Context: an optimization exercise on an open-source flow, tuned for small area and a short achievable clock period. The choices shown serve that exercise and are no tape-out recipe.
RTL that was checked went through simulation tests only; none was proved equivalent to the original.
Not every run is shown, and edits may drop behaviour that the tests do not exercise.
The RTL of runs 2 and 4 was laid out without a check of its function.
Power and IR drop assume default switching activity.

[design.v]
`timescale 1ns / 1ps
module mux2to1(output q,input a0,input a1,input select);
	wire d[1:0];
	assign d[0] = a0;
	assign d[1] = a1;
	assign q = d[select];
endmodule
`timescale 1ns / 1ps
module mux2to1bus(output [31:0]out,input [31:0]a,input [31:0]b,input select);
	mux2to1 M0 (out[0] ,a[0] ,b[0] ,select);
	mux2to1 M1 (out[1] ,a[1] ,b[1] ,select);
	mux2to1 M2 (out[2] ,a[2] ,b[2] ,select);
	mux2to1 M3 (out[3] ,a[3] ,b[3] ,select);
	mux2to1 M4 (out[4] ,a[4] ,b[4] ,select);
	mux2to1 M5 (out[5] ,a[5] ,b[5] ,select);
	mux2to1 M6 (out[6] ,a[6] ,b[6] ,select);
	mux2to1 M7 (out[7] ,a[7] ,b[7] ,select);
	mux2to1 M8 (out[8] ,a[8] ,b[8] ,select);
	mux2to1 M9 (out[9] ,a[9] ,b[9] ,select);
	mux2to1 M10(out[10],a[10],b[10],select);
	mux2to1 M11(out[11],a[11],b[11],select);
	mux2to1 M12(out[12],a[12],b[12],select);
	mux2to1 M13(out[13],a[13],b[13],select);
	mux2to1 M14(out[14],a[14],b[14],select);
	mux2to1 M15(out[15],a[15],b[15],select);
	mux2to1 M16(out[16],a[16],b[16],select);
	mux2to1 M17(out[17],a[17],b[17],select);
	mux2to1 M18(out[18],a[18],b[18],select);
	mux2to1 M19(out[19],a[19],b[19],select);
	mux2to1 M20(out[20],a[20],b[20],select);
	mux2to1 M21(out[21],a[21],b[21],select);
	mux2to1 M22(out[22],a[22],b[22],select);
	mux2to1 M23(out[23],a[23],b[23],select);
	mux2to1 M24(out[24],a[24],b[24],select);
	mux2to1 M25(out[25],a[25],b[25],select);
	mux2to1 M26(out[26],a[26],b[26],select);
	mux2to1 M27(out[27],a[27],b[27],select);
	mux2to1 M28(out[28],a[28],b[28],select);
	mux2to1 M29(out[29],a[29],b[29],select);
	mux2to1 M30(out[30],a[30],b[30],select);
	mux2to1 M31(out[31],a[31],b[31],select);
endmodule
`timescale 1ns / 1ps
module mux2to14bit(output [3:0]out, input [3:0]a, input [3:0] b, input select);
	mux2to1 M0 (out[0] ,a[0] ,b[0] ,select);
	mux2to1 M1 (out[1] ,a[1] ,b[1] ,select);
	mux2to1 M2 (out[2] ,a[2] ,b[2] ,select);
	mux2to1 M3 (out[3] ,a[3] ,b[3] ,select);
endmodule
`timescale 1ns / 1ps
module mux4to1bus(output [31:0]out,input [31:0]a,input [31:0]b,input [31:0]c,input [31:0]d,input [1:0]select);
	wire [31:0]out1;
	wire [31:0]out2;
	mux2to1bus M0(out1,a,b,select[0]);
	mux2to1bus M1(out2,c,d,select[0]);
	mux2to1bus M2(out,out1,out2,select[1]);
endmodule
`timescale 1ns / 1ps
module xorbus(output [31:0]out,input [31:0]A,input x);
	xor l0 (out[0] , A[0] , x);
	xor l1 (out[1] , A[1] , x);
	xor l2 (out[2] , A[2] , x);
	xor l3 (out[3] , A[3] , x);
	xor l4 (out[4] , A[4] , x);
	xor l5 (out[5] , A[5] , x);
	xor l6 (out[6] , A[6] , x);
	xor l7 (out[7] , A[7] , x);
	xor l8 (out[8] , A[8] , x);
	xor l9 (out[9] , A[9] , x);
	xor l10(out[10], A[10], x);
	xor l11(out[11], A[11], x);
	xor l12(out[12], A[12], x);
	xor l13(out[13], A[13], x);
	xor l14(out[14], A[14], x);
	xor l15(out[15], A[15], x);
	xor l16(out[16], A[16], x);
	xor l17(out[17], A[17], x);
	xor l18(out[18], A[18], x);
	xor l19(out[19], A[19], x);
	xor l20(out[20], A[20], x);
	xor l21(out[21], A[21], x);
	xor l22(out[22], A[22], x);
	xor l23(out[23], A[23], x);
	xor l24(out[24], A[24], x);
	xor l25(out[25], A[25], x);
	xor l26(out[26], A[26], x);
	xor l27(out[27], A[27], x);
	xor l28(out[28], A[28], x);
	xor l29(out[29], A[29], x);
	xor l30(out[30], A[30], x);
	xor l31(out[31], A[31], x);
endmodule
`timescale 1ns / 1ps
module generate_propogate(output G,output P,input a,input b);
	and (G,a,b);
	or  (P,a,b);
endmodule
`timescale 1ns / 1ps
module carrylookahead4bit(output [3:0]S,output g,output p,input [3:0]A,input [3:0]B,input C);
	wire [3:0]P;
	wire [3:0]G;
	generate_propogate GP0(G[0],P[0],A[0],B[0]);
	generate_propogate GP1(G[1],P[1],A[1],B[1]);
	generate_propogate GP2(G[2],P[2],A[2],B[2]);
	generate_propogate GP3(G[3],P[3],A[3],B[3]);
	wire t0,t1,t2,t3,t4,t5,t6,t7,t8,t9,C1,C2,C3,g0,g1,g2;
	and m0(t0,P[0],C);
	and m1(t1,P[1],G[0]);
	and m2(t2,P[1],P[0],C);
	and m3(t3,P[2],G[1]);
	and m4(t4,P[2],P[1],G[0]);
	and m5(t5,P[2],P[1],P[0],C);
	and m6(t6,P[3],G[2]);
	and m7(t7,P[3],P[2],G[1]);
	and m8(t8,P[3],P[2],P[1],G[0]);
	and m9(t9,P[3],P[2],P[1],P[0],C);
	or  n1(C1,G[0],t0);
	or  n2(C2,G[1],t1,t2);
	or  n3(C3,G[2],t3,t4,t5);
	xor s0(S[0],A[0],B[0],C);
	xor s1(S[1],A[1],B[1],C1);
	xor s2(S[2],A[2],B[2],C2);
	xor s3(S[3],A[3],B[3],C3);
	and f0(g0,P[3],G[2]);
	and f1(g1,P[3],P[2],G[1]);
	and f2(g2,P[3],P[2],P[1],G[0]);
	and f3(p,P[3],P[2],P[1],P[0]);
	or  f4(g,G[3],g0,g1,g2);
endmodule
`timescale 1ns / 1ps
module internibblecarrylookahead16bit(output [15:0]S, output cout, input [15:0]A, input [15:0]B, input cin);
	wire [3:1]C;
	wire [3:0]GG;
	wire [3:0]PG;
	wire t0,t2,t3,t4,t5,t6,t7,t8,t9,t10;
	carrylookahead4bit fun0(S[3:0], GG[0], PG[0], A[3:0], B[3:0], cin);
	carrylookahead4bit fun1(S[7:4], GG[1], PG[1], A[7:4], B[7:4], C[1]);
	carrylookahead4bit fun2(S[11:8], GG[2], PG[2], A[11:8], B[11:8], C[2]);
	carrylookahead4bit fun3(S[15:12], GG[3], PG[3], A[15:12], B[15:12], C[3]);
	and a0(t0, PG[0], cin);
	or  a1(C[1], GG[0], t0);
	and a2(t2, PG[1], GG[0]);		
	and a3(t3, PG[1], PG[0], cin);		
	or  a4(C[2], GG[1], t2, t3);
	and a5(t4, PG[2], GG[1]);		
	and a6(t5, PG[2], PG[1], GG[0]);
	and a7(t6, PG[2], PG[1], PG[0], cin);
	or  a8(C[3], GG[2],  t4, t5, t6);
	and a9(t7, PG[3], GG[2]);
	and a10(t8, PG[3], PG[2], GG[1]);
	and a11(t9, PG[3], PG[2], PG[1], GG[0]);
	and a12(t10, PG[3], PG[2], PG[1], PG[0], cin);
	or  a13(cout, GG[3], t7, t8, t9, t10);
endmodule
`timescale 1ns / 1ps
module adder(output[31:0] sum,output cout,input[31:0] a,input[31:0] b,input cin);
	wire c;
	internibblecarrylookahead16bit f0 (sum[15:0], c, a[15:0], b[15:0], cin);
	internibblecarrylookahead16bit f1 (sum[31:16], cout, a[31:16], b[31:16], c);
endmodule
`timescale 1ns / 1ps
module au(output [31:0]out,output cout,input [31:0]A,input [31:0]B,input [2:0]select);
	wire [31:0]one;
	assign one = 1;
	wire [31:0]temp1;	 
	wire [31:0]temp2;
	assign temp1 = 0;
	assign temp2 = 0;
	wire [31:0]in;		 
	wire [31:0]fin;
	mux4to1bus M0(in,B,temp1,one,temp2,select[1:0]);
	xorbus X120(fin,in,select[2]);
	adder A0(out,cout,A,fin,select[2]);
endmodule
`timescale 1ns / 1ps
module luunit(output out, input a, input b, input [3:0]sel);
	wire tA;
	wire tB;
	wire [3:0]t;
	not N0(tA,a);
	not N1(tB,b);
	and A0(t[0],tA,tB,sel[0]);
	and A1(t[1],tA,b,sel[1]);
	and A2(t[2],a,tB,sel[2]);
	and A3(t[3],a,b,sel[3]);
	or	O0(out,t[0],t[1],t[2],t[3]);
endmodule
`timescale 1ns / 1ps
module lu(output [31:0]out, input [31:0]A, input [31:0]B, input [3:0]sel);
	luunit l0 (out[0] , A[0] , B[0] , sel[3:0]);
	luunit l1 (out[1] , A[1] , B[1] , sel[3:0]);
	luunit l2 (out[2] , A[2] , B[2] , sel[3:0]);
	luunit l3 (out[3] , A[3] , B[3] , sel[3:0]);
	luunit l4 (out[4] , A[4] , B[4] , sel[3:0]);
	luunit l5 (out[5] , A[5] , B[5] , sel[3:0]);
	luunit l6 (out[6] , A[6] , B[6] , sel[3:0]);
	luunit l7 (out[7] , A[7] , B[7] , sel[3:0]);
	luunit l8 (out[8] , A[8] , B[8] , sel[3:0]);
	luunit l9 (out[9] , A[9] , B[9] , sel[3:0]);
	luunit l10(out[10], A[10], B[10], sel[3:0]);
	luunit l11(out[11], A[11], B[11], sel[3:0]);
	luunit l12(out[12], A[12], B[12], sel[3:0]);
	luunit l13(out[13], A[13], B[13], sel[3:0]);
	luunit l14(out[14], A[14], B[14], sel[3:0]);
	luunit l15(out[15], A[15], B[15], sel[3:0]);
	luunit l16(out[16], A[16], B[16], sel[3:0]);
	luunit l17(out[17], A[17], B[17], sel[3:0]);
	luunit l18(out[18], A[18], B[18], sel[3:0]);
	luunit l19(out[19], A[19], B[19], sel[3:0]);
	luunit l20(out[20], A[20], B[20], sel[3:0]);
	luunit l21(out[21], A[21], B[21], sel[3:0]);
	luunit l22(out[22], A[22], B[22], sel[3:0]);
	luunit l23(out[23], A[23], B[23], sel[3:0]);
	luunit l24(out[24], A[24], B[24], sel[3:0]);
	luunit l25(out[25], A[25], B[25], sel[3:0]);
	luunit l26(out[26], A[26], B[26], sel[3:0]);
	luunit l27(out[27], A[27], B[27], sel[3:0]);
	luunit l28(out[28], A[28], B[28], sel[3:0]);
	luunit l29(out[29], A[29], B[29], sel[3:0]);
	luunit l30(out[30], A[30], B[30], sel[3:0]);
	luunit l31(out[31], A[31], B[31], sel[3:0]);
endmodule
`timescale 1ns / 1ps
module su(output [31:0]out, input [31:0]A,input [1:0]select);
	supply0 gnd;
	wire temp;
	mux2to1 M0 (out[ 0],gnd  ,A[ 1],select[1]);
	mux2to1 M1 (out[ 1],A[ 0],A[ 2],select[1]);
	mux2to1 M2 (out[ 2],A[ 1],A[ 3],select[1]);
	mux2to1 M3 (out[ 3],A[ 2],A[ 4],select[1]);
	mux2to1 M4 (out[ 4],A[ 3],A[ 5],select[1]);
	mux2to1 M5 (out[ 5],A[ 4],A[ 6],select[1]);
	mux2to1 M6 (out[ 6],A[ 5],A[ 7],select[1]);
	mux2to1 M7 (out[ 7],A[ 6],A[ 8],select[1]);
	mux2to1 M8 (out[ 8],A[ 7],A[ 9],select[1]);
	mux2to1 M9 (out[ 9],A[ 8],A[10],select[1]);
	mux2to1 M10(out[10],A[ 9],A[11],select[1]);
	mux2to1 M11(out[11],A[10],A[12],select[1]);
	mux2to1 M12(out[12],A[11],A[13],select[1]);
	mux2to1 M13(out[13],A[12],A[14],select[1]);
	mux2to1 M14(out[14],A[13],A[15],select[1]);
	mux2to1 M15(out[15],A[14],A[16],select[1]);
	mux2to1 M16(out[16],A[15],A[17],select[1]);
	mux2to1 M17(out[17],A[16],A[18],select[1]);
	mux2to1 M18(out[18],A[17],A[19],select[1]);
	mux2to1 M19(out[19],A[18],A[20],select[1]);
	mux2to1 M20(out[20],A[19],A[21],select[1]);
	mux2to1 M21(out[21],A[20],A[22],select[1]);
	mux2to1 M22(out[22],A[21],A[23],select[1]);
	mux2to1 M23(out[23],A[22],A[24],select[1]);
	mux2to1 M24(out[24],A[23],A[25],select[1]);
	mux2to1 M25(out[25],A[24],A[26],select[1]);
	mux2to1 M26(out[26],A[25],A[27],select[1]);
	mux2to1 M27(out[27],A[26],A[28],select[1]);
	mux2to1 M28(out[28],A[27],A[29],select[1]);
	mux2to1 M29(out[29],A[28],A[30],select[1]);
	mux2to1 M30(out[30],A[29],A[31],select[1]);
	mux2to1 T0 (temp,A[31],gnd,select[0]);
	mux2to1 M31(out[31],A[30],temp,select[1]);
endmodule
`timescale 1ns / 1ps
module alu(output [31:0]out,output cout,input [31:0]A,input [31:0]B,input [4:0]select);
	wire [31:0]LU;
	wire [31:0]SU;
	wire [31:0]AU;
	wire [31:0]ASU;
	lu L0(LU,A,B,select[3:0]);
	au A0(AU,cout,A,B,select[2:0]);
	su S0(SU,A,select[1:0]);
	mux2to1bus M0(ASU,AU,SU,select[3]);
	mux2to1bus FM1(out,ASU,LU,select[4]);
endmodule
`timescale 1ns / 1ps
module signext(output [31:0]o, input [15:0]i);
	assign o[31] = i[15];
	assign o[30] = i[15];
	assign o[29] = i[15];
	assign o[28] = i[15];
	assign o[27] = i[15];
	assign o[26] = i[15];
	assign o[25] = i[15];
	assign o[24] = i[15];
	assign o[23] = i[15];
	assign o[22] = i[15];
	assign o[21] = i[15];
	assign o[20] = i[15];
	assign o[19] = i[15];
	assign o[18] = i[15];
	assign o[17] = i[15];
	assign o[16] = i[15];
	assign o[15:0] = i[15:0];
endmodule
`timescale 1ns / 1ps
module shiftleft2(output[31:0]out, input [31:0] in);
	supply0 gnd;
	assign out[31] = in [29];
	assign out[30] = in [28];
	assign out[29] = in [27];
	assign out[28] = in [26];
	assign out[27] = in [25];
	assign out[26] = in [24];
	assign out[25] = in [23];
	assign out[24] = in [22];
	assign out[23] = in [21];
	assign out[22] = in [20];
	assign out[21] = in [19];
	assign out[20] = in [18];
	assign out[19] = in [17];
	assign out[18] = in [16];
	assign out[17] = in [15];
	assign out[16] = in [14];
	assign out[15] = in [13];
	assign out[14] = in [12];
	assign out[13] = in [11];
	assign out[12] = in [10];
	assign out[11] = in [ 9];
	assign out[10] = in [ 8];
	assign out[ 9] = in [ 7];
	assign out[ 8] = in [ 6];
	assign out[ 7] = in [ 5];
	assign out[ 6] = in [ 4];
	assign out[ 5] = in [ 3];
	assign out[ 4] = in [ 2];
	assign out[ 3] = in [ 1];
	assign out[ 2] = in [ 0];
	assign out[ 1] = gnd;
	assign out[ 0] = gnd;
endmodule
`timescale 1ns / 1ps
module registers(output [31:0]ans, output [31:0]rd1,output [31:0]rd2,input clk,input reset,input [3:0]rs,input [3:0]rt,input [3:0]rd,input [31:0]data,input write);
	reg [31:0]R[15:0];
	integer i;
	assign rd1[31:0] = R[rs];
	assign rd2[31:0] = R[rt];
	wire test;
	assign ans = R[4];
	assign test = write && (rd!=4'b0000);
	always @(posedge clk) begin
		if(reset) begin
			for (i = 0; i < 16; i = i + 1)
				R[i] <= 0;
		end
		else if(test)
			R[rd] <= data;
	end
endmodule
`timescale 1ns / 1ps
module memory(output [31:0] data, input clk,input reset, input [31:0] addr, input [31:0] wdata, input ren, input wen);
	reg [7:0]R[63:0];
	wire [5:0] a0 = addr[5:0];
	wire [5:0] a1 = addr[5:0] + 6'd1;
	wire [5:0] a2 = addr[5:0] + 6'd2;
	wire [5:0] a3 = addr[5:0] + 6'd3;
	assign data[7:0]   = R[a0];
	assign data[15:8]  = R[a1];
	assign data[23:16] = R[a2];
	assign data[31:24] = R[a3];
	always @(posedge clk) begin
		if(~reset && wen) begin
			R[a0] <= wdata[7:0];
			R[a1] <= wdata[15:8];
			R[a2] <= wdata[23:16];
			R[a3] <= wdata[31:24];
		end
	end
endmodule
`timescale 1ns / 1ps
module Rtypeinst(output [31:0]out,output [31:0]ans,output [5:0]op, output zero, output [31:0]imem_addr, input [31:0]imem_data, input clk,input reset,input RegDst, input ALUSrc, input Mem2Reg, input MemRead, input MemWrite, input RegWrite, input PCSrc, input [4:0] ALUOp, input push, input pop, input halt);
	wire [31:0]signextout;	 
	wire [31:0]slout;			 
	wire [31:0] jsum;			 
	wire [31:0] pcsum;		 
	wire [3:0]rd;				 
	wire gnd;
	assign gnd = 1'b0;
	wire [31:0]temp;			 
	assign temp=4;			 
	wire [31:0]pcin; 			 
	reg [31:0]pc;				 
	wire [31:0]instr;			 
	wire [31:0]rwd;			 
	assign op[5:0] = instr[31:26];		 
	wire [31:0]read1;			 
	wire [31:0]read2;			 
	reg [31:0]stack;			 
	wire [31:0]pcint;					 
	wire shit1;
	wire shit2;
	wire [31:0]memout;		 
	wire [31:0]aluin2;		 
	always @(posedge clk) begin
		if (reset) begin
			pc <= 0;
			stack <= 0;
		end
		else begin
			if (~halt) begin
				if (push)
					stack <= pcsum;
				pc <= pcin;
			end
		end
	end
	assign imem_addr = pc;
	assign instr = imem_data;
	mux2to1bus rbw (rwd, out, memout, Mem2Reg);							 
	mux2to14bit rwa (rd, instr[21:18], instr [17:14],RegDst);		 
	registers R(ans,read1,read2,clk,reset,instr [25:22],instr [21:18],rd,rwd,RegWrite);
	signext s (signextout, instr[15:0]);
	mux2to1bus alui (aluin2, read2, signextout, ALUSrc); 				 
	alu A(out,zero,read1,aluin2,ALUOp);
	memory m (memout ,clk, reset, out, read2, MemRead, MemWrite);
	shiftleft2 sl (slout, signextout);
	adder apc( pcsum,shit1,pc,temp,gnd);
	adder ajmp( jsum,shit2,pc,slout,gnd);
	mux2to1bus pcnext (pcint, pcsum, jsum, PCSrc);
	mux2to1bus pcnext2 (pcin, pcint, stack, pop);
endmodule
`timescale 1ns / 1ps
module controlunit(
	output halt,
	output RegDst_w,
	output ALUSrc_w,
	output Mem2Reg_w,
	output MemRead_w,
	output MemWrite_w, 
	output RegWrite_w, 
	output PCSrc_w,
	output Push_w,
	output Pop_w,
	output [4:0]ALUOp_w,
	input reset,
	input clk, 
	output alusignal, 
	input[5:0]op_w,
	input zero, 
	input sign);
	reg RegDst,ALUSrc,Mem2Reg,MemRead,MemWrite,RegWrite,PCSrc,Push,Pop,Halt;
	reg [4:0] ALUOp;
	assign RegDst_w = RegDst;
	assign ALUSrc_w = ALUSrc;
	assign Mem2Reg_w = Mem2Reg;
	assign MemRead_w = MemRead;
	assign MemWrite_w = MemWrite;
	assign RegWrite_w = RegWrite;
	assign PCSrc_w = PCSrc;
	assign Push_w = Push;
	assign Pop_w = Pop;
	assign halt = Halt;
	assign ALUOp_w[4:0] = ALUOp[4:0];
	assign alusignal = 1'b0;
	always @* begin
		if (reset) begin
			RegDst 	= 0	;
			ALUSrc 	= 0	;
			Mem2Reg 	= 0	;
			MemRead 	= 0	;
			MemWrite = 0	;
			RegWrite = 0	;
			PCSrc 	= 0	;
			Push 		= 0	;
			Pop		= 0	;
			Halt		= 0	;
			ALUOp 	= 5'b00000;
		end
		else begin
			case(op_w)
				6'b000000 : begin  
					RegDst 	= 1	;
					ALUSrc 	= 0	;
					Mem2Reg 	= 0	;
					MemRead 	= 0	;
					MemWrite = 0	;
					RegWrite = 1	;
					PCSrc 	= 0	;
					Push 		= 0	;
					Pop		= 0	;
					Halt		= 0	;
					ALUOp 	= 5'b00000;
					end
				6'b000100 : begin  
					RegDst 	= 1	;
					ALUSrc 	= 0	;
					Mem2Reg 	= 0	;
					MemRead 	= 0	;
					MemWrite = 0	;
					RegWrite = 1	;
					PCSrc 	= 0	;
					Push 		= 0	;
					Pop		= 0	;
					Halt		= 0	;
					ALUOp 	= 5'b00100;
					end
				6'b011000 : begin  
					RegDst 	= 1	;
					ALUSrc 	= 0	;
					Mem2Reg 	= 0	;
					MemRead 	= 0	;
					MemWrite = 0	;
					RegWrite = 1	;
					PCSrc 	= 0	;
					Push 		= 0	;
					Pop		= 0	;
					Halt		= 0	;
					ALUOp 	= 5'b11000;
					end
				6'b011110 : begin  
					RegDst 	= 1	;
					ALUSrc 	= 0	;
					Mem2Reg 	= 0	;
					MemRead 	= 0	;
					MemWrite = 0	;
					RegWrite = 1	;
					PCSrc 	= 0	;
					Push 		= 0	;
					Pop		= 0	;
					Halt		= 0	;
					ALUOp 	= 5'b11110;
					end
				6'b010110 : begin  
					RegDst 	= 1	;
					ALUSrc 	= 0	;
					Mem2Reg 	= 0	;
					MemRead 	= 0	;
					MemWrite = 0	;
					RegWrite = 1	;
					PCSrc 	= 0	;
					Push 		= 0	;
					Pop		= 0	;
					Halt		= 0	;
					ALUOp 	= 5'b10110;
					end
				6'b010101 : begin  
					RegDst 	= 0	;
					ALUSrc 	= 0	;
					Mem2Reg 	= 0	;
					MemRead 	= 0	;
					MemWrite = 0	;
					RegWrite = 1	;
					PCSrc 	= 0	;
					Push 		= 0	;
					Pop		= 0	;
					Halt		= 0	;
					ALUOp 	= 5'b10101;
					end
				6'b001000 : begin  
					RegDst 	= 1	;
					ALUSrc 	= 0	;
					Mem2Reg 	= 0	;
					MemRead 	= 0	;
					MemWrite = 0	;
					RegWrite = 1	;
					PCSrc 	= 0	;
					Push 		= 0	;
					Pop		= 0	;
					Halt		= 0	;
					ALUOp 	= 5'b01000;
					end
				6'b001010 : begin  
					RegDst 	= 1	;
					ALUSrc 	= 0	;
					Mem2Reg 	= 0	;
					MemRead 	= 0	;
					MemWrite = 0	;
					RegWrite = 1	;
					PCSrc 	= 0	;
					Push 		= 0	;
					Pop		= 0	;
					Halt		= 0	;
					ALUOp 	= 5'b01010;
					end
				6'b001011 : begin  
					RegDst 	= 1	;
					ALUSrc 	= 0	;
					Mem2Reg 	= 0	;
					MemRead 	= 0	;
					MemWrite = 0	;
					RegWrite = 1	;
					PCSrc 	= 0	;
					Push 		= 0	;
					Pop		= 0	;
					Halt		= 0	;
					ALUOp 	= 5'b01011;
					end
				6'b000001 : begin  
					RegDst 	= 0	;
					ALUSrc 	= 1	;
					Mem2Reg 	= 0	;
					MemRead 	= 0	;
					MemWrite = 0	;
					RegWrite = 1	;
					PCSrc 	= 0	;
					Push 		= 0	;
					Pop		= 0	;
					Halt		= 0	;
					ALUOp 	= 5'b00000;
					end
				6'b000101 : begin  
					RegDst 	= 0	;
					ALUSrc 	= 1	;
					Mem2Reg 	= 0	;
					MemRead 	= 0	;
					MemWrite = 0	;
					RegWrite = 1	;
					PCSrc 	= 0	;
					Push 		= 0	;
					Pop		= 0	;
					Halt		= 0	;
					ALUOp 	= 5'b00100;
					end
				6'b111000 : begin  
					RegDst 	= 0	;
					ALUSrc 	= 1	;
					Mem2Reg 	= 0	;
					MemRead 	= 0	;
					MemWrite = 0	;
					RegWrite = 1	;
					PCSrc 	= 0	;
					Push 		= 0	;
					Pop		= 0	;
					Halt		= 0	;
					ALUOp 	= 5'B11000;
					end
				6'B111110 : begin  
					RegDst 	= 0	;
					ALUSrc 	= 1	;
					Mem2Reg 	= 0	;
					MemRead 	= 0	;
					MemWrite = 0	;
					RegWrite = 1	;
					PCSrc 	= 0	;
					Push 		= 0	;
					Pop		= 0	;
					Halt		= 0	;
					ALUOp 	= 5'B11110;
					end
				6'B110110 : begin  
					RegDst 	= 0	;
					ALUSrc 	= 1	;
					Mem2Reg 	= 0	;
					MemRead 	= 0	;
					MemWrite = 0	;
					RegWrite = 1	;
					PCSrc 	= 0	;
					Push 		= 0	;
					Pop		= 0	;
					Halt		= 0	;
					ALUOp 	= 5'B10110;
					end
				6'b100000 : begin  
					RegDst 	= 0	;
					ALUSrc 	= 1	;
					Mem2Reg 	= 1	;
					MemRead 	= 1	;
					MemWrite = 0	;
					RegWrite = 1	;
					PCSrc 	= 0	;
					Push 		= 0	;
					Pop		= 0	;
					Halt		= 0	;
					ALUOp 	= 5'b00000;
					end				
				6'b100001 : begin  
					RegDst 	= 0	;
					ALUSrc 	= 1	;
					Mem2Reg 	= 0	;
					MemRead 	= 0	;
					MemWrite = 1	;
					RegWrite = 0	;
					PCSrc 	= 0	;
					Push 		= 0	;
					Pop		= 0	;
					Halt		= 0	;
					ALUOp 	= 5'b00000;
					end
				6'B100100 : begin  
					RegDst 	= 0	;
					ALUSrc 	= 0	;
					Mem2Reg 	= 0	;
					MemRead 	= 0	;
					MemWrite = 0	;
					RegWrite = 0	;
					PCSrc 	= 1	;
					Push 		= 0	;
					Pop		= 0	;
					Halt		= 0	;
					ALUOp 	= 5'B00000;
					end
				6'B100101 : begin  
					RegDst 	= 0	;
					ALUSrc 	= 0	;
					Mem2Reg 	= 0	;
					MemRead 	= 0	;
					MemWrite = 0	;
					RegWrite = 0	;
					PCSrc 	= sign;			 
					Push 		= 0	;
					Pop		= 0	;
					Halt		= 0	;
					ALUOp 	= 5'B00100;
					end
				6'B100110 : begin  
					RegDst 	= 0	;
					ALUSrc 	= 0	;
					Mem2Reg 	= 0	;
					MemRead 	= 0	;
					MemWrite = 0	;
					RegWrite = 0	;
					PCSrc 	= ~sign& ~zero;			 
					Push 		= 0	;
					Pop		= 0	;
					Halt		= 0	;
					ALUOp 	= 5'B00000;
					end
				6'B100111 : begin  
					RegDst 	= 0	;
					ALUSrc 	= 0	;
					Mem2Reg 	= 0	;
					MemRead 	= 0	;
					MemWrite = 0	;
					RegWrite = 0	;
					PCSrc 	= zero;			 
					Push 		= 0	;
					Pop		= 0	;
					Halt		= 0	;
					ALUOp 	= 5'B00000;
					end
				6'b101010 : begin  
					RegDst 	= 0	;
					ALUSrc 	= 0	;
					Mem2Reg 	= 0	;
					MemRead 	= 0	;
					MemWrite = 0	;
					RegWrite = 0	;
					PCSrc 	= 1	;
					Pop		= 0	;
					Push 		= 1	;
					Halt		= 0	;
					ALUOp 	= 5'b00000;
					end
				6'b101011 : begin  
					RegDst 	= 0	;
					ALUSrc 	= 0	;
					Mem2Reg 	= 0	;
					MemRead 	= 0	;
					MemWrite = 0	;
					RegWrite = 0	;
					PCSrc 	= 0	;
					Pop		= 1	;
					Push 		= 0	;
					Halt		= 0	;
					ALUOp 	= 5'b00000;
					end
				6'b101110 : begin  
					RegDst 	= 1	;
					ALUSrc 	= 0	;
					Mem2Reg 	= 0	;
					MemRead 	= 0	;
					MemWrite = 0	;
					RegWrite = 1	;
					PCSrc 	= 0	;
					Push 		= 0	;
					Pop		= 0	;
					Halt		= 0	;
					ALUOp 	= 5'b00000;
					end
				6'b101111 : begin  
					RegDst 	= 0	;
					ALUSrc 	= 1	;
					Mem2Reg 	= 0	;
					MemRead 	= 0	;
					MemWrite = 0	;
					RegWrite = 1	;
					PCSrc 	= 0	;
					Push 		= 0	;
					Pop		= 0	;
					Halt		= 0	;
					ALUOp 	= 5'b00000;
					end
				6'b101100 : begin  
					RegDst 	= 0	;
					ALUSrc 	= 0	;
					Mem2Reg 	= 0	;
					MemRead 	= 0	;
					MemWrite = 0	;
					RegWrite = 0	;
					PCSrc 	= 0	;
					Push 		= 0	;
					Pop		= 0	;
					Halt		= 1	;
					ALUOp 	= 5'b00000;
					end
				6'b101101 : begin  
					RegDst 	= 0	;
					ALUSrc 	= 0	;
					Mem2Reg 	= 0	;
					MemRead 	= 0	;
					MemWrite = 0	;
					RegWrite = 0	;
					PCSrc 	= 0	;
					Push 		= 0	;
					Pop		= 0	;
					Halt		= 0	;
					ALUOp 	= 5'b00000;
					end
				default begin  
					RegDst 	= 0	;
					ALUSrc 	= 0	;
					Mem2Reg 	= 0	;
					MemRead 	= 0	;
					MemWrite = 0	;
					RegWrite = 0	;
					PCSrc 	= 0	;
					Push 		= 0	;
					Pop		= 0	;
					Halt		= 0	;
					ALUOp 	= 5'b00000;
					end
			endcase
		end
	end
endmodule
`timescale 1ns / 1ps
module Processor(
	output [31:0] out,
	output [31:0] ans,
	output [31:0] imem_addr,
	input [31:0] imem_data,
	input reset,
	input clk);
	wire cout;
	wire [4:0] ALUOp;
	wire [5:0] op;
	wire RegDst,ALUSrc,Mem2Reg,MemRead,MemWrite,RegWrite,PCSrc,Push,Pop;
	wire halt;
	wire alusignal;
	wire zero, temp;
	assign temp =	|out;
	assign zero = ~temp;
	wire sign;
	assign sign = out[31];
	Rtypeinst R(
		.out(out),
		.ans(ans),
		.op(op),
		.zero(cout),
		.imem_addr(imem_addr),
		.imem_data(imem_data),
		.clk(clk),
		.reset(reset),
		.RegDst(RegDst),
		.ALUSrc(ALUSrc),
		.Mem2Reg(Mem2Reg),
		.MemRead(MemRead),
		.MemWrite(MemWrite),
		.RegWrite(RegWrite),
		.PCSrc(PCSrc),
		.ALUOp(ALUOp),
		.push(Push),
		.pop(Pop),
		.halt(halt)
		);
	controlunit cu (halt,RegDst,ALUSrc,Mem2Reg,MemRead,MemWrite,RegWrite,PCSrc,Push,Pop,ALUOp,reset,clk,alusignal,op, zero, sign);
endmodule
[run.sh]
#!/bin/bash
# synth_recipe.tcl (not shown) runs the flow's synth.tcl, then flattens the netlist and writes it again
# the make line also repeats each setting of config.mk as NAME=value (left out here)
make -C /OpenROAD-flow-scripts/flow DESIGN_CONFIG=/design/flow/config.mk WORK_HOME=/design/flow/orfs CLKGATE_MAP_FILE= SYNTH_SCRIPT=/design/flow/synth_recipe.tcl finish
[config.mk]
export PLATFORM = sky130hd
export DESIGN_NAME = Processor
export DESIGN_NICKNAME = Processor
export VERILOG_FILES = /design/flow/design.v
export SDC_FILE = /design/flow/constraint.sdc
export NUM_CORES = 4
export LEC_CHECK = 0
export CAP_MARGIN = 20
export CELL_PAD_IN_SITES_DETAIL_PLACEMENT = 1
export CELL_PAD_IN_SITES_GLOBAL_PLACEMENT = 2
export CORE_MARGIN = 2
export CORE_UTILIZATION = 30
export GPL_ROUTABILITY_DRIVEN = 1
export PLACE_DENSITY = 0.5
export SLEW_MARGIN = 20
[constraint.sdc]
create_clock -name core_clock -period 14.0 [get_ports {clk}]
set_input_delay 2.8000 -clock core_clock [delete_from_list [all_inputs] [get_ports {clk}]]
set_output_delay 2.8000 -clock core_clock [all_outputs]
set_load 0.01 [all_outputs]
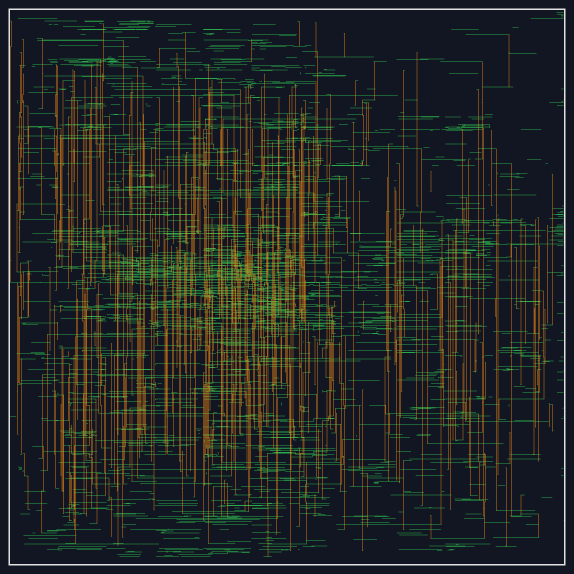
run_1/metal_stack.png
Drawn at 1 px/µm. Only two layers are drawn.
met4: shown in orange, wire length 50.4 mm. met3: shown in green, wire length 44.4 mm.

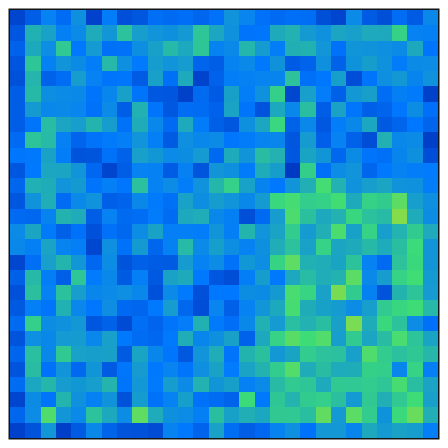
run_1/density.png
28 x 28 tiles, from dark blue (low) to red (high), 0 to 100% covered.
The fullest tile reaches 59%. The densest ninth of the die: bottom right. The mean over all tiles is 31%.

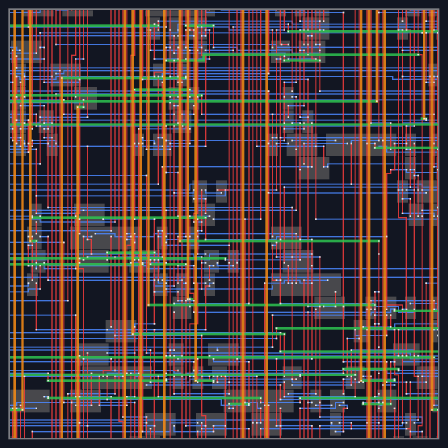
run_1/zoom.png
Region (114, 114) to (164, 164) µm. Cells in grey, sequential cells in the stronger grey; small squares are vias.
met3: shown in green. met1: shown in blue. met4: shown in orange. met2: shown in red.
Most frequent: nand2_1 (39), mux2i_1 (19). 90 logic cells have their middle in the window. Sequential cells in the window: 0.

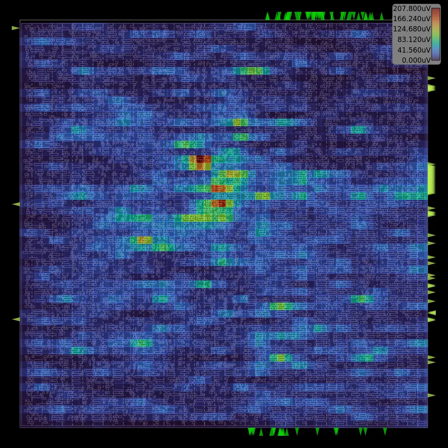
run_1/final_ir_drop.png
total power: 0.0179 W
Sw Pwr: 0.00894 W

==> impl_metrics.py, run 1 <==
metrics = {
    "worst_setup_path": {
        "crit_buf_inv": 3,
        "cp_slowest_cell": "mux4_4",
        "r2r-start": "R.R.R[11][0]",
        "crit_start": "imem_data[19]",
        "startpoint_type": "input pin",
        "worstRegToRegCells": 25,
        "rrSetupSlack_ns": 4.48,
        "cp.arrival_ns": 9.69,
        "critPathCapture": "out[29]",
        "endpoint_kind": "primary output",
    },
    "logic_synthesis": {
        "synth_warnings": 5,
        "yosysMostFrequentCell": "nand2_1",
        "synth_flop_cell": "edfxtp_1",
        "ys_seq_area_share_pct": 35.3,
        "postSynthCellCount": 9601,
        "synth_area_leader_cell": "edfxtp_1",
        "muxShareOfSynthArea_pct": 24.5,
        "synth_compound_area_share_pct": 13.2,
        "synth_edf_count": 1024,
        "synth_fa_ha_area_share_pct": 2.23,
        "synth-xor-area-share_pct": 1.06,
        "yosys.area_share.simple_pct": 17.6,
        "synth_top_family_by_area": "multiplexers",
        "yosysTopAreaCellShare_pct": 33.9,
        "synthesis.area_um2": 90800,
    },
    "hold_path": {
        "whs_endpoint": "R.pc[0]",
        "min_path_cells": 2,
        "worst_hold_path_type": "reg -> reg",
    },
    "finish": {
        "syn2layout_area_growth_pct": 11.3,
        "final_common_cell": "nand2_1",
        "drive_gt1_share_pct": 14.0,
    },
    "timing": {
        "finalHoldViolCount": 0,
        "setup_viol": 0,
        "max_freq_ghz": 0.0801,
        "min_period_ns": 12.49,
        "tightest_slew_ns": 1.33,
        "skew_ns": 0.0922,
        "finalCritPeriodShare_pct": 89.2,
        "relSlewSlack_pct": 11.4,
        "maxSlewViolCount": 0,
    },
    "clock_network": {
        "cts_root_buffer": "clkbuf_16",
        "cts_tree": "yes",
        "clk_pin_slew_worst_paths_ns": 0.06,
        "post_cts_buffers": 0,
        "post_cts_resized": 0,
        "cts.sinks": 1088,
        "clockBufferDepth": 4,
    },
    "grt": {
        "grt_max_degree": 140,
        "antenna_found_initial": 59,
        "use_met1_pct": 48.3,
        "grt_pass1_vias": 83527,
        "grt_first_pass_wirelength_mm": 804,
    },
    "detailed_routing": {
        "highest_layer": "met5",
        "vias_per_cell": 6.43,
        "drc": 0,
        "m1WireLength_mm": 242,
        "wl_per_cell_um": 45.7,
        "ant_nets": 0,
        "wl_met2_mm": 273,
        "routed-wl-met3_mm": 44.4,
    },
    "power_and_ir_drop": {
        "power.leakage_nw": 37.4,
        "power_density_nw_per_um2": 177,
        "maxPowerGroup": "combinational logic",
        "peakVddDrop_mv": 0.246,
        "power_frac_seq_pct": 20.8,
        "swShare_pct": 49.9,
    },
    "placed_design": {
        "gp_congestion": 0.964,
        "place_inst": 13049,
    },
    "floorplanning": {
        "num_io_pins": 130,
        "die_h_um": 554,
        "row_count": 201,
        "die_x_um": 554,
        "die_area_um2": 307000,
        "design.core.area_um2": 301000,
    },
    "outcome": {
        "status": "finished clean",
    },
    "job": {
        "cap_violations": 0,
    },
}
[run 1: per-stage QoR]
stage	setup slack [ns]	area [µm²]	hold WS (ns)	total power, W	utilization [%]
floorplan	3.02	90900	0.432	0.00926	-
detailed placement	1.45	96000	0.450	0.0136	32.0
finish	1.51	101000	0.455	0.0179	33.6
global placement	1.18	95800	0.439	0.0135	31.9
CTS	1.41	101000	0.457	0.0176	33.5
global route	0.910	101000	0.481	0.0181	33.6
[run 1: flip-flops by register name (all words and copies together) (netlist names)]
| register | count |
|---|---|
| R.R.R | 512 |
| R.m.R | 512 |
| R.pc | 32 |
| R.stack | 32 |
[run 1: layout make-up]
class / instances / area (µm²)
antenna: 43 / 108
clock buffer: 194 / 4070
clock inverter: 66 / 697
fill: 33649 / 200000
inverter: 157 / 616
multi-input combinational: 7376 / 54300
sequential: 1088 / 32000
tap: 3958 / 4950
timing repair buffer: 475 / 4260
[run 1: worst min-delay path, stage by stage (launching register included)]
cell and delay, ns:
dfxtp_1 0.31, nand2_1 0.05, a21oi_1 0.05
--- run 2 (changed files replaced; the others as in run 1) ---
==> design.v <==
module Processor(
	output [31:0] out,
	output [31:0] ans,
	output [31:0] imem_addr,
	input [31:0] imem_data,
	input reset,
	input clk);
	integer i;
	wire [5:0] op  = imem_data[31:26];
	wire [3:0] rs  = imem_data[25:22];
	wire [3:0] rt  = imem_data[21:18];
	wire [3:0] rdf = imem_data[17:14];
	wire [31:0] simm = {{16{imem_data[15]}}, imem_data[15:0]};
	wire op_add   = op == 6'b000000;
	wire op_sub   = op == 6'b000100;
	wire op_and   = op == 6'b011000;
	wire op_or    = op == 6'b011110;
	wire op_xor   = op == 6'b010110;
	wire op_not   = op == 6'b010101;
	wire op_sla   = op == 6'b001000;
	wire op_sra   = op == 6'b001010;
	wire op_srl   = op == 6'b001011;
	wire op_move  = op == 6'b101110;
	wire op_addi  = op == 6'b000001;
	wire op_subi  = op == 6'b000101;
	wire op_andi  = op == 6'b111000;
	wire op_ori   = op == 6'b111110;
	wire op_xori  = op == 6'b110110;
	wire op_movei = op == 6'b101111;
	wire op_ld    = op == 6'b100000;
	wire op_st    = op == 6'b100001;
	wire op_br    = op == 6'b100100;
	wire op_bmi   = op == 6'b100101;
	wire op_bpl   = op == 6'b100110;
	wire op_bz    = op == 6'b100111;
	wire op_call  = op == 6'b101010;
	wire op_ret   = op == 6'b101011;
	wire op_halt  = op == 6'b101100;
	wire alusrc = op_addi | op_subi | op_andi | op_ori | op_xori | op_movei | op_ld | op_st;
	wire regdst = op_add | op_sub | op_and | op_or | op_xor | op_sla | op_sra | op_srl | op_move;
	wire regwr  = regdst | op_not | op_addi | op_subi | op_andi | op_ori | op_xori | op_movei | op_ld;
	wire f_sub  = op_sub | op_subi | op_bmi;
	wire f_and  = op_and | op_andi;
	wire f_or   = op_or | op_ori;
	wire f_xor  = op_xor | op_xori;
	wire f_not  = op_not;
	wire f_sla  = op_sla;
	wire f_sr   = op_sra | op_srl;
	wire f_arith = ~(f_and | f_or | f_xor | f_not | f_sla | f_sr);
	reg [31:0] R [1:15];
	reg [479:0] Rf;
	always @* for (i = 1; i < 16; i = i + 1) Rf[32*(i-1) +: 32] = R[i];
	wire [15:0] rs_oh = 16'b1 << rs;
	wire [15:0] rt_oh = 16'b1 << rt;
	wire [31:0] A, RT;
	rf_read rda (.oh(rs_oh[15:1]), .R(Rf), .q(A));
	rf_read rdb (.oh(rt_oh[15:1]), .R(Rf), .q(RT));
	assign ans = R[4];
	wire [31:0] sum;
	alu u_alu (.A(A), .RT(RT), .simm(simm), .alusrc(alusrc), .f_sub(f_sub),
		.f_arith(f_arith), .f_and(f_and), .f_or(f_or), .f_xor(f_xor), .f_not(f_not),
		.f_sla(f_sla), .f_sr(f_sr), .f_sra(op_sra), .sum(sum), .out(out));
	reg [7:0] M [0:63];
	wire [1:0] s = sum[1:0];
	wire [3:0] w = sum[5:2];
	wire [3:0] w1 = w + 4'd1;
	wire [3:0] wl0 = (s != 2'd0) ? w1 : w;
	wire [3:0] wl1 = s[1] ? w1 : w;
	wire [3:0] wl2 = (s == 2'd3) ? w1 : w;
	wire [3:0] wl3 = w;
	wire [15:0] oh0 = 16'b1 << wl0;
	wire [15:0] oh1 = 16'b1 << wl1;
	wire [15:0] oh2 = 16'b1 << wl2;
	wire [15:0] oh3 = 16'b1 << wl3;
	reg [127:0] Mf0, Mf1, Mf2, Mf3;
	always @* for (i = 0; i < 16; i = i + 1) begin
		Mf0[8*i +: 8] = M[4*i+0];
		Mf1[8*i +: 8] = M[4*i+1];
		Mf2[8*i +: 8] = M[4*i+2];
		Mf3[8*i +: 8] = M[4*i+3];
	end
	wire [7:0] L0, L1, L2, L3;
	mem_lane ml0 (.oh(oh0), .M(Mf0), .q(L0));
	mem_lane ml1 (.oh(oh1), .M(Mf1), .q(L1));
	mem_lane ml2 (.oh(oh2), .M(Mf2), .q(L2));
	mem_lane ml3 (.oh(oh3), .M(Mf3), .q(L3));
	reg [31:0] memout;
	always @* begin
		case (s)
			2'd0: memout = {L3, L2, L1, L0};
			2'd1: memout = {L0, L3, L2, L1};
			2'd2: memout = {L1, L0, L3, L2};
			default: memout = {L2, L1, L0, L3};
		endcase
	end
	reg [31:0] wlane;
	always @* begin
		case (s)
			2'd0: wlane = RT;
			2'd1: wlane = {RT[23:0], RT[31:24]};
			2'd2: wlane = {RT[15:0], RT[31:16]};
			default: wlane = {RT[7:0], RT[31:8]};
		endcase
	end
	wire mwen = op_st & ~reset;
	always @(posedge clk) begin
		for (i = 0; i < 16; i = i + 1) begin
			if (mwen & oh0[i]) M[4*i+0] <= wlane[7:0];
			if (mwen & oh1[i]) M[4*i+1] <= wlane[15:8];
			if (mwen & oh2[i]) M[4*i+2] <= wlane[23:16];
			if (mwen & oh3[i]) M[4*i+3] <= wlane[31:24];
		end
	end
	wire [3:0] wa = regdst ? rdf : rt;
	wire [15:0] wa_oh = 16'b1 << wa;
	wire [31:0] rwd = op_ld ? memout : out;
	wire [31:0] rwd_r = rwd & {32{~reset}};
	always @(posedge clk) begin
		for (i = 1; i < 16; i = i + 1) begin
			if (reset | (regwr & wa_oh[i]))
				R[i] <= rwd_r;
		end
	end
	reg [29:0] pc;       
	reg [29:0] stack;
	assign imem_addr = {pc, 2'b00};
	wire [29:0] pc1 = pc + 30'd1;
	wire [29:0] pcj = pc + simm[29:0];
	wire zero = ~|sum;
	wire taken = op_br | op_call | (op_bmi & sum[31]) | (op_bpl & ~sum[31] & ~zero) | (op_bz & zero);
	wire [29:0] pcn = op_ret ? stack : taken ? pcj : pc1;
	always @(posedge clk) begin
		if (reset | ~op_halt)
			pc <= pcn & {30{~reset}};
		if (reset | (op_call & ~op_halt))
			stack <= pc1 & {30{~reset}};
	end
endmodule
module rf_read(input [15:1] oh, input [479:0] R, output reg [31:0] q);
	integer i;
	always @* begin
		q = 32'd0;
		for (i = 1; i < 16; i = i + 1)
			q = q | (R[32*(i-1) +: 32] & {32{oh[i]}});
	end
endmodule
module mem_lane(input [15:0] oh, input [127:0] M, output reg [7:0] q);
	integer i;
	always @* begin
		q = 8'd0;
		for (i = 0; i < 16; i = i + 1)
			q = q | (M[8*i +: 8] & {8{oh[i]}});
	end
endmodule
module alu(
	input [31:0] A, input [31:0] RT, input [31:0] simm,
	input alusrc, input f_sub, input f_arith, input f_and, input f_or,
	input f_xor, input f_not, input f_sla, input f_sr, input f_sra,
	output [31:0] sum, output [31:0] out);
	wire [31:0] B = alusrc ? simm : RT;
	wire [31:0] Bx = B ^ {32{f_sub}};
	wire [31:0] g0 = A & Bx;
	wire [31:0] p0 = A ^ Bx;
	wire [31:0] gg [0:5];
	wire [31:0] pp [0:5];
	assign gg[0] = {g0[31:1], g0[0] | (p0[0] & f_sub)};
	assign pp[0] = p0;
	genvar k, j;
	generate
		for (k = 0; k < 5; k = k + 1) begin : lvl
			for (j = 0; j < 32; j = j + 1) begin : bt
				if (j >= (1 << k)) begin : pf
					assign gg[k+1][j] = gg[k][j] | (pp[k][j] & gg[k][j - (1 << k)]);
					assign pp[k+1][j] = pp[k][j] & pp[k][j - (1 << k)];
				end else begin : ps
					assign gg[k+1][j] = gg[k][j];
					assign pp[k+1][j] = pp[k][j];
				end
			end
		end
	endgenerate
	wire [31:0] carry = {gg[5][30:0], f_sub};
	assign sum = p0 ^ carry;
	wire [31:0] shl = {A[30:0], 1'b0};
	wire [31:0] shr = {A[31] & f_sra, A[31:1]};
	assign out = ({32{f_arith}} & sum)
	           | ({32{f_and}} & (A & B))
	           | ({32{f_or}}  & (A | B))
	           | ({32{f_xor}} & (A ^ B))
	           | ({32{f_not}} & ~RT)
	           | ({32{f_sla}} & shl)
	           | ({32{f_sr}}  & shr);
endmodule
==> config.mk <==
export PLATFORM = sky130hd
export DESIGN_NAME = Processor
export DESIGN_NICKNAME = Processor
export VERILOG_FILES = /design/flow/design.v
export SDC_FILE = /design/flow/constraint.sdc
export NUM_CORES = 4
export LEC_CHECK = 0
export CAP_MARGIN = 20
export CELL_PAD_IN_SITES_DETAIL_PLACEMENT = 1
export CELL_PAD_IN_SITES_GLOBAL_PLACEMENT = 2
export CORE_MARGIN = 2
export CORE_UTILIZATION = 30
export GPL_ROUTABILITY_DRIVEN = 1
export PLACE_DENSITY = 0.5
export SETUP_SLACK_MARGIN = 5
export SLEW_MARGIN = 20
export SYNTH_HIERARCHICAL = 1
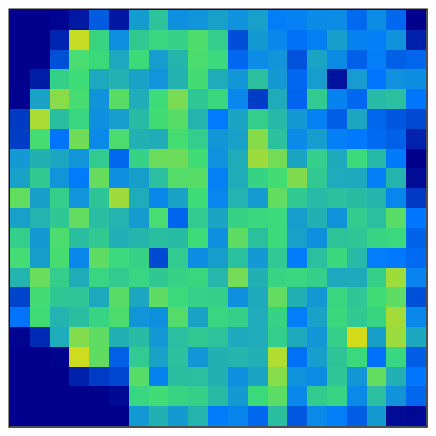
run_2/density.png
Drawn at 1 px/µm. 21 x 21 tiles, from dark blue (low) to red (high), 0 to 100% covered.
The mean over all tiles is 36%. The fullest tile reaches 70%. 7.0% of the tiles are nearly empty.

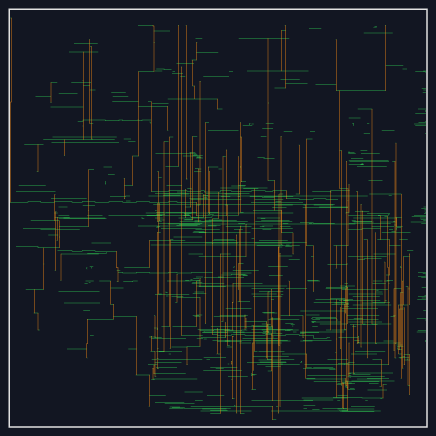
run_2/metal_stack.png
Drawn at 1 px/µm. Only two layers are drawn.
met4: shown in orange, wire length 10,800 µm. met3: shown in green, wire length 12,100 µm.

==> impl_metrics.py, run 2 <==
metrics = {
    "clock_network": {
        "cts_hold_buffers": 0,
        "post_cts_buffers": 232,
        "htree_levels": 3,
        "cts.sinks": 1052,
        "post_cts_resized": 556,
        "cts_tree": "yes",
        "clockBufferDepth": 3,
        "cts-buffers-inserted": 121,
        "clock_latency_ns": 0.77,
        "clk_pin_slew_worst_paths_ns": 0.06,
        "cts_root_buffer": "clkbuf_16",
    },
    "finish": {
        "finalNonFillerCells": 6435,
        "postLayoutCellArea_um2": 64300,
        "top_register": "M",
        "regArea_um2": 31600,
        "reg_top3": "M: 512 flops, R: 480 flops",
        "nFillCells": 17155,
        "most-common-layout-cells": "edfxtp_1, buf_4, a22oi_1",
        "fin_util_pct": 38.0,
        "fin_nets": 4286,
        "largest_reg_flops": 512,
        "drive_gt1_share_pct": 26.8,
        "syn2layout_area_growth_pct": 26.0,
        "multi_input_area_um2": 20500,
        "final_common_cell": "edfxtp_1",
    },
    "detailed_routing": {
        "wl_per_cell_um": 34.0,
        "routed-wl-met3_mm": 12.1,
        "totalWireLength_mm": 218,
        "vias_per_cell": 5.86,
        "drt_iter0_markers": 3608,
        "highest_layer": "met4",
        "drc": 0,
        "m1WireLength_mm": 93.0,
        "wl_met2_mm": 103,
        "ant_nets": 0,
        "first_pass_iters": 7,
        "vias": 37731,
    },
    "grt": {
        "grt_util_met3_pct": 3.05,
        "grt.busiest_layer": "met2",
        "grtUsageTotal_pct": 24.7,
        "grt_use_met2_pct": 40.6,
        "overflow": 0,
        "grt_pass1_vias": 39014,
        "grt_max_degree": 64,
        "grt_first_pass_wirelength_mm": 305,
        "antenna_found_initial": 7,
        "use_met1_pct": 33.0,
    },
    "worst_setup_path": {
        "worst-path-stages": 21,
        "reg2reg_to": "R[3][28]",
        "r2r-start": "R[4][1]",
        "cp.arrival_ns": 7.07,
        "max_stage_delay_ns": 0.37,
        "endpoint_kind": "primary output",
        "path_max_fanout": 6,
        "criticalPathCategory": "in -> out",
        "crit_buf_inv": 5,
        "crit_start": "imem_data[20]",
        "rrSetupSlack_ns": 7.10,
        "worstRegToRegCells": 27,
        "critPathCapture": "out[30]",
        "cp_top_family": "compound AO/OA/AOI/OAI gates",
        "startpoint_type": "input pin",
        "cp_slowest_cell": "a211o_4",
        "cp_common_cell": "buf_12",
        "path_cells": "buf_12, nand2b_4, nor2_4, buf_12, buf_16, buf_4, a222oi_1, and3_1, nand4_1, mux2i_2, xnor2_1, ha_2, a21o_4, a21o_1, a21oi_2, o21a_1, o21ai_0, a31o_2, xor2_2, a211o_4, buf_6",
        "cp_data_required_time_ns": 11.20,
    },
    "logic_synthesis": {
        "synthesis.area_um2": 51000,
        "synth_cell_types": 83,
        "yosys.area_share.simple_pct": 7.87,
        "ys_ff_latch": 1052,
        "yosysTopAreaCellShare_pct": 61.9,
        "synthTopCellsByArea": "edfxtp_1, a22oi_1, a221oi_1",
        "avgSynthCellArea_um2": 13.8,
        "muxShareOfSynthArea_pct": 4.30,
        "synth_area_leader_cell": "edfxtp_1",
        "synth_edf_count": 1052,
        "yosysMostFrequentCell": "edfxtp_1",
        "synth_warnings": 12,
        "synth_flop_cell": "edfxtp_1",
        "synth-xor-area-share_pct": 2.03,
        "yosys-top-cells-count": "edfxtp_1, nor2_1, a22oi_1",
        "synth_top_family_by_area": "compound AO/OA/AOI/OAI gates",
        "synth_fa_ha_area_share_pct": 3.37,
        "synth_compound_area_share_pct": 17.1,
        "ys_async_sr_fraction_pct": 0,
        "postSynthCellCount": 3697,
        "ys_seq_area_share_pct": 61.9,
    },
    "floorplanning": {
        "initial_core_util_pct": 30.2,
        "die_area_um2": 173000,
        "design.core.area_um2": 169000,
        "die_h_um": 416,
        "num_io_pins": 130,
        "die_x_um": 416,
        "row_count": 151,
    },
    "power_and_ir_drop": {
        "peakVddDrop_mv": 0.199,
        "power.leakage_nw": 22.3,
    },
    "timing": {
        "setup_viol": 0,
        "skew_ns": 0.0439,
        "hold_slack_ns": 0.593,
        "min_period_ns": 9.87,
        "tightest_slew_ns": 1.18,
        "maxSlewViolCount": 0,
        "relSlewSlack_pct": 21.0,
        "max_freq_ghz": 0.101,
        "fin_setup_tns_ns": 0,
        "grt_setup_unrepaired": "true",
        "fin_ws_ns": 4.13,
        "finalHoldViolCount": 0,
        "finalCritPeriodShare_pct": 70.5,
    },
    "outcome": {
        "status": "finished clean",
    },
    "placed_design": {
        "portBuffers": 127,
        "gp_congestion": 0.847,
        "hpwlAfterDp_mm": 145,
        "placed_cell_area_um2": 54900,
        "place_inst": 5899,
        "pre_cts_slack_ns": 1.59,
    },
    "job": {
        "cap_violations": 0,
    },
    "hold_path": {
        "worst_hold_path_type": "reg -> reg",
    },
}
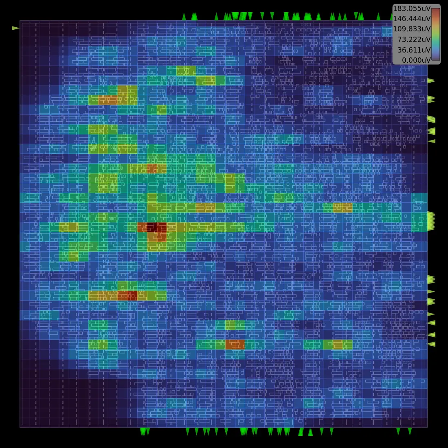
run_2/final_ir_drop.png
power per cell area: 262 nW/µm²
total power: 0.0168 W

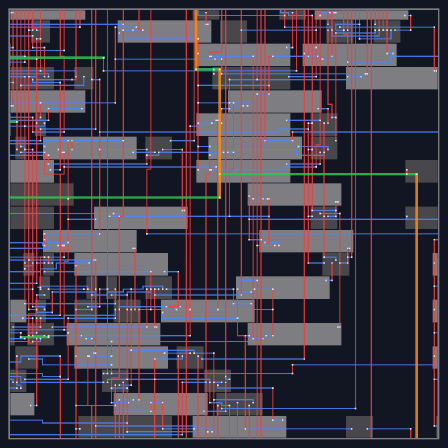
run_2/zoom.png
Region (79, 79) to (129, 129) µm. Cells in grey, sequential cells in the stronger grey; small squares are vias.
met2: shown in red. met3: shown in green. met1: shown in blue. met4: shown in orange.
55 logic cells have their middle in the window. Most frequent: edfxtp_1 (22), nor2_1 (8), a221oi_1 (7). Sequential cells in the window: 22. Netlist names of flops here include M (22).

run 2: Yosys stat by module, one instance, submodules excluded:
module	flip-flops and latches	area (µm²)	times used
mem_lane	0	767	4
rf_read	0	2490	2
Processor	1052	38400	1
alu	0	4590	1
run 2: worst min-delay path by stage:
| stage | endpoint | slack [ns] | depth (start not counted) | startpoint |
|---|---|---|---|---|
| final | pc[4] | 0.59 | 2 | stack[4] |
| after global placement | pc[3] | 0.56 | 2 | stack[3] |
| after global routing | pc[4] | 0.61 | 2 | stack[4] |
| after detailed placement | pc[4] | 0.58 | 2 | stack[4] |
| after floorplan | pc[3] | 0.55 | 2 | stack[3] |
| after CTS | pc[4] | 0.60 | 2 | stack[4] |
run 2: area by class of cell:
class / count / share of cell area, %
Tap cell: 2218 / 4.32
Clock buffer: 142 / 4.87
Sequential cell: 1052 / 49.2
Antenna cell: 3 / 0.0117
Multi-Input combinational cell: 2305 / 31.8
Timing Repair Buffer: 554 / 7.95
Inverter: 82 / 0.483
Clock inverter: 79 / 1.37
run 2: where the power goes:
| group | internal [W] | switching, W |
|---|---|---|
| sequential | 0.00453 | 0.000288 |
| combinational | 0.00330 | 0.00546 |
| clock | 0.00190 | 0.00134 |
| total | 0.00974 | 0.00708 |
--- run 3 (changed files replaced; the others as in run 2) ---
==> design.v <==
module Processor(
	output [31:0] out,
	output [31:0] ans,
	output [31:0] imem_addr,
	input [31:0] imem_data,
	input reset,
	input clk);
	integer i;
	wire [5:0] op  = imem_data[31:26];
	wire [3:0] rs  = imem_data[25:22];
	wire [3:0] rt  = imem_data[21:18];
	wire [3:0] rdf = imem_data[17:14];
	wire [31:0] simm = {{16{imem_data[15]}}, imem_data[15:0]};
	wire op_add   = op == 6'b000000;
	wire op_sub   = op == 6'b000100;
	wire op_and   = op == 6'b011000;
	wire op_or    = op == 6'b011110;
	wire op_xor   = op == 6'b010110;
	wire op_not   = op == 6'b010101;
	wire op_sla   = op == 6'b001000;
	wire op_sra   = op == 6'b001010;
	wire op_srl   = op == 6'b001011;
	wire op_move  = op == 6'b101110;
	wire op_addi  = op == 6'b000001;
	wire op_subi  = op == 6'b000101;
	wire op_andi  = op == 6'b111000;
	wire op_ori   = op == 6'b111110;
	wire op_xori  = op == 6'b110110;
	wire op_movei = op == 6'b101111;
	wire op_ld    = op == 6'b100000;
	wire op_st    = op == 6'b100001;
	wire op_br    = op == 6'b100100;
	wire op_bmi   = op == 6'b100101;
	wire op_bpl   = op == 6'b100110;
	wire op_bz    = op == 6'b100111;
	wire op_call  = op == 6'b101010;
	wire op_ret   = op == 6'b101011;
	wire op_halt  = op == 6'b101100;
	wire alusrc = op_addi | op_subi | op_andi | op_ori | op_xori | op_movei | op_ld | op_st;
	wire regdst = op_add | op_sub | op_and | op_or | op_xor | op_sla | op_sra | op_srl | op_move;
	wire regwr  = regdst | op_not | op_addi | op_subi | op_andi | op_ori | op_xori | op_movei | op_ld;
	wire f_sub  = op_sub | op_subi | op_bmi;
	wire f_and  = op_and | op_andi;
	wire f_or   = op_or | op_ori;
	wire f_xor  = op_xor | op_xori;
	wire f_not  = op_not;
	wire f_sla  = op_sla;
	wire f_sr   = op_sra | op_srl;
	wire f_arith = ~(f_and | f_or | f_xor | f_not | f_sla | f_sr);
	reg [31:0] R [1:15];
	reg [479:0] Rf;
	always @* for (i = 1; i < 16; i = i + 1) Rf[32*(i-1) +: 32] = R[i];
	wire [15:0] rs_oh = 16'b1 << rs;
	wire [15:0] rt_oh = 16'b1 << rt;
	wire [31:0] An, RTn;
	rf_read_n rda (.oh(rs_oh[15:1]), .R(Rf), .qn(An));
	rf_read_n rdb (.oh(rt_oh[15:1]), .R(Rf), .qn(RTn));
	wire [31:0] RT = ~RTn;
	assign ans = R[4];
	alu u_alu (.An(An), .RTn(RTn), .simm(simm), .alusrc(alusrc), .f_sub(f_sub),
		.f_arith(f_arith), .f_and(f_and), .f_or(f_or), .f_xor(f_xor), .f_not(f_not),
		.f_sla(f_sla), .f_sr(f_sr), .f_sra(op_sra), .out(out));
	wire [31:0] sum = out;
	reg [7:0] M [0:63];
	wire [1:0] s = sum[1:0];
	wire [3:0] w = sum[5:2];
	wire [3:0] w1 = w + 4'd1;
	wire [3:0] wl0 = (s != 2'd0) ? w1 : w;
	wire [3:0] wl1 = s[1] ? w1 : w;
	wire [3:0] wl2 = (s == 2'd3) ? w1 : w;
	wire [3:0] wl3 = w;
	wire [15:0] oh0 = 16'b1 << wl0;
	wire [15:0] oh1 = 16'b1 << wl1;
	wire [15:0] oh2 = 16'b1 << wl2;
	wire [15:0] oh3 = 16'b1 << wl3;
	reg [127:0] Mf0, Mf1, Mf2, Mf3;
	always @* for (i = 0; i < 16; i = i + 1) begin
		Mf0[8*i +: 8] = M[4*i+0];
		Mf1[8*i +: 8] = M[4*i+1];
		Mf2[8*i +: 8] = M[4*i+2];
		Mf3[8*i +: 8] = M[4*i+3];
	end
	wire [7:0] L0, L1, L2, L3;
	mem_lane ml0 (.oh(oh0), .M(Mf0), .q(L0));
	mem_lane ml1 (.oh(oh1), .M(Mf1), .q(L1));
	mem_lane ml2 (.oh(oh2), .M(Mf2), .q(L2));
	mem_lane ml3 (.oh(oh3), .M(Mf3), .q(L3));
	reg [31:0] memout;
	always @* begin
		case (s)
			2'd0: memout = {L3, L2, L1, L0};
			2'd1: memout = {L0, L3, L2, L1};
			2'd2: memout = {L1, L0, L3, L2};
			default: memout = {L2, L1, L0, L3};
		endcase
	end
	reg [31:0] wlane;
	always @* begin
		case (s)
			2'd0: wlane = RT;
			2'd1: wlane = {RT[23:0], RT[31:24]};
			2'd2: wlane = {RT[15:0], RT[31:16]};
			default: wlane = {RT[7:0], RT[31:8]};
		endcase
	end
	wire mwen = op_st & ~reset;
	always @(posedge clk) begin
		for (i = 0; i < 16; i = i + 1) begin
			if (mwen & oh0[i]) M[4*i+0] <= wlane[7:0];
			if (mwen & oh1[i]) M[4*i+1] <= wlane[15:8];
			if (mwen & oh2[i]) M[4*i+2] <= wlane[23:16];
			if (mwen & oh3[i]) M[4*i+3] <= wlane[31:24];
		end
	end
	wire [3:0] wa = regdst ? rdf : rt;
	wire [15:0] wa_oh = 16'b1 << wa;
	wire [31:0] rwd = op_ld ? memout : out;
	wire [31:0] rwd_r = rwd & {32{~reset}};
	always @(posedge clk) begin
		for (i = 1; i < 16; i = i + 1) begin
			if (reset | (regwr & wa_oh[i]))
				R[i] <= rwd_r;
		end
	end
	reg [29:0] pc;       
	reg [29:0] stack;
	assign imem_addr = {pc, 2'b00};
	wire [29:0] pc1 = pc + 30'd1;
	wire [29:0] pcj = pc + simm[29:0];
	wire zero = ~|sum;
	wire taken = op_br | op_call | (op_bmi & sum[31]) | (op_bpl & ~sum[31] & ~zero) | (op_bz & zero);
	wire [29:0] pcn = op_ret ? stack : taken ? pcj : pc1;
	always @(posedge clk) begin
		if (reset | ~op_halt)
			pc <= pcn & {30{~reset}};
		if (reset | (op_call & ~op_halt))
			stack <= pc1 & {30{~reset}};
	end
endmodule
module rf_read_n(input [15:1] oh, input [479:0] R, output [31:0] qn);
	genvar b;
	generate
		for (b = 0; b < 32; b = b + 1) begin : bt
			wire [15:1] r;
			genvar i;
			for (i = 1; i < 16; i = i + 1) begin : rr
				assign r[i] = R[32*(i-1) + b];
			end
			rd15n u_rd (.s(oh), .r(r), .yn(qn[b]));
		end
	endgenerate
endmodule
module rd15n(input [15:1] s, input [15:1] r, output yn);
	wire [8:1] y;
	assign y[1] = ~(s[1] & r[1] | s[2] & r[2]);
	assign y[2] = ~(s[3] & r[3] | s[4] & r[4]);
	assign y[3] = ~(s[5] & r[5] | s[6] & r[6]);
	assign y[4] = ~(s[7] & r[7] | s[8] & r[8]);
	assign y[5] = ~(s[9] & r[9] | s[10] & r[10]);
	assign y[6] = ~(s[11] & r[11] | s[12] & r[12]);
	assign y[7] = ~(s[13] & r[13] | s[14] & r[14]);
	assign y[8] = ~(s[15] & r[15]);
	assign yn = ~(~&y[4:1] | ~&y[8:5]);
endmodule
module mem_lane(input [15:0] oh, input [127:0] M, output reg [7:0] q);
	integer i;
	always @* begin
		q = 8'd0;
		for (i = 0; i < 16; i = i + 1)
			q = q | (M[8*i +: 8] & {8{oh[i]}});
	end
endmodule
module alu(
	input [31:0] An, input [31:0] RTn, input [31:0] simm,
	input alusrc, input f_sub, input f_arith, input f_and, input f_or,
	input f_xor, input f_not, input f_sla, input f_sr, input f_sra,
	output [31:0] out);
	wire [16:0] bx0s, bx1s;
	bpre u_bp [16:0] (.imm(simm[16:0]), .alusrc(alusrc), .inv(f_sub), .bx0(bx0s), .bx1(bx1s));
	wire [31:0] bx0 = {{15{bx0s[16]}}, bx0s};
	wire [31:0] bx1 = {{15{bx1s[16]}}, bx1s};
	wire [31:0] Bxn;
	mux2n u_bm [31:0] (.s(RTn), .d1(bx0), .d0(bx1), .y(Bxn));
	wire [31:0] x;
	xor2m u_x [31:0] (.a(An), .b(Bxn), .y(x));
	wire [31:0] gl [0:5];
	wire [31:0] tl [0:5];
	cin_gen u_c0 (.an(An[0]), .bn(Bxn[0]), .cin(f_sub), .g(gl[0][0]));
	assign tl[0][0] = 1'b0;
	pg_pos u_pg [31:1] (.an(An[31:1]), .bn(Bxn[31:1]), .g(gl[0][31:1]), .t(tl[0][31:1]));
	genvar k, j;
	generate
		for (k = 1; k <= 5; k = k + 1) begin : lvl
			localparam integer D = 1 << (k - 1);
			for (j = 0; j < 32; j = j + 1) begin : bt
				if (j < D) begin : ps
					inv1 u_i (.a(gl[k-1][j]), .y(gl[k][j]));
					assign tl[k][j] = 1'b0;
				end else if (j < 2 * D) begin : gonly
					if (k % 2 == 0) begin : np
						pre_np_g u_g (.gh(gl[k-1][j]), .th(tl[k-1][j]), .gl(gl[k-1][j-D]), .g(gl[k][j]));
					end else begin : pn
						pre_pn_g u_g (.gh(gl[k-1][j]), .th(tl[k-1][j]), .gl(gl[k-1][j-D]), .g(gl[k][j]));
					end
					assign tl[k][j] = 1'b0;
				end else begin : full
					if (k % 2 == 0) begin : np
						pre_np u_p (.gh(gl[k-1][j]), .th(tl[k-1][j]), .gl(gl[k-1][j-D]), .tl(tl[k-1][j-D]), .g(gl[k][j]), .t(tl[k][j]));
					end else begin : pn
						pre_pn u_p (.gh(gl[k-1][j]), .th(tl[k-1][j]), .gl(gl[k-1][j-D]), .tl(tl[k-1][j-D]), .g(gl[k][j]), .t(tl[k][j]));
					end
				end
			end
		end
	endgenerate
	wire [31:0] cn = {gl[5][30:0], ~f_sub};
	wire [31:0] aln = {An[30:0], 1'b1};
	wire [31:0] arn = {~(~An[31] & f_sra), An[31:1]};
	wire [31:0] y0n, y1n;
	wire [3:0] m = {f_and | f_or, f_or | f_xor | f_not, f_or | f_xor, f_not};
	res_pre u_rp [31:0] (.an(An), .bn(Bxn), .x(x), .aln(aln), .arn(arn), .f_arith(f_arith),
		.m(m), .f_sla(f_sla), .f_sr(f_sr), .y0n(y0n), .y1n(y1n));
	mux2n u_rm [31:0] (.s(cn), .d1(y0n), .d0(y1n), .y(out));
endmodule
module bpre(input imm, input alusrc, input inv, output bx0, output bx1);
	assign bx0 = alusrc ? (imm ^ inv) : inv;
	assign bx1 = alusrc ? (imm ^ inv) : ~inv;
endmodule
module mux2n(input s, input d1, input d0, output y);
	assign y = ~(s ? d1 : d0);
endmodule
module xor2m(input a, input b, output y);
	assign y = a ^ b;
endmodule
module inv1(input a, output y);
	assign y = ~a;
endmodule
module cin_gen(input an, input bn, input cin, output g);
	assign g = (~an & ~bn) | ((~an | ~bn) & cin);
endmodule
module pg_pos(input an, input bn, output g, output t);
	assign g = ~(an | bn);
	assign t = ~(an & bn);
endmodule
module pre_np(input gh, input th, input gl, input tl, output g, output t);
	assign g = ~(gh & (th | gl));
	assign t = ~(th | tl);
endmodule
module pre_np_g(input gh, input th, input gl, output g);
	assign g = ~(gh & (th | gl));
endmodule
module pre_pn(input gh, input th, input gl, input tl, output g, output t);
	assign g = ~(gh | (th & gl));
	assign t = ~(th & tl);
endmodule
module pre_pn_g(input gh, input th, input gl, output g);
	assign g = ~(gh | (th & gl));
endmodule
module res_pre(input an, input bn, input x, input aln, input arn, input f_arith,
	input [3:0] m, input f_sla, input f_sr,
	output y0n, output y1n);
	wire l = (an ? (bn ? m[0] : m[1]) : (bn ? m[2] : m[3])) | (f_sla & ~aln) | (f_sr & ~arn);
	assign y0n = ~((f_arith & x) | l);
	assign y1n = ~((f_arith & ~x) | l);
endmodule
==> config.mk <==
export PLATFORM = sky130hd
export DESIGN_NAME = Processor
export DESIGN_NICKNAME = Processor
export VERILOG_FILES = /design/flow/design.v
export SDC_FILE = /design/flow/constraint.sdc
export NUM_CORES = 4
export LEC_CHECK = 0
export CAP_MARGIN = 20
export CELL_PAD_IN_SITES_DETAIL_PLACEMENT = 0
export CELL_PAD_IN_SITES_GLOBAL_PLACEMENT = 1
export CORE_MARGIN = 2
export CORE_UTILIZATION = 60
export GPL_ROUTABILITY_DRIVEN = 1
export PLACE_DENSITY = 0.7
export SETUP_SLACK_MARGIN = 5
export SLEW_MARGIN = 20
export SYNTH_HIERARCHICAL = 1
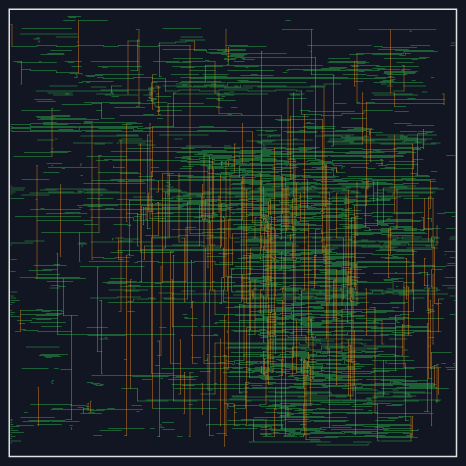
run_3/metal_stack.png
Drawn at 1.5 px/µm. Only two layers are drawn.
met3: shown in green, wire length 28.3 mm. met4: shown in orange, wire length 11,200 µm.

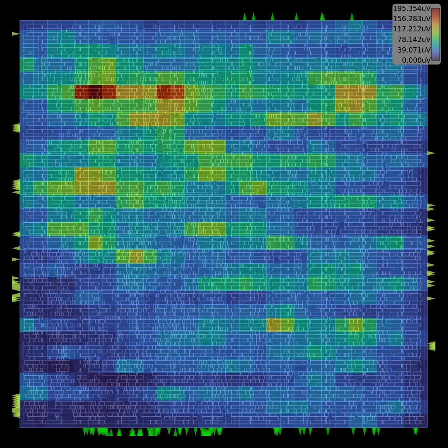
run_3/final_ir_drop.png
power per cell area: 225 nW/µm²
Sw Pwr: 0.00582 W
Int Power: 0.00851 W
total power: 0.0143 W

==> impl_metrics.py, run 3 <==
metrics = {
    "clock_network": {
        "htree_levels": 3,
        "cts_root_buffer": "clkbuf_16",
        "clock_latency_ns": 0.73,
        "clk_pin_slew_worst_paths_ns": 0.06,
        "cts-buffers-inserted": 107,
        "cts_tree": "yes",
    },
    "timing": {
        "min_period_ns": 9.18,
        "maxSlewViolCount": 0,
        "fin_ws_ns": 4.82,
        "setup_viol": 0,
        "max_freq_ghz": 0.109,
        "tightest_slew_ns": 1.02,
        "finalHoldViolCount": 0,
        "finalCritPeriodShare_pct": 65.5,
        "relSlewSlack_pct": 31.9,
        "grt_setup_unrepaired": "true",
    },
    "finish": {
        "sh_seq_area_pct": 49.7,
        "regArea_um2": 31600,
        "final_common_cell": "edfxtp_1",
        "reg_top3": "M: 512 flops, R: 480 flops",
        "multi_input_area_share_pct": 34.9,
        "nFillCells": 5301,
        "multi_input_area_um2": 22200,
        "syn2layout_area_growth_pct": 23.4,
        "clock_buffers": 129,
        "antenna_cells": 4,
        "finalNonFillerCells": 5430,
        "non_clock_buffer_count": 468,
        "top_register": "M",
        "fin_util_pct": 74.7,
        "bufAreaShareNonClock_pct": 6.90,
        "postLayoutCellArea_um2": 63600,
        "largest_reg_flops": 512,
        "fin_nets": 4263,
    },
    "worst_setup_path": {
        "worstRegToRegCells": 18,
        "cp_slowest_cell": "mux2i_4",
        "crit_buf_inv": 5,
        "cp_top_family": "compound AO/OA/AOI/OAI gates",
        "path_cells": "buf_8, nand2b_4, buf_12, nor2_4, buf_4, buf_4, a22oi_1, nand4_1, nor2_4, mux2i_4, nor2_4, a21oi_4, o21ai_4, a21oi_2, o21ai_2, a21oi_4, mux2i_4, buf_2",
        "rrSetupSlack_ns": 7.30,
        "cp_data_required_time_ns": 11.20,
        "max_stage_delay_ns": 0.45,
        "startpoint_type": "input pin",
        "path_max_fanout": 9,
        "cp.arrival_ns": 6.38,
    },
    "grt": {
        "grt_util_met3_pct": 14.7,
        "overflow": 0,
        "use_met1_pct": 54.1,
        "antenna_found_initial": 4,
        "grt_first_pass_wirelength_mm": 265,
        "grtUsageTotal_pct": 41.1,
        "grt.busiest_layer": "met2",
    },
    "logic_synthesis": {
        "synth_warnings": 11,
        "yosysMostFrequentCell": "edfxtp_1",
        "ys_seq_area_share_pct": 61.3,
        "synth_edf_count": 1052,
        "ys_async_sr_fraction_pct": 0,
        "postSynthCellCount": 3745,
        "synth_cell_types": 83,
        "ys_ff_latch": 1052,
        "synthTopCellsByArea": "edfxtp_1, a22oi_1, mux4_2",
    },
    "hold_path": {
        "whs_endpoint": "pc[18]",
        "worst_hold_path_type": "reg -> reg",
        "holdCritStartpoint": "stack[18]",
        "min_path_cells": 2,
    },
    "detailed_routing": {
        "drc": 0,
        "first_pass_iters": 13,
        "drt_iter0_markers": 6285,
        "vias": 40045,
        "vias_per_cell": 7.37,
        "totalWireLength_mm": 185,
        "ant_nets": 0,
    },
    "floorplanning": {
        "num_io_pins": 130,
        "die_h_um": 297,
        "die_area_um2": 88300,
        "design.core.area_um2": 85100,
        "taps": 1144,
        "row_count": 107,
    },
    "placed_design": {
        "gp_congestion": 0.975,
        "place_inst": 4978,
        "placed_cell_area_um2": 54800,
        "pre_cts_slack_ns": 1.54,
        "portBuffers": 127,
    },
    "outcome": {
        "status": "finished clean",
    },
    "job": {
        "cap_violations": 0,
    },
    "power_and_ir_drop": {
        "power.leakage_nw": 21.5,
        "peakVddDrop_mv": 0.174,
    },
}
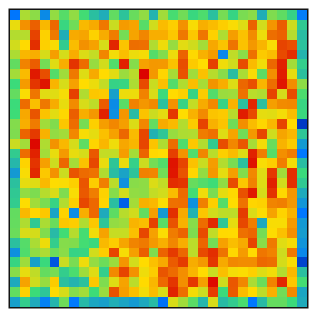
run_3/density.png
Drawn at 1 px/µm. 30 x 30 tiles, from dark blue (low) to red (high), 0 to 100% covered.
The mean over all tiles is 70%. The emptiest ninth of the die: bottom left. The fullest tile reaches 100%. 48% of the tiles are over 75% full.

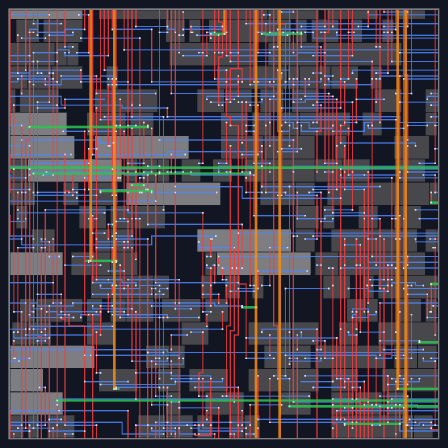
run_3/zoom.png
Region (49, 49) to (99, 99) µm. Cells in grey, sequential cells in the stronger grey; small squares are vias.
met4: shown in orange. met1: shown in blue. met3: shown in green. met2: shown in red.
Sequential cells in the window: 10. Most frequent: nor2_1 (16), edfxtp_1 (10), xnor2_1 (9). Netlist names of flops here include pc (6), stack (4). 152 logic cells have their middle in the window.

## run 3: cell types whose count changed after synthesis, sizes merged, moves of 63 or more
cell	delta
buf	-63
a221oi	-84
nor2b	+74
nor2	+121
ha	-98
a22oi	+114
a2111oi	+63
a22o	-63
## run 3: power breakdown
group	internal, W	switching (W)
Sequential	0.00436	0.000232
Clock	0.00166	0.00125
Combinational	0.00249	0.00433
Total	0.00851	0.00582
## run 3: what timing repair did
action	in CTS	in global routing
pin swaps	132	108
endpoints found under the setup margin	1344	533
hold endpoints to repair	0	0
buffers inserted	165	71
gates cloned	7	6
gates resized for setup	565	237
## run 3: cells by family (layout without fill, tap and decap cells)
logic type,count (synthesis),in the layout,share of synthesized area [%]
compound gates,1087,1088,17.7
xor+xnor,120,120,2.04
fa+ha+maj,38,38,0.934
buf+inv,246,779,2.37
flops,1052,1052,61.3
mux,201,202,6.19
other cells,2,7,0.0146
simple gates,999,1000,9.48
## run 3: routing by layer
layer / up-vias / routed length, µm
met2: 3338 / 81300
met3: 687 / 28300
met1: 19724 / 64500
met5: - / 162
li1: 16290 / -
met4: 6 / 11200
==> run 3 -> run 4 <==
--- a/design.v
+++ b/design.v
@@ -50,17 +50,22 @@
 	reg [31:0] R [1:15];
 	reg [479:0] Rf;
 	always @* for (i = 1; i < 16; i = i + 1) Rf[32*(i-1) +: 32] = R[i];
-	wire [15:0] rs_oh = 16'b1 << rs;
-	wire [15:0] rt_oh = 16'b1 << rt;
+	wire [15:0] rs_oh_lo, rs_oh_hi, rt_oh_lo, rt_oh_hi;
+	dec4 u_dsl (.a(rs), .y(rs_oh_lo));
+	dec4 u_dsh (.a(rs), .y(rs_oh_hi));
+	dec4 u_dtl (.a(rt), .y(rt_oh_lo));
+	dec4 u_dth (.a(rt), .y(rt_oh_hi));
 	wire [31:0] An, RTn;
-	rf_read_n rda (.oh(rs_oh[15:1]), .R(Rf), .qn(An));
-	rf_read_n rdb (.oh(rt_oh[15:1]), .R(Rf), .qn(RTn));
-	wire [31:0] RT = ~RTn;
+	rf_read_n rda (.ohl(rs_oh_lo[15:1]), .ohh(rs_oh_hi[15:1]), .R(Rf), .qn(An));
+	rf_read_n rdb (.ohl(rt_oh_lo[15:1]), .ohh(rt_oh_hi[15:1]), .R(Rf), .qn(RTn));
+	wire [31:0] RT;
+	inv1 u_rtinv [31:0] (.a(RTn), .y(RT));
 	assign ans = R[4];
+	wire [31:0] res;
 	alu u_alu (.An(An), .RTn(RTn), .simm(simm), .alusrc(alusrc), .f_sub(f_sub),
 		.f_arith(f_arith), .f_and(f_and), .f_or(f_or), .f_xor(f_xor), .f_not(f_not),
-		.f_sla(f_sla), .f_sr(f_sr), .f_sra(op_sra), .out(out));
-	wire [31:0] sum = out;
+		.f_sla(f_sla), .f_sr(f_sr), .f_sra(op_sra), .out(out), .res(res));
+	wire [31:0] sum = res;
 	reg [7:0] M [0:63];
 	wire [1:0] s = sum[1:0];
 	wire [3:0] w = sum[5:2];
@@ -114,7 +119,7 @@
 	end
 	wire [3:0] wa = regdst ? rdf : rt;
 	wire [15:0] wa_oh = 16'b1 << wa;
-	wire [31:0] rwd = op_ld ? memout : out;
+	wire [31:0] rwd = op_ld ? memout : res;
 	wire [31:0] rwd_r = rwd & {32{~reset}};
 	always @(posedge clk) begin
 		for (i = 1; i < 16; i = i + 1) begin
@@ -137,7 +142,21 @@
 			stack <= pc1 & {30{~reset}};
 	end
 endmodule
-module rf_read_n(input [15:1] oh, input [479:0] R, output [31:0] qn);
+module dec4(input [3:0] a, output [15:0] y);
+	wire [3:0] ln, hn;
+	pdec2n u_l (.a(a[1:0]), .yn(ln));
+	pdec2n u_h (.a(a[3:2]), .yn(hn));
+	genvar i;
+	generate
+		for (i = 0; i < 16; i = i + 1) begin : o
+			nor2m u_o (.a(ln[i % 4]), .b(hn[i / 4]), .y(y[i]));
+		end
+	endgenerate
+endmodule
+module pdec2n(input [1:0] a, output [3:0] yn);
+	assign yn = ~(4'b1 << a);
+endmodule
+module rf_read_n(input [15:1] ohl, input [15:1] ohh, input [479:0] R, output [31:0] qn);
 	genvar b;
 	generate
 		for (b = 0; b < 32; b = b + 1) begin : bt
@@ -146,7 +165,7 @@
 			for (i = 1; i < 16; i = i + 1) begin : rr
 				assign r[i] = R[32*(i-1) + b];
 			end
-			rd15n u_rd (.s(oh), .r(r), .yn(qn[b]));
+			rd15n u_rd (.s(b < 16 ? ohl : ohh), .r(r), .yn(qn[b]));
 		end
 	endgenerate
 endmodule
@@ -174,7 +193,7 @@
 	input [31:0] An, input [31:0] RTn, input [31:0] simm,
 	input alusrc, input f_sub, input f_arith, input f_and, input f_or,
 	input f_xor, input f_not, input f_sla, input f_sr, input f_sra,
-	output [31:0] out);
+	output [31:0] out, output [31:0] res);
 	wire [16:0] bx0s, bx1s;
 	bpre u_bp [16:0] (.imm(simm[16:0]), .alusrc(alusrc), .inv(f_sub), .bx0(bx0s), .bx1(bx1s));
 	wire [31:0] bx0 = {{15{bx0s[16]}}, bx0s};
@@ -185,9 +204,12 @@
 	xor2m u_x [31:0] (.a(An), .b(Bxn), .y(x));
 	wire [31:0] gl [0:5];
 	wire [31:0] tl [0:5];
+	wire [31:0] g, t;
+	pg_pos u_pg [31:0] (.an(An), .bn(Bxn), .g(g), .t(t));
 	cin_gen u_c0 (.an(An[0]), .bn(Bxn[0]), .cin(f_sub), .g(gl[0][0]));
 	assign tl[0][0] = 1'b0;
-	pg_pos u_pg [31:1] (.an(An[31:1]), .bn(Bxn[31:1]), .g(gl[0][31:1]), .t(tl[0][31:1]));
+	assign gl[0][31:1] = g[31:1];
+	assign tl[0][31:1] = t[31:1];
 	genvar k, j;
 	generate
 		for (k = 1; k <= 5; k = k + 1) begin : lvl
@@ -217,10 +239,11 @@
 	wire [31:0] aln = {An[30:0], 1'b1};
 	wire [31:0] arn = {~(~An[31] & f_sra), An[31:1]};
 	wire [31:0] y0n, y1n;
-	wire [3:0] m = {f_and | f_or, f_or | f_xor | f_not, f_or | f_xor, f_not};
-	res_pre u_rp [31:0] (.an(An), .bn(Bxn), .x(x), .aln(aln), .arn(arn), .f_arith(f_arith),
-		.m(m), .f_sla(f_sla), .f_sr(f_sr), .y0n(y0n), .y1n(y1n));
+	res_pre u_rp [31:0] (.x(x), .g(g), .t(t), .bn(Bxn), .aln(aln), .arn(arn),
+		.f_arith(f_arith), .f_ax(f_arith | f_xor), .f_xor(f_xor), .f_and(f_and), .f_or(f_or),
+		.f_not(f_not), .f_sla(f_sla), .f_sr(f_sr), .y0n(y0n), .y1n(y1n));
 	mux2n u_rm [31:0] (.s(cn), .d1(y0n), .d0(y1n), .y(out));
+	mux2n u_rm2 [31:0] (.s(cn), .d1(y0n), .d0(y1n), .y(res));
 endmodule
 module bpre(input imm, input alusrc, input inv, output bx0, output bx1);
 	assign bx0 = alusrc ? (imm ^ inv) : inv;
@@ -256,10 +279,13 @@
 module pre_pn_g(input gh, input th, input gl, output g);
 	assign g = ~(gh | (th & gl));
 endmodule
-module res_pre(input an, input bn, input x, input aln, input arn, input f_arith,
-	input [3:0] m, input f_sla, input f_sr,
-	output y0n, output y1n);
-	wire l = (an ? (bn ? m[0] : m[1]) : (bn ? m[2] : m[3])) | (f_sla & ~aln) | (f_sr & ~arn);
-	assign y0n = ~((f_arith & x) | l);
-	assign y1n = ~((f_arith & ~x) | l);
-endmodule
+module res_pre(input x, input g, input t, input bn, input aln, input arn,
+	input f_arith, input f_ax, input f_xor, input f_and, input f_or, input f_not,
+	input f_sla, input f_sr, output y0n, output y1n);
+	wire k = (f_and & g) | (f_or & t) | (f_not & bn) | (f_sla & ~aln) | (f_sr & ~arn);
+	assign y0n = ~((f_ax & x) | k);
+	assign y1n = ~((x ? f_xor : f_arith) | k);
+endmodule
+module nor2m(input a, input b, output y);
+	assign y = ~(a | b);
+endmodule
--- a/config.mk
+++ b/config.mk
@@ -10,6 +10,9 @@
 export CELL_PAD_IN_SITES_GLOBAL_PLACEMENT = 1
 export CORE_MARGIN = 2
 export CORE_UTILIZATION = 60
+export CTS_BUF_LIST = sky130_fd_sc_hd__clkbuf_8
+export CTS_CLUSTER_DIAMETER = 60
+export CTS_CLUSTER_SIZE = 20
 export GPL_ROUTABILITY_DRIVEN = 1
 export PLACE_DENSITY = 0.7
 export SETUP_SLACK_MARGIN = 5
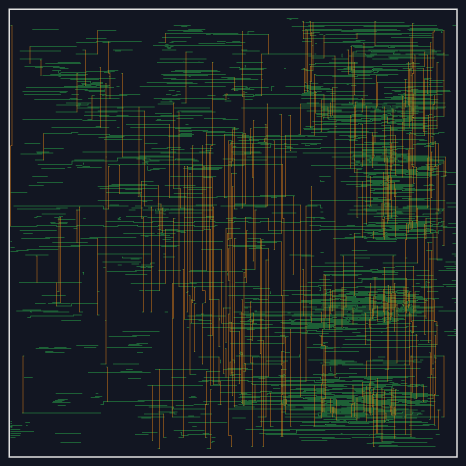
run_4/metal_stack.png
Drawn at 1.5 px/µm. Only two layers are drawn.
met3: shown in green, wire length 22.3 mm. met4: shown in orange, wire length 12,300 µm.

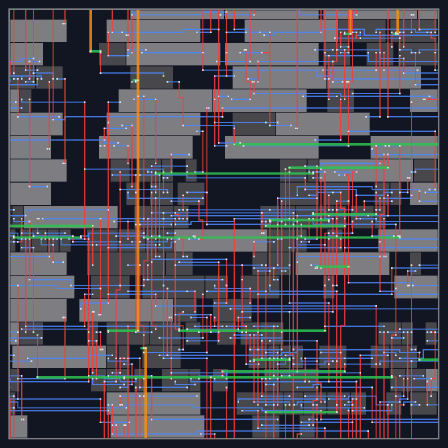
run_4/zoom.png
Region (49, 49) to (99, 99) µm. Cells in grey, sequential cells in the stronger grey; small squares are vias.
met3: shown in green. met1: shown in blue. met4: shown in orange. met2: shown in red.
Most frequent: edfxtp_1 (28), nor2_1 (23), a21oi_1 (8). Sequential cells in the window: 28. 129 logic cells have their middle in the window. Netlist names of flops here include M (12), pc (8), stack (8).

==> impl_metrics.py, run 4 <==
metrics = {
    "finish": {
        "sh_seq_area_pct": 52.2,
        "bufAreaShareNonClock_pct": 5.47,
        "clk_share_pct": 2.78,
        "postLayoutCellArea_um2": 60500,
        "most-common-layout-cells": "edfxtp_1, a22oi_1, nor2_1",
        "multi_input_area_um2": 22100,
        "comb.multi_input.count": 2591,
        "reg_top3": "M: 512 flops, R: 480 flops",
        "largest_reg_flops": 512,
        "n_all_inverters": 110,
        "non_clock_buffer_count": 374,
        "top_register": "M",
        "finalNonFillerCells": 5406,
        "fin_nets": 4280,
        "multi_input_area_share_pct": 36.5,
        "nFillCells": 5793,
        "syn2layout_area_growth_pct": 17.1,
        "antenna_cells": 3,
        "final_common_cell": "edfxtp_1",
        "n_sequential_cell": 1052,
        "area_dominant_class": "flip-flops and latches",
        "clock_buffers": 80,
    },
    "clock_network": {
        "cts_root_buffer": "clkbuf_8",
        "post_cts_buffers": 80,
        "cts.sinks": 1052,
        "post_cts_resized": 466,
        "cts_hold_buffers": 0,
        "cts-buffers-inserted": 80,
        "htree_levels": 3,
        "clockBufferDepth": 3,
        "clk_pin_slew_worst_paths_ns": 0.12,
    },
    "placed_design": {
        "gp_congestion": 0.981,
        "pre_cts_slack_ns": 2.46,
        "placed_cell_area_um2": 55000,
        "place_inst": 5107,
    },
    "worst_setup_path": {
        "r2r-start": "R[6][4]",
        "cp_data_required_time_ns": 11.20,
        "criticalPathCategory": "in -> out",
        "endpoint_kind": "primary output",
        "reg2reg_to": "R[15][7]",
        "max_stage_delay_ns": 0.45,
        "worstRegToRegCells": 21,
        "path_max_fanout": 16,
        "cp_slowest_cell": "a222oi_1",
        "worst-path-stages": 16,
        "crit_buf_inv": 4,
        "critPathCapture": "out[31]",
    },
    "grt": {
        "grt_use_met2_pct": 60.8,
        "grt_pass1_vias": 38027,
        "use_met1_pct": 50.5,
        "grtUsageTotal_pct": 39.1,
        "grt_max_degree": 62,
        "grt_util_met3_pct": 9.86,
        "grt.busiest_layer": "met2",
        "antenna_found_initial": 7,
        "overflow": 0,
    },
    "hold_path": {
        "worst_hold_path_type": "reg -> reg",
        "holdCritStartpoint": "stack[2]",
        "whs_endpoint": "pc[2]",
    },
    "detailed_routing": {
        "m1WireLength_mm": 62.2,
        "highest_layer": "met5",
        "drc": 0,
        "wl_met2_mm": 80.6,
        "vias": 39338,
        "routed-wl-met3_mm": 22.3,
        "drt_iter0_markers": 6474,
        "vias_per_cell": 7.28,
        "wl_per_cell_um": 32.8,
        "totalWireLength_mm": 177,
        "ant_nets": 0,
        "first_pass_iters": 13,
    },
    "logic_synthesis": {
        "synthesis.area_um2": 51700,
        "avgSynthCellArea_um2": 13.3,
        "synth_warnings": 11,
        "postSynthCellCount": 3879,
    },
    "floorplanning": {
        "initial_core_util_pct": 60.6,
        "die_x_um": 298,
        "design.core.area_um2": 85300,
        "die_h_um": 298,
        "die_area_um2": 88500,
        "row_count": 107,
    },
    "timing": {
        "relSlewSlack_pct": 14.6,
        "skew_ns": 0.0770,
        "hold_slack_ns": 0.596,
        "grt_setup_unrepaired": "true",
        "tightest_slew_ns": 1.24,
        "fin_setup_tns_ns": 0,
        "maxSlewViolCount": 0,
        "fin_ws_ns": 4.98,
        "finalCritPeriodShare_pct": 64.5,
        "setup_viol": 0,
        "max_freq_ghz": 0.111,
        "finalHoldViolCount": 0,
    },
    "job": {
        "cap_violations": 0,
    },
    "outcome": {
        "status": "finished clean",
    },
    "power_and_ir_drop": {
        "peakVddDrop_mv": 0.158,
        "power.leakage_nw": 20.4,
    },
}
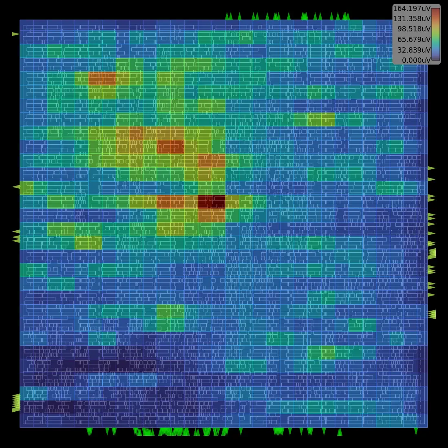
run_4/final_ir_drop.png
Sw Pwr: 0.00517 W
power per cell area: 202 nW/µm²
total power: 0.0122 W
Int Power: 0.00705 W

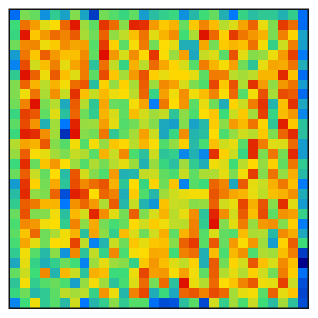
run_4/density.png
Drawn at 1 px/µm. 30 x 30 tiles, from dark blue (low) to red (high), 0 to 100% covered.
39% of the tiles are over 75% full. The fullest tile reaches 99%. The mean over all tiles is 67%.

==> run 4: cell count changes in the layout (fill, tap and decap cells not counted), sizes merged, moves of 30 or more <==
cell,before,now
o21ai,80,112
mux2i,104,135
mux4,94,62
nand2,161,196
buf,363,264
a2111oi,69,4
mux2,4,35
nor2b,93,63
nor2,411,460
a211oi,26,57
clkbuf,139,90
a221o,1,33
==> run 4: power breakdown <==
group	switching (W)	total, W	internal, W
sequential	0.000228	0.00455	0.00432
combinational	0.00383	0.00593	0.00210
clock	0.00111	0.00175	0.000636
total	0.00517	0.0122	0.00705
==> run 4: worst reg2reg max path, stage by stage, from the launching register on <==
cell and delay, ns:
edfxtp_1 0.43, a222oi_1 0.33, nand3_1 0.19, nor2_4 0.26, mux2i_4 0.36, nand2_2 0.14, a21oi_4 0.20, o21ai_2 0.11
a21oi_4 0.17, inv_2 0.12, inv_2 0.14, mux2i_4 0.22, buf_4 0.40, clkinvlp_4 0.31, buf_4 0.20, and3_1 0.29
a22o_1 0.27, a221oi_1 0.48, nand4_1 0.51, mux4_2 0.79, mux2i_4 0.29, nor2_2 0.18
==> run 4 -> run 5 <==
--- a/design.v
+++ b/design.v
@@ -62,22 +62,19 @@
 	inv1 u_rtinv [31:0] (.a(RTn), .y(RT));
 	assign ans = R[4];
 	wire [31:0] res;
-	alu u_alu (.An(An), .RTn(RTn), .simm(simm), .alusrc(alusrc), .f_sub(f_sub),
+	wire [5:0] ad;	 
+	alu u_alu (.An(An), .RTn(RTn), .simm(simm), .op(op), .alusrc(alusrc), .f_sub(f_sub),
 		.f_arith(f_arith), .f_and(f_and), .f_or(f_or), .f_xor(f_xor), .f_not(f_not),
-		.f_sla(f_sla), .f_sr(f_sr), .f_sra(op_sra), .out(out), .res(res));
+		.f_sla(f_sla), .f_sr(f_sr), .f_sra(op_sra), .out(out), .res(res), .ad(ad));
 	wire [31:0] sum = res;
 	reg [7:0] M [0:63];
-	wire [1:0] s = sum[1:0];
-	wire [3:0] w = sum[5:2];
-	wire [3:0] w1 = w + 4'd1;
-	wire [3:0] wl0 = (s != 2'd0) ? w1 : w;
-	wire [3:0] wl1 = s[1] ? w1 : w;
-	wire [3:0] wl2 = (s == 2'd3) ? w1 : w;
-	wire [3:0] wl3 = w;
-	wire [15:0] oh0 = 16'b1 << wl0;
-	wire [15:0] oh1 = 16'b1 << wl1;
-	wire [15:0] oh2 = 16'b1 << wl2;
-	wire [15:0] oh3 = 16'b1 << wl3;
+	wire [1:0] s = ad[1:0];
+	wire [15:0] ohw = 16'b1 << ad[5:2];
+	wire [15:0] ohw1 = {ohw[14:0], ohw[15]};	 
+	wire [15:0] oh0 = (s != 2'd0) ? ohw1 : ohw;
+	wire [15:0] oh1 = s[1] ? ohw1 : ohw;
+	wire [15:0] oh2 = (s == 2'd3) ? ohw1 : ohw;
+	wire [15:0] oh3 = ohw;
 	reg [127:0] Mf0, Mf1, Mf2, Mf3;
 	always @* for (i = 0; i < 16; i = i + 1) begin
 		Mf0[8*i +: 8] = M[4*i+0];
@@ -90,24 +87,11 @@
 	mem_lane ml1 (.oh(oh1), .M(Mf1), .q(L1));
 	mem_lane ml2 (.oh(oh2), .M(Mf2), .q(L2));
 	mem_lane ml3 (.oh(oh3), .M(Mf3), .q(L3));
-	reg [31:0] memout;
-	always @* begin
-		case (s)
-			2'd0: memout = {L3, L2, L1, L0};
-			2'd1: memout = {L0, L3, L2, L1};
-			2'd2: memout = {L1, L0, L3, L2};
-			default: memout = {L2, L1, L0, L3};
-		endcase
-	end
-	reg [31:0] wlane;
-	always @* begin
-		case (s)
-			2'd0: wlane = RT;
-			2'd1: wlane = {RT[23:0], RT[31:24]};
-			2'd2: wlane = {RT[15:0], RT[31:16]};
-			default: wlane = {RT[7:0], RT[31:8]};
-		endcase
-	end
+	wire [3:0] s_oh = 4'b1 << s;
+	wire [31:0] wlane;
+	ao4 u_wl [31:0] (.s0(s_oh[0]), .s1(s_oh[1]), .s2(s_oh[2]), .s3(s_oh[3]),
+		.d0(RT), .d1({RT[23:0], RT[31:24]}), .d2({RT[15:0], RT[31:16]}), .d3({RT[7:0], RT[31:8]}),
+		.y(wlane));
 	wire mwen = op_st & ~reset;
 	always @(posedge clk) begin
 		for (i = 0; i < 16; i = i + 1) begin
@@ -119,8 +103,12 @@
 	end
 	wire [3:0] wa = regdst ? rdf : rt;
 	wire [15:0] wa_oh = 16'b1 << wa;
-	wire [31:0] rwd = op_ld ? memout : res;
-	wire [31:0] rwd_r = rwd & {32{~reset}};
+	wire [3:0] ld_oh = s_oh & {4{op_ld & ~reset}};
+	wire sel_res = ~op_ld & ~reset;
+	wire [31:0] rwd_r;
+	ao5 u_wb [31:0] (.s0(ld_oh[0]), .s1(ld_oh[1]), .s2(ld_oh[2]), .s3(ld_oh[3]), .s4(sel_res),
+		.d0({L3, L2, L1, L0}), .d1({L0, L3, L2, L1}), .d2({L1, L0, L3, L2}), .d3({L2, L1, L0, L3}),
+		.d4(res), .y(rwd_r));
 	always @(posedge clk) begin
 		for (i = 1; i < 16; i = i + 1) begin
 			if (reset | (regwr & wa_oh[i]))
@@ -190,12 +178,17 @@
 	end
 endmodule
 module alu(
-	input [31:0] An, input [31:0] RTn, input [31:0] simm,
+	input [31:0] An, input [31:0] RTn, input [31:0] simm, input [5:0] op,
 	input alusrc, input f_sub, input f_arith, input f_and, input f_or,
 	input f_xor, input f_not, input f_sla, input f_sr, input f_sra,
-	output [31:0] out, output [31:0] res);
+	output [31:0] out, output [31:0] res, output [5:0] ad);
 	wire [16:0] bx0s, bx1s;
-	bpre u_bp [16:0] (.imm(simm[16:0]), .alusrc(alusrc), .inv(f_sub), .bx0(bx0s), .bx1(bx1s));
+	wire [1:0] p0, p1, q0, q1;
+	bctl u_bc [1:0] (.op(op), .p0(p0), .p1(p1), .q0(q0), .q1(q1));
+	bpre u_bpl [8:0] (.imm(simm[8:0]), .p0(p0[0]), .p1(p1[0]), .q0(q0[0]), .q1(q1[0]),
+		.bx0(bx0s[8:0]), .bx1(bx1s[8:0]));
+	bpre u_bph [16:9] (.imm(simm[16:9]), .p0(p0[1]), .p1(p1[1]), .q0(q0[1]), .q1(q1[1]),
+		.bx0(bx0s[16:9]), .bx1(bx1s[16:9]));
 	wire [31:0] bx0 = {{15{bx0s[16]}}, bx0s};
 	wire [31:0] bx1 = {{15{bx1s[16]}}, bx1s};
 	wire [31:0] Bxn;
@@ -206,10 +199,10 @@
 	wire [31:0] tl [0:5];
 	wire [31:0] g, t;
 	pg_pos u_pg [31:0] (.an(An), .bn(Bxn), .g(g), .t(t));
-	cin_gen u_c0 (.an(An[0]), .bn(Bxn[0]), .cin(f_sub), .g(gl[0][0]));
+	assign gl[0][0] = f_sub;
 	assign tl[0][0] = 1'b0;
-	assign gl[0][31:1] = g[31:1];
-	assign tl[0][31:1] = t[31:1];
+	assign gl[0][31:1] = g[30:0];
+	assign tl[0][31:1] = t[30:0];
 	genvar k, j;
 	generate
 		for (k = 1; k <= 5; k = k + 1) begin : lvl
@@ -235,7 +228,7 @@
 			end
 		end
 	endgenerate
-	wire [31:0] cn = {gl[5][30:0], ~f_sub};
+	wire [31:0] cn = gl[5];
 	wire [31:0] aln = {An[30:0], 1'b1};
 	wire [31:0] arn = {~(~An[31] & f_sra), An[31:1]};
 	wire [31:0] y0n, y1n;
@@ -244,10 +237,20 @@
 		.f_not(f_not), .f_sla(f_sla), .f_sr(f_sr), .y0n(y0n), .y1n(y1n));
 	mux2n u_rm [31:0] (.s(cn), .d1(y0n), .d0(y1n), .y(out));
 	mux2n u_rm2 [31:0] (.s(cn), .d1(y0n), .d0(y1n), .y(res));
-endmodule
-module bpre(input imm, input alusrc, input inv, output bx0, output bx1);
-	assign bx0 = alusrc ? (imm ^ inv) : inv;
-	assign bx1 = alusrc ? (imm ^ inv) : ~inv;
+	mux2n u_rm3 [5:0] (.s(cn[5:0]), .d1(y0n[5:0]), .d0(y1n[5:0]), .y(ad));
+endmodule
+module bpre(input imm, input p0, input p1, input q0, input q1, output bx0, output bx1);
+	assign bx0 = imm ? p1 : p0;
+	assign bx1 = imm ? q1 : q0;
+endmodule
+module bctl(input [5:0] op, output p0, output p1, output q0, output q1);
+	wire inv = op == 6'b000100 || op == 6'b000101 || op == 6'b100101;
+	wire as = op == 6'b000001 || op == 6'b000101 || op == 6'b111000 || op == 6'b111110
+	       || op == 6'b110110 || op == 6'b101111 || op == 6'b100000 || op == 6'b100001;
+	assign p0 = inv;
+	assign p1 = inv ^ as;
+	assign q0 = ~(inv ^ as);
+	assign q1 = ~inv;
 endmodule
 module mux2n(input s, input d1, input d0, output y);
 	assign y = ~(s ? d1 : d0);
@@ -257,9 +260,6 @@
 endmodule
 module inv1(input a, output y);
 	assign y = ~a;
-endmodule
-module cin_gen(input an, input bn, input cin, output g);
-	assign g = (~an & ~bn) | ((~an | ~bn) & cin);
 endmodule
 module pg_pos(input an, input bn, output g, output t);
 	assign g = ~(an | bn);
@@ -289,3 +289,11 @@
 module nor2m(input a, input b, output y);
 	assign y = ~(a | b);
 endmodule
+module ao4(input s0, input s1, input s2, input s3, input d0, input d1, input d2, input d3,
+	output y);
+	assign y = (s0 & d0) | (s1 & d1) | (s2 & d2) | (s3 & d3);
+endmodule
+module ao5(input s0, input s1, input s2, input s3, input s4,
+	input d0, input d1, input d2, input d3, input d4, output y);
+	assign y = (s0 & d0) | (s1 & d1) | (s2 & d2) | (s3 & d3) | (s4 & d4);
+endmodule
==> flow/run.sh (new file) <==
#!/bin/bash
# The standard layout, except that the port buffers are a plain buffer cell
# (buf_4) instead of the flow's default. Each tool's output goes to its own
# log under orfs/logs; make's output goes to flow_make.log here.
set -euo pipefail
bash standard.sh "BUFFER_PORTS_ARGS=-buffer_cell sky130_fd_sc_hd__buf_4" finish > flow_make.log 2>&1
==> standard.sh (new file) <==
#!/bin/bash
# synth_recipe.tcl (not shown) runs the flow's synth.tcl, then flattens the netlist and writes it again
# the make line also repeats each setting of config.mk as NAME=value (left out here)
make -C /OpenROAD-flow-scripts/flow DESIGN_CONFIG=/design/flow/config.mk WORK_HOME=/design/flow/orfs CLKGATE_MAP_FILE= SYNTH_SCRIPT=/design/flow/synth_recipe.tcl "${@:-finish}"
--- a/config.mk
+++ b/config.mk
@@ -11,8 +11,8 @@
 export CORE_MARGIN = 2
 export CORE_UTILIZATION = 60
 export CTS_BUF_LIST = sky130_fd_sc_hd__clkbuf_8
-export CTS_CLUSTER_DIAMETER = 60
-export CTS_CLUSTER_SIZE = 20
+export CTS_CLUSTER_DIAMETER = 50
+export CTS_CLUSTER_SIZE = 14
 export GPL_ROUTABILITY_DRIVEN = 1
 export PLACE_DENSITY = 0.7
 export SETUP_SLACK_MARGIN = 5
removed: run.sh
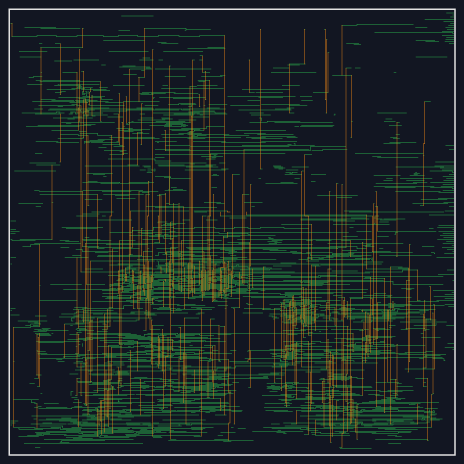
run_5/metal_stack.png
Drawn at 1.5 px/µm. Only two layers are drawn.
met3: shown in green, wire length 24.4 mm. met4: shown in orange, wire length 11,000 µm.

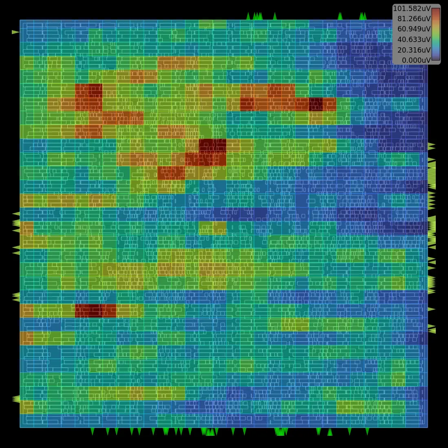
run_5/final_ir_drop.png
total power: 0.0111 W
Int Power: 0.00653 W
power per cell area: 190 nW/µm²
Sw Pwr: 0.00460 W

==> impl_metrics.py, run 5 <==
metrics = {
    "finish": {
        "regArea_um2": 31600,
        "n_all_inverters": 125,
        "n_sequential_cell": 1052,
        "final_common_cell": "edfxtp_1",
        "largest_reg_flops": 512,
        "reg_top3": "M: 512 flops, R: 480 flops",
        "fin_util_pct": 68.9,
        "non_clock_buffer_count": 356,
        "fin_nets": 4334,
        "bufAreaShareNonClock_pct": 4.80,
        "multi_input_area_share_pct": 34.7,
        "syn2layout_area_growth_pct": 14.2,
        "area_dominant_class": "flip-flops and latches",
        "finalNonFillerCells": 5470,
    },
    "detailed_routing": {
        "routed-wl-met3_mm": 24.4,
        "first_pass_iters": 17,
        "vias_per_cell": 7.36,
        "vias": 40283,
        "m1WireLength_mm": 65.2,
        "wl_met2_mm": 77.7,
        "totalWireLength_mm": 178,
        "ant_nets": 0,
        "wl_per_cell_um": 32.6,
    },
    "timing": {
        "tightest_slew_ns": 1.29,
        "setup_viol": 0,
        "relSlewSlack_pct": 12.9,
        "max_freq_ghz": 0.110,
        "finalHoldViolCount": 0,
        "grt_setup_unrepaired": "true",
        "fin_setup_tns_ns": 0,
        "skew_ns": 0.0460,
        "min_period_ns": 9.10,
    },
    "worst_setup_path": {
        "cp_data_required_time_ns": 11.20,
        "rrSetupSlack_ns": 7.21,
    },
    "placed_design": {
        "gp_congestion": 1.04,
        "place_inst": 5196,
    },
    "power_and_ir_drop": {
        "maxPowerGroup": "combinational logic",
        "swShare_pct": 41.3,
        "p_comb_w": 0.00473,
        "pwr-share-clk_pct": 16.5,
        "seq_cell_power_w": 0.00456,
        "p_clk_w": 0.00184,
    },
    "clock_network": {
        "cts_root_buffer": "clkbuf_8",
        "clk_pin_slew_worst_paths_ns": 0.08,
        "cts-buffers-inserted": 101,
        "clockBufferDepth": 3,
        "cts_hold_buffers": 0,
        "cts_tree": "yes",
        "clock_latency_ns": 0.77,
        "post_cts_resized": 236,
    },
    "hold_path": {
        "min_path_cells": 2,
    },
    "outcome": {
        "status": "finished clean",
    },
    "grt": {
        "grt_pass1_vias": 38354,
        "grtUsageTotal_pct": 39.8,
        "antenna_found_initial": 6,
        "grt_max_degree": 82,
        "grt_util_met3_pct": 11.0,
        "overflow": 0,
    },
    "floorplanning": {
        "die_h_um": 296,
        "design.core.area_um2": 84900,
        "die_x_um": 296,
    },
}
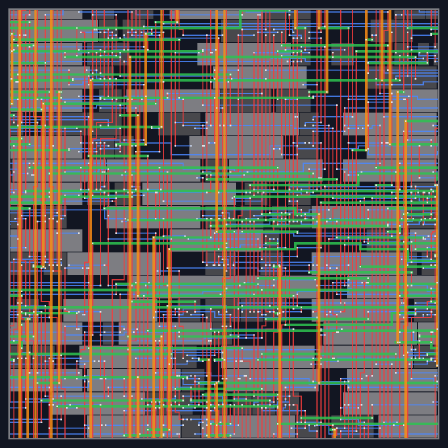
run_5/zoom.png
Region (49, 49) to (99, 99) µm. Cells in grey, sequential cells in the stronger grey; small squares are vias.
met1: shown in blue. met3: shown in green. met2: shown in red. met4: shown in orange.
112 logic cells have their middle in the window. Sequential cells in the window: 45. Netlist names of flops here include R (45). Most frequent: edfxtp_1 (45), a22oi_1 (31), nand4_1 (7).

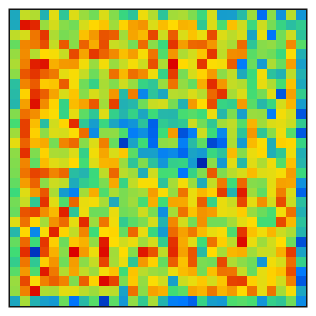
run_5/density.png
Drawn at 1 px/µm. 30 x 30 tiles, from dark blue (low) to red (high), 0 to 100% covered.
33% of the tiles are over 75% full. The emptiest ninth of the die: middle. The mean over all tiles is 65%.

-- run 5: cell count changes in the layout (fill, tap and decap cells not counted), moves of 62 or more --
cell	before	now
nand2_1	131	247
buf_4	221	332
a22oi_1	379	478
nor2_1	278	194
clkdlybuf4s50_1	81	0
mux4_2	62	0
-- run 5: stage by stage --
| step | hold WS, ns | power [W] | instance area, µm² | setup WS (ns) |
|---|---|---|---|---|
| after detailed placement | 0.590 | 0.00849 | 53900 | 3.01 |
| after CTS | 0.606 | 0.0107 | 57400 | 4.95 |
| final | 0.602 | 0.0111 | 58500 | 4.90 |
| after floorplan | 0.552 | 0.00672 | 51200 | 5.27 |
| after global placement | 0.566 | 0.00838 | 53800 | 2.89 |
| after global routing | 0.638 | 0.0114 | 58500 | 4.93 |
-- run 5: critical path: stages --
cell,delay [ns]
buf_8,0.12
nand2b_4,0.15
nor2_1,0.08
clkbuf_4,0.23
a222oi_1,0.46
nand3_1,0.25
nor2_4,0.24
mux2i_4,0.31
nor2_2,0.11
a21oi_2,0.24
o21ai_2,0.12
a21oi_2,0.19
buf_4,0.15
o21ai_4,0.07
a21oi_2,0.13
buf_4,0.17
mux2i_4,0.28
buf_4,0.16
==> run 5 -> run 6 <==
--- a/design.v
+++ b/design.v
@@ -237,7 +237,7 @@
 		.f_not(f_not), .f_sla(f_sla), .f_sr(f_sr), .y0n(y0n), .y1n(y1n));
 	mux2n u_rm [31:0] (.s(cn), .d1(y0n), .d0(y1n), .y(out));
 	mux2n u_rm2 [31:0] (.s(cn), .d1(y0n), .d0(y1n), .y(res));
-	mux2n u_rm3 [5:0] (.s(cn[5:0]), .d1(y0n[5:0]), .d0(y1n[5:0]), .y(ad));
+	mux2n u_rm3 [5:0] (.s(gl[3][5:0]), .d1(y0n[5:0]), .d0(y1n[5:0]), .y(ad));
 endmodule
 module bpre(input imm, input p0, input p1, input q0, input q1, output bx0, output bx1);
 	assign bx0 = imm ? p1 : p0;
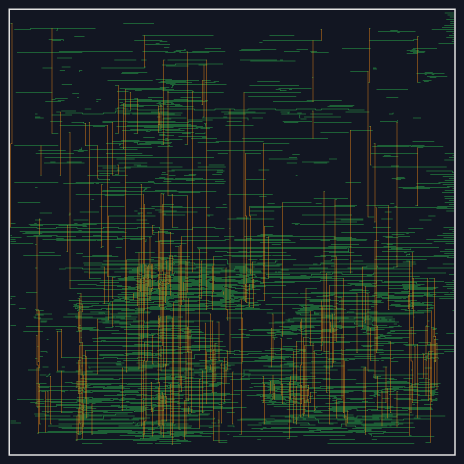
run_6/metal_stack.png
Drawn at 1.5 px/µm. Only two layers are drawn.
met4: shown in orange, wire length 10,000 µm. met3: shown in green, wire length 24.7 mm.

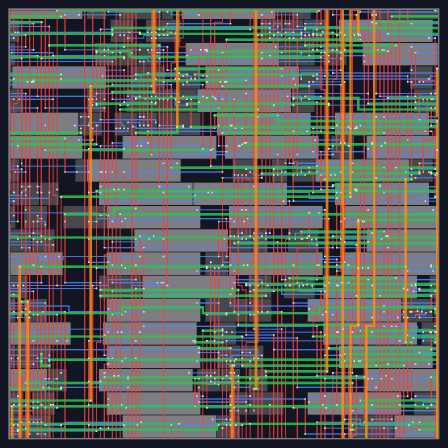
run_6/zoom.png
Region (49, 49) to (99, 99) µm. Cells in grey, sequential cells in the stronger grey; small squares are vias.
met4: shown in orange. met2: shown in red. met3: shown in green. met1: shown in blue.
Sequential cells in the window: 41. Netlist names of flops here include R (41). 109 logic cells have their middle in the window. Most frequent: edfxtp_1 (41), a22oi_1 (39), nand4_1 (6).

==> impl_metrics.py, run 6 <==
metrics = {
    "outcome": {
        "status": "finished clean",
    },
    "worst_setup_path": {
        "cp_common_cell": "buf_4",
        "crit_buf_inv": 3,
        "path_cells": "buf_4, nand2b_4, nor2_2, buf_4, a22oi_1, nand4_1, nor2_2, mux2i_4, nand2_1, nand2_1, nor2_1, a21oi_2, o21ai_2, a21oi_4, mux2i_4, buf_4",
        "reg2reg_to": "R[5][26]",
        "r2r-start": "R[8][4]",
        "worstRegToRegCells": 18,
        "cp_data_required_time_ns": 11.20,
        "path_max_fanout": 16,
        "critPathCapture": "out[30]",
        "cp_slowest_cell": "nor2_2",
        "worst-path-stages": 16,
        "rrSetupSlack_ns": 7.19,
        "startpoint_type": "input pin",
        "endpoint_kind": "primary output",
        "cp_top_family": "simple AND/OR/NAND/NOR gates",
        "max_stage_delay_ns": 0.45,
        "crit_start": "imem_data[19]",
        "criticalPathCategory": "in -> out",
        "cp.arrival_ns": 6.20,
    },
    "timing": {
        "setup_viol": 0,
        "hold_slack_ns": 0.600,
        "fin_setup_tns_ns": 0,
        "skew_ns": 0.0560,
        "max_freq_ghz": 0.111,
        "relSlewSlack_pct": 22.7,
        "maxSlewViolCount": 0,
        "finalHoldViolCount": 0,
        "grt_setup_unrepaired": "true",
        "finalCritPeriodShare_pct": 64.3,
        "tightest_slew_ns": 1.15,
        "min_period_ns": 9.00,
    },
    "clock_network": {
        "cts-buffers-inserted": 101,
        "cts_root_buffer": "clkbuf_8",
        "htree_levels": 3,
        "cts_hold_buffers": 0,
        "clock_latency_ns": 0.81,
        "post_cts_buffers": 55,
        "post_cts_resized": 209,
        "clockBufferDepth": 3,
        "clk_pin_slew_worst_paths_ns": 0.08,
        "cts_tree": "yes",
        "cts.sinks": 1052,
    },
    "finish": {
        "final_common_cell": "edfxtp_1",
        "syn2layout_area_growth_pct": 13.9,
        "reg_top3": "M: 512 flops, R: 480 flops",
        "top_register": "M",
        "most-common-layout-cells": "edfxtp_1, a22oi_1, buf_4",
        "fin_util_pct": 68.7,
        "largest_reg_flops": 512,
        "drive_gt1_share_pct": 23.3,
        "fin_nets": 4322,
    },
    "floorplanning": {
        "initial_core_util_pct": 60.3,
        "die_h_um": 296,
        "die_x_um": 296,
        "row_count": 107,
        "design.core.area_um2": 84900,
        "die_area_um2": 87700,
        "num_io_pins": 130,
    },
    "detailed_routing": {
        "drc": 0,
        "first_pass_iters": 14,
        "drt_iter0_markers": 6575,
        "vias": 40238,
        "vias_per_cell": 7.37,
        "wl_per_cell_um": 32.6,
        "ant_nets": 0,
        "totalWireLength_mm": 178,
    },
    "grt": {
        "antenna_found_initial": 3,
        "grtUsageTotal_pct": 39.5,
        "grt_max_degree": 82,
        "grt_first_pass_wirelength_mm": 252,
        "grt.busiest_layer": "met2",
        "grt_util_met3_pct": 10.5,
        "use_met1_pct": 54.5,
        "grt_pass1_vias": 37817,
        "grt_use_met2_pct": 58.7,
        "overflow": 0,
    },
    "hold_path": {
        "holdCritStartpoint": "stack[16]",
        "whs_endpoint": "pc[16]",
        "min_path_cells": 2,
        "worst_hold_path_type": "reg -> reg",
    },
    "power_and_ir_drop": {
        "p_switching_w": 0.00465,
        "peakVddDrop_mv": 0.145,
        "pwr-share-comb_pct": 42.6,
        "power.leakage_nw": 20.1,
        "power_frac_seq_pct": 40.6,
        "pwr-share-clk_pct": 16.8,
        "swShare_pct": 41.5,
    },
    "logic_synthesis": {
        "synth_warnings": 11,
        "synthesis.area_um2": 51200,
        "postSynthCellCount": 3925,
        "avgSynthCellArea_um2": 13.0,
    },
    "placed_design": {
        "hpwlAfterDp_mm": 117,
        "gp_congestion": 0.993,
        "portBuffers": 127,
    },
    "job": {
        "cap_violations": 0,
    },
}
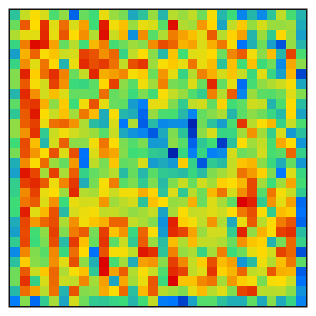
run_6/density.png
Drawn at 1 px/µm. 30 x 30 tiles, from dark blue (low) to red (high), 0 to 100% covered.
The emptiest ninth of the die: middle. 32% of the tiles are over 75% full. The mean over all tiles is 65%.

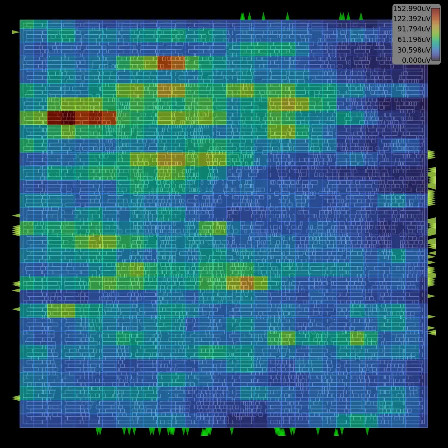
run_6/final_ir_drop.png
power per cell area: 192 nW/µm²
total power: 0.0112 W
Int Power: 0.00656 W

## run 6: through the flow
stage	worst slack, ns	area (µm²)	cells
2_1_floorplan	5.27	51200	3926
3_3_place_gp	3.35	53800	5184
4_1_cts	4.99	57200	5403
6_report	5.00	58300	5462
5_1_grt	4.95	58300	5462
3_5_place_dp	3.20	53800	5185
## run 6: metal layers
| metal | vias to the layer above | routed length [µm] |
|---|---|---|
| met5 | - | 0 |
| met4 | 0 | 10000 |
| met3 | 611 | 24700 |
| met2 | 3314 | 77900 |
| met1 | 19630 | 65300 |
| li1 | 16683 | - |
## run 6: power groups by stage
stage          combinational, W  clock [W]  sequential, W
3_5_place_dp            0.00394          0        0.00461
5_1_grt                 0.00485    0.00201        0.00458
2_1_floorplan           0.00220          0        0.00452
4_1_cts                 0.00434    0.00190        0.00454
3_3_place_gp            0.00386          0        0.00458
6_report                0.00478    0.00189        0.00455
## run 6: final cells by class
type                       count  area, µm²
timing repair buffer         342       2690
multi-input combinational   2634      20200
antenna                        3       7.51
fill                        6016      26600
clock inverter                55        492
clock buffer                 106       1460
tap                         1144       1430
timing repair inverter         2       10.0
sequential                  1052      31600
inverter                     124        477
==> run 6 -> run 7 <==
--- a/design.v
+++ b/design.v
@@ -158,24 +158,44 @@
 	endgenerate
 endmodule
 module rd15n(input [15:1] s, input [15:1] r, output yn);
-	wire [8:1] y;
-	assign y[1] = ~(s[1] & r[1] | s[2] & r[2]);
-	assign y[2] = ~(s[3] & r[3] | s[4] & r[4]);
-	assign y[3] = ~(s[5] & r[5] | s[6] & r[6]);
-	assign y[4] = ~(s[7] & r[7] | s[8] & r[8]);
-	assign y[5] = ~(s[9] & r[9] | s[10] & r[10]);
-	assign y[6] = ~(s[11] & r[11] | s[12] & r[12]);
-	assign y[7] = ~(s[13] & r[13] | s[14] & r[14]);
-	assign y[8] = ~(s[15] & r[15]);
-	assign yn = ~(~&y[4:1] | ~&y[8:5]);
-endmodule
-module mem_lane(input [15:0] oh, input [127:0] M, output reg [7:0] q);
-	integer i;
-	always @* begin
-		q = 8'd0;
-		for (i = 0; i < 16; i = i + 1)
-			q = q | (M[8*i +: 8] & {8{oh[i]}});
-	end
+	wire p1, p2;
+	or8 u_lo (.s(s[8:1]), .r(r[8:1]), .y(p1));
+	or7 u_hi (.s(s[15:9]), .r(r[15:9]), .y(p2));
+	assign yn = ~(p1 | p2);
+endmodule
+module or8(input [8:1] s, input [8:1] r, output y);
+	wire [4:1] q;
+	assign q[1] = ~(s[1] & r[1] | s[2] & r[2]);
+	assign q[2] = ~(s[3] & r[3] | s[4] & r[4]);
+	assign q[3] = ~(s[5] & r[5] | s[6] & r[6]);
+	assign q[4] = ~(s[7] & r[7] | s[8] & r[8]);
+	assign y = ~&q;
+endmodule
+module or7(input [7:1] s, input [7:1] r, output y);
+	wire [4:1] q;
+	assign q[1] = ~(s[1] & r[1] | s[2] & r[2]);
+	assign q[2] = ~(s[3] & r[3] | s[4] & r[4]);
+	assign q[3] = ~(s[5] & r[5] | s[6] & r[6]);
+	assign q[4] = ~(s[7] & r[7]);
+	assign y = ~&q;
+endmodule
+module mem_lane(input [15:0] oh, input [127:0] M, output [7:0] q);
+	genvar b, i;
+	generate
+		for (b = 0; b < 8; b = b + 1) begin : bt
+			wire [16:1] r;
+			for (i = 0; i < 16; i = i + 1) begin : rr
+				assign r[i+1] = M[8*i + b];
+			end
+			wire p1, p2;
+			or8 u_lo (.s(oh[7:0]), .r(r[8:1]), .y(p1));
+			or8 u_hi (.s(oh[15:8]), .r(r[16:9]), .y(p2));
+			or2m u_o (.a(p1), .b(p2), .y(q[b]));
+		end
+	endgenerate
+endmodule
+module or2m(input a, input b, output y);
+	assign y = a | b;
 endmodule
 module alu(
 	input [31:0] An, input [31:0] RTn, input [31:0] simm, input [5:0] op,
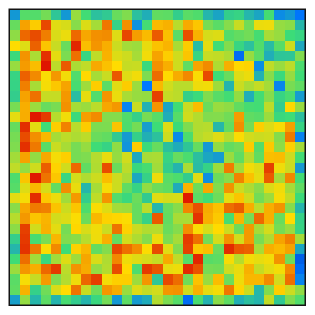
run_7/density.png
Drawn at 1 px/µm. 29 x 29 tiles, from dark blue (low) to red (high), 0 to 100% covered.
29% of the tiles are over 75% full. The fullest tile reaches 98%. The mean over all tiles is 65%.

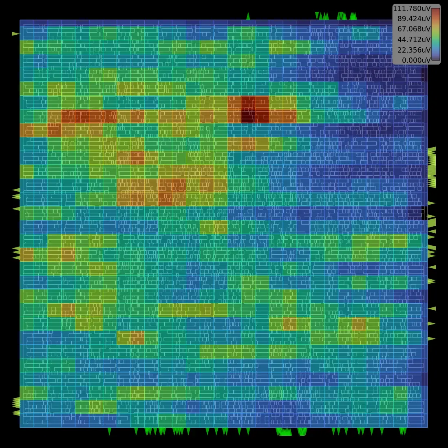
run_7/final_ir_drop.png
Sw Pwr: 0.00450 W
power per cell area: 188 nW/µm²
total power: 0.0109 W

==> impl_metrics.py, run 7 <==
metrics = {
    "finish": {
        "clk_share_pct": 3.78,
        "finalNonFillerCells": 5430,
        "n_sequential_cell": 1052,
        "n_all_inverters": 125,
        "regArea_um2": 31600,
        "antenna_cells": 2,
        "sh_seq_area_pct": 54.4,
        "top_register": "M",
        "nFillCells": 6056,
        "fin_nets": 4344,
        "clock_buffers": 107,
        "comb.multi_input.count": 2699,
        "bufAreaShareNonClock_pct": 3.94,
        "reg_top3": "M: 512 flops, R: 480 flops",
        "area_dominant_class": "flip-flops and latches",
        "syn2layout_area_growth_pct": 14.6,
        "drive_gt1_share_pct": 22.0,
    },
    "power_and_ir_drop": {
        "p_comb_w": 0.00437,
        "pwr-share-clk_pct": 18.6,
        "seq_cell_power_w": 0.00453,
        "power.leakage_nw": 19.8,
        "p_int_w": 0.00644,
        "p_clk_w": 0.00204,
        "peakVddDrop_mv": 0.165,
        "swShare_pct": 41.1,
    },
    "detailed_routing": {
        "first_pass_iters": 15,
        "totalWireLength_mm": 173,
        "vias_per_cell": 7.26,
    },
    "placed_design": {
        "portBuffers": 127,
        "place_inst": 5170,
        "hpwlAfterDp_mm": 113,
        "gp_congestion": 1.00,
    },
    "grt": {
        "grt_first_pass_wirelength_mm": 246,
        "overflow": 0,
    },
    "clock_network": {
        "clock_latency_ns": 0.80,
        "cts_hold_buffers": 0,
        "cts.sinks": 1052,
    },
    "timing": {
        "tightest_slew_ns": 1.24,
        "maxSlewViolCount": 0,
        "fin_setup_tns_ns": 0,
        "grt_setup_unrepaired": "true",
        "relSlewSlack_pct": 17.4,
        "skew_ns": 0.0413,
        "finalHoldViolCount": 0,
        "min_period_ns": 9.09,
        "max_freq_ghz": 0.110,
    },
    "worst_setup_path": {
        "max_stage_delay_ns": 0.59,
        "cp_data_required_time_ns": 11.20,
        "cp.arrival_ns": 6.29,
        "rrSetupSlack_ns": 7.30,
        "startpoint_type": "input pin",
    },
    "floorplanning": {
        "num_io_pins": 130,
        "die_x_um": 295,
        "die_h_um": 295,
        "die_area_um2": 86800,
        "design.core.area_um2": 83600,
        "initial_core_util_pct": 60.6,
        "row_count": 106,
    },
    "logic_synthesis": {
        "postSynthCellCount": 3925,
        "synth_warnings": 10,
        "avgSynthCellArea_um2": 12.9,
    },
    "job": {
        "cap_violations": 0,
    },
    "outcome": {
        "status": "finished clean",
    },
}
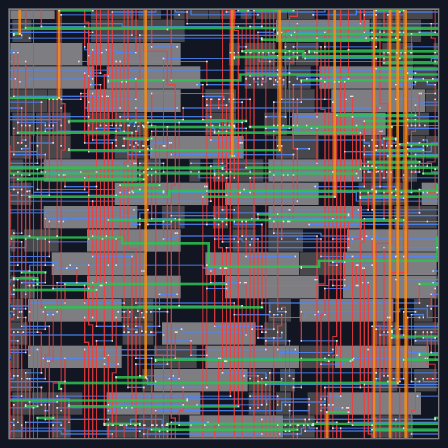
run_7/zoom.png
Region (49, 49) to (99, 99) µm. Cells in grey, sequential cells in the stronger grey; small squares are vias.
met3: shown in green. met1: shown in blue. met4: shown in orange. met2: shown in red.
Most frequent: edfxtp_1 (34), a22oi_1 (27), a222oi_1 (14). 113 logic cells have their middle in the window. Netlist names of flops here include R (32), M (2). Sequential cells in the window: 34.

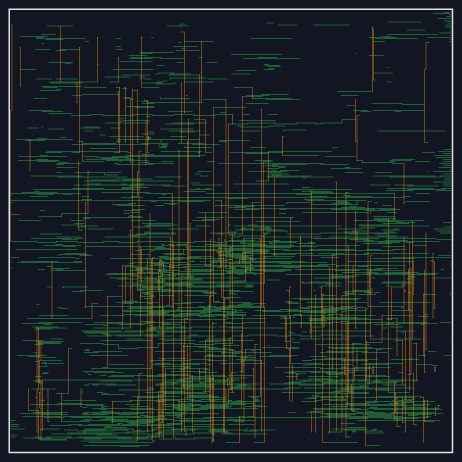
run_7/metal_stack.png
Drawn at 1.5 px/µm. Only two layers are drawn.
met3: shown in green, wire length 22.5 mm. met4: shown in orange, wire length 9,180 µm.

==> run 7: worst paths after layout <==
check | end | start | cells after the start
worst max-delay path | out[23] | imem_data[30] | 15
worst min-delay path | pc[19] | stack[19] | 2
worst max register to register | R[6][27] | R[9][4] | 18
worst min register to register | pc[19] | stack[19] | 2
==> run 7: routing by layer <==
layer	track usage, %	up-vias	share of wire, %
met1	55.3	19287	38
met3	9.72	480	13
met4	19.1	0	5.3
li1	-	16731	-
met5	0	-	0
met2	57.1	2909	43
==> run 7: worst max-delay path: cells and delay by family <==
| kind | cells | cell delay [ns] |
|---|---|---|
| simple gates | 6 | 1.30 |
| compound gates | 3 | 0.89 |
| mux | 3 | 0.75 |
| buf+inv | 3 | 0.52 |
==> run 7: through the flow <==
stage	utilization (%)	worst slack, ns	area [µm²]
final	69.4	4.91	58000
after global routing	69.4	4.93	58000
after global placement	64.1	3.71	53600
after detailed placement	64.1	3.69	53600
after CTS	68.2	4.95	57000
after floorplan	-	5.28	50700
==> run 7: repair_timing <==
item,in CTS,in global routing
setup endpoints to repair,497,359
setup buffers,22,49
resized for setup,200,140
pin swaps,29,62
gates cloned,4,2

==> afterwards: timing with drivers on the ports <==
In the flow no input, the clock included, has a driving cell. The finished layouts below were timed again as built, in two steps.
Step 1 (the two cells are an assumption about what drives the block):
set clk [get_ports {clk}]
set_driving_cell -lib_cell sky130_fd_sc_hd__clkbuf_16 $clk
set_driving_cell -lib_cell sky130_fd_sc_hd__buf_2 [delete_from_list [all_inputs] $clk]
Step 2 adds t to the input delays and takes it off the output delays; t is the mean of the earliest and latest rising clock arrival at the registers after step 1. Input paths then give back, and output paths get back, about the clock's delay inside the block.
Slacks: ideal ports / drivers / drivers and shift; pairs: ideal ports / drivers.
run | t, ns | setup WS [ns] | worst setup path after step 2 | slew at the worst register clock pin (ns) | worst slew at a driven data input, ns
run 1 | 0.976 | 1.513 / 1.470 / 1.470 | input to output | 0.07 / 0.07 | 0.07
run 2 | 0.829 | 4.133 / 4.064 / 4.064 | input to output | 0.07 / 0.07 | 0.07
run 3 | 0.778 | 4.823 / 4.765 / 4.210 | input to register | 0.08 / 0.08 | 0.07
run 4 | 0.819 | 4.977 / 4.893 / 4.305 | input to register | 0.12 / 0.12 | 0.13
run 5 | 0.823 | 4.905 / 4.847 / 4.226 | input to register | 0.09 / 0.09 | 0.06
run 6 | 0.848 | 4.995 / 4.966 / 4.240 | input to register | 0.09 / 0.09 | 0.05
run 7 | 0.845 | 4.911 / 4.865 / 4.263 | input to register | 0.09 / 0.09 | 0.09
After both steps every run listed still meets setup and hold. For run 6, which loses most, drivers alone change the setup slack by -0.029 ns; drivers and shift together by -0.755 ns.
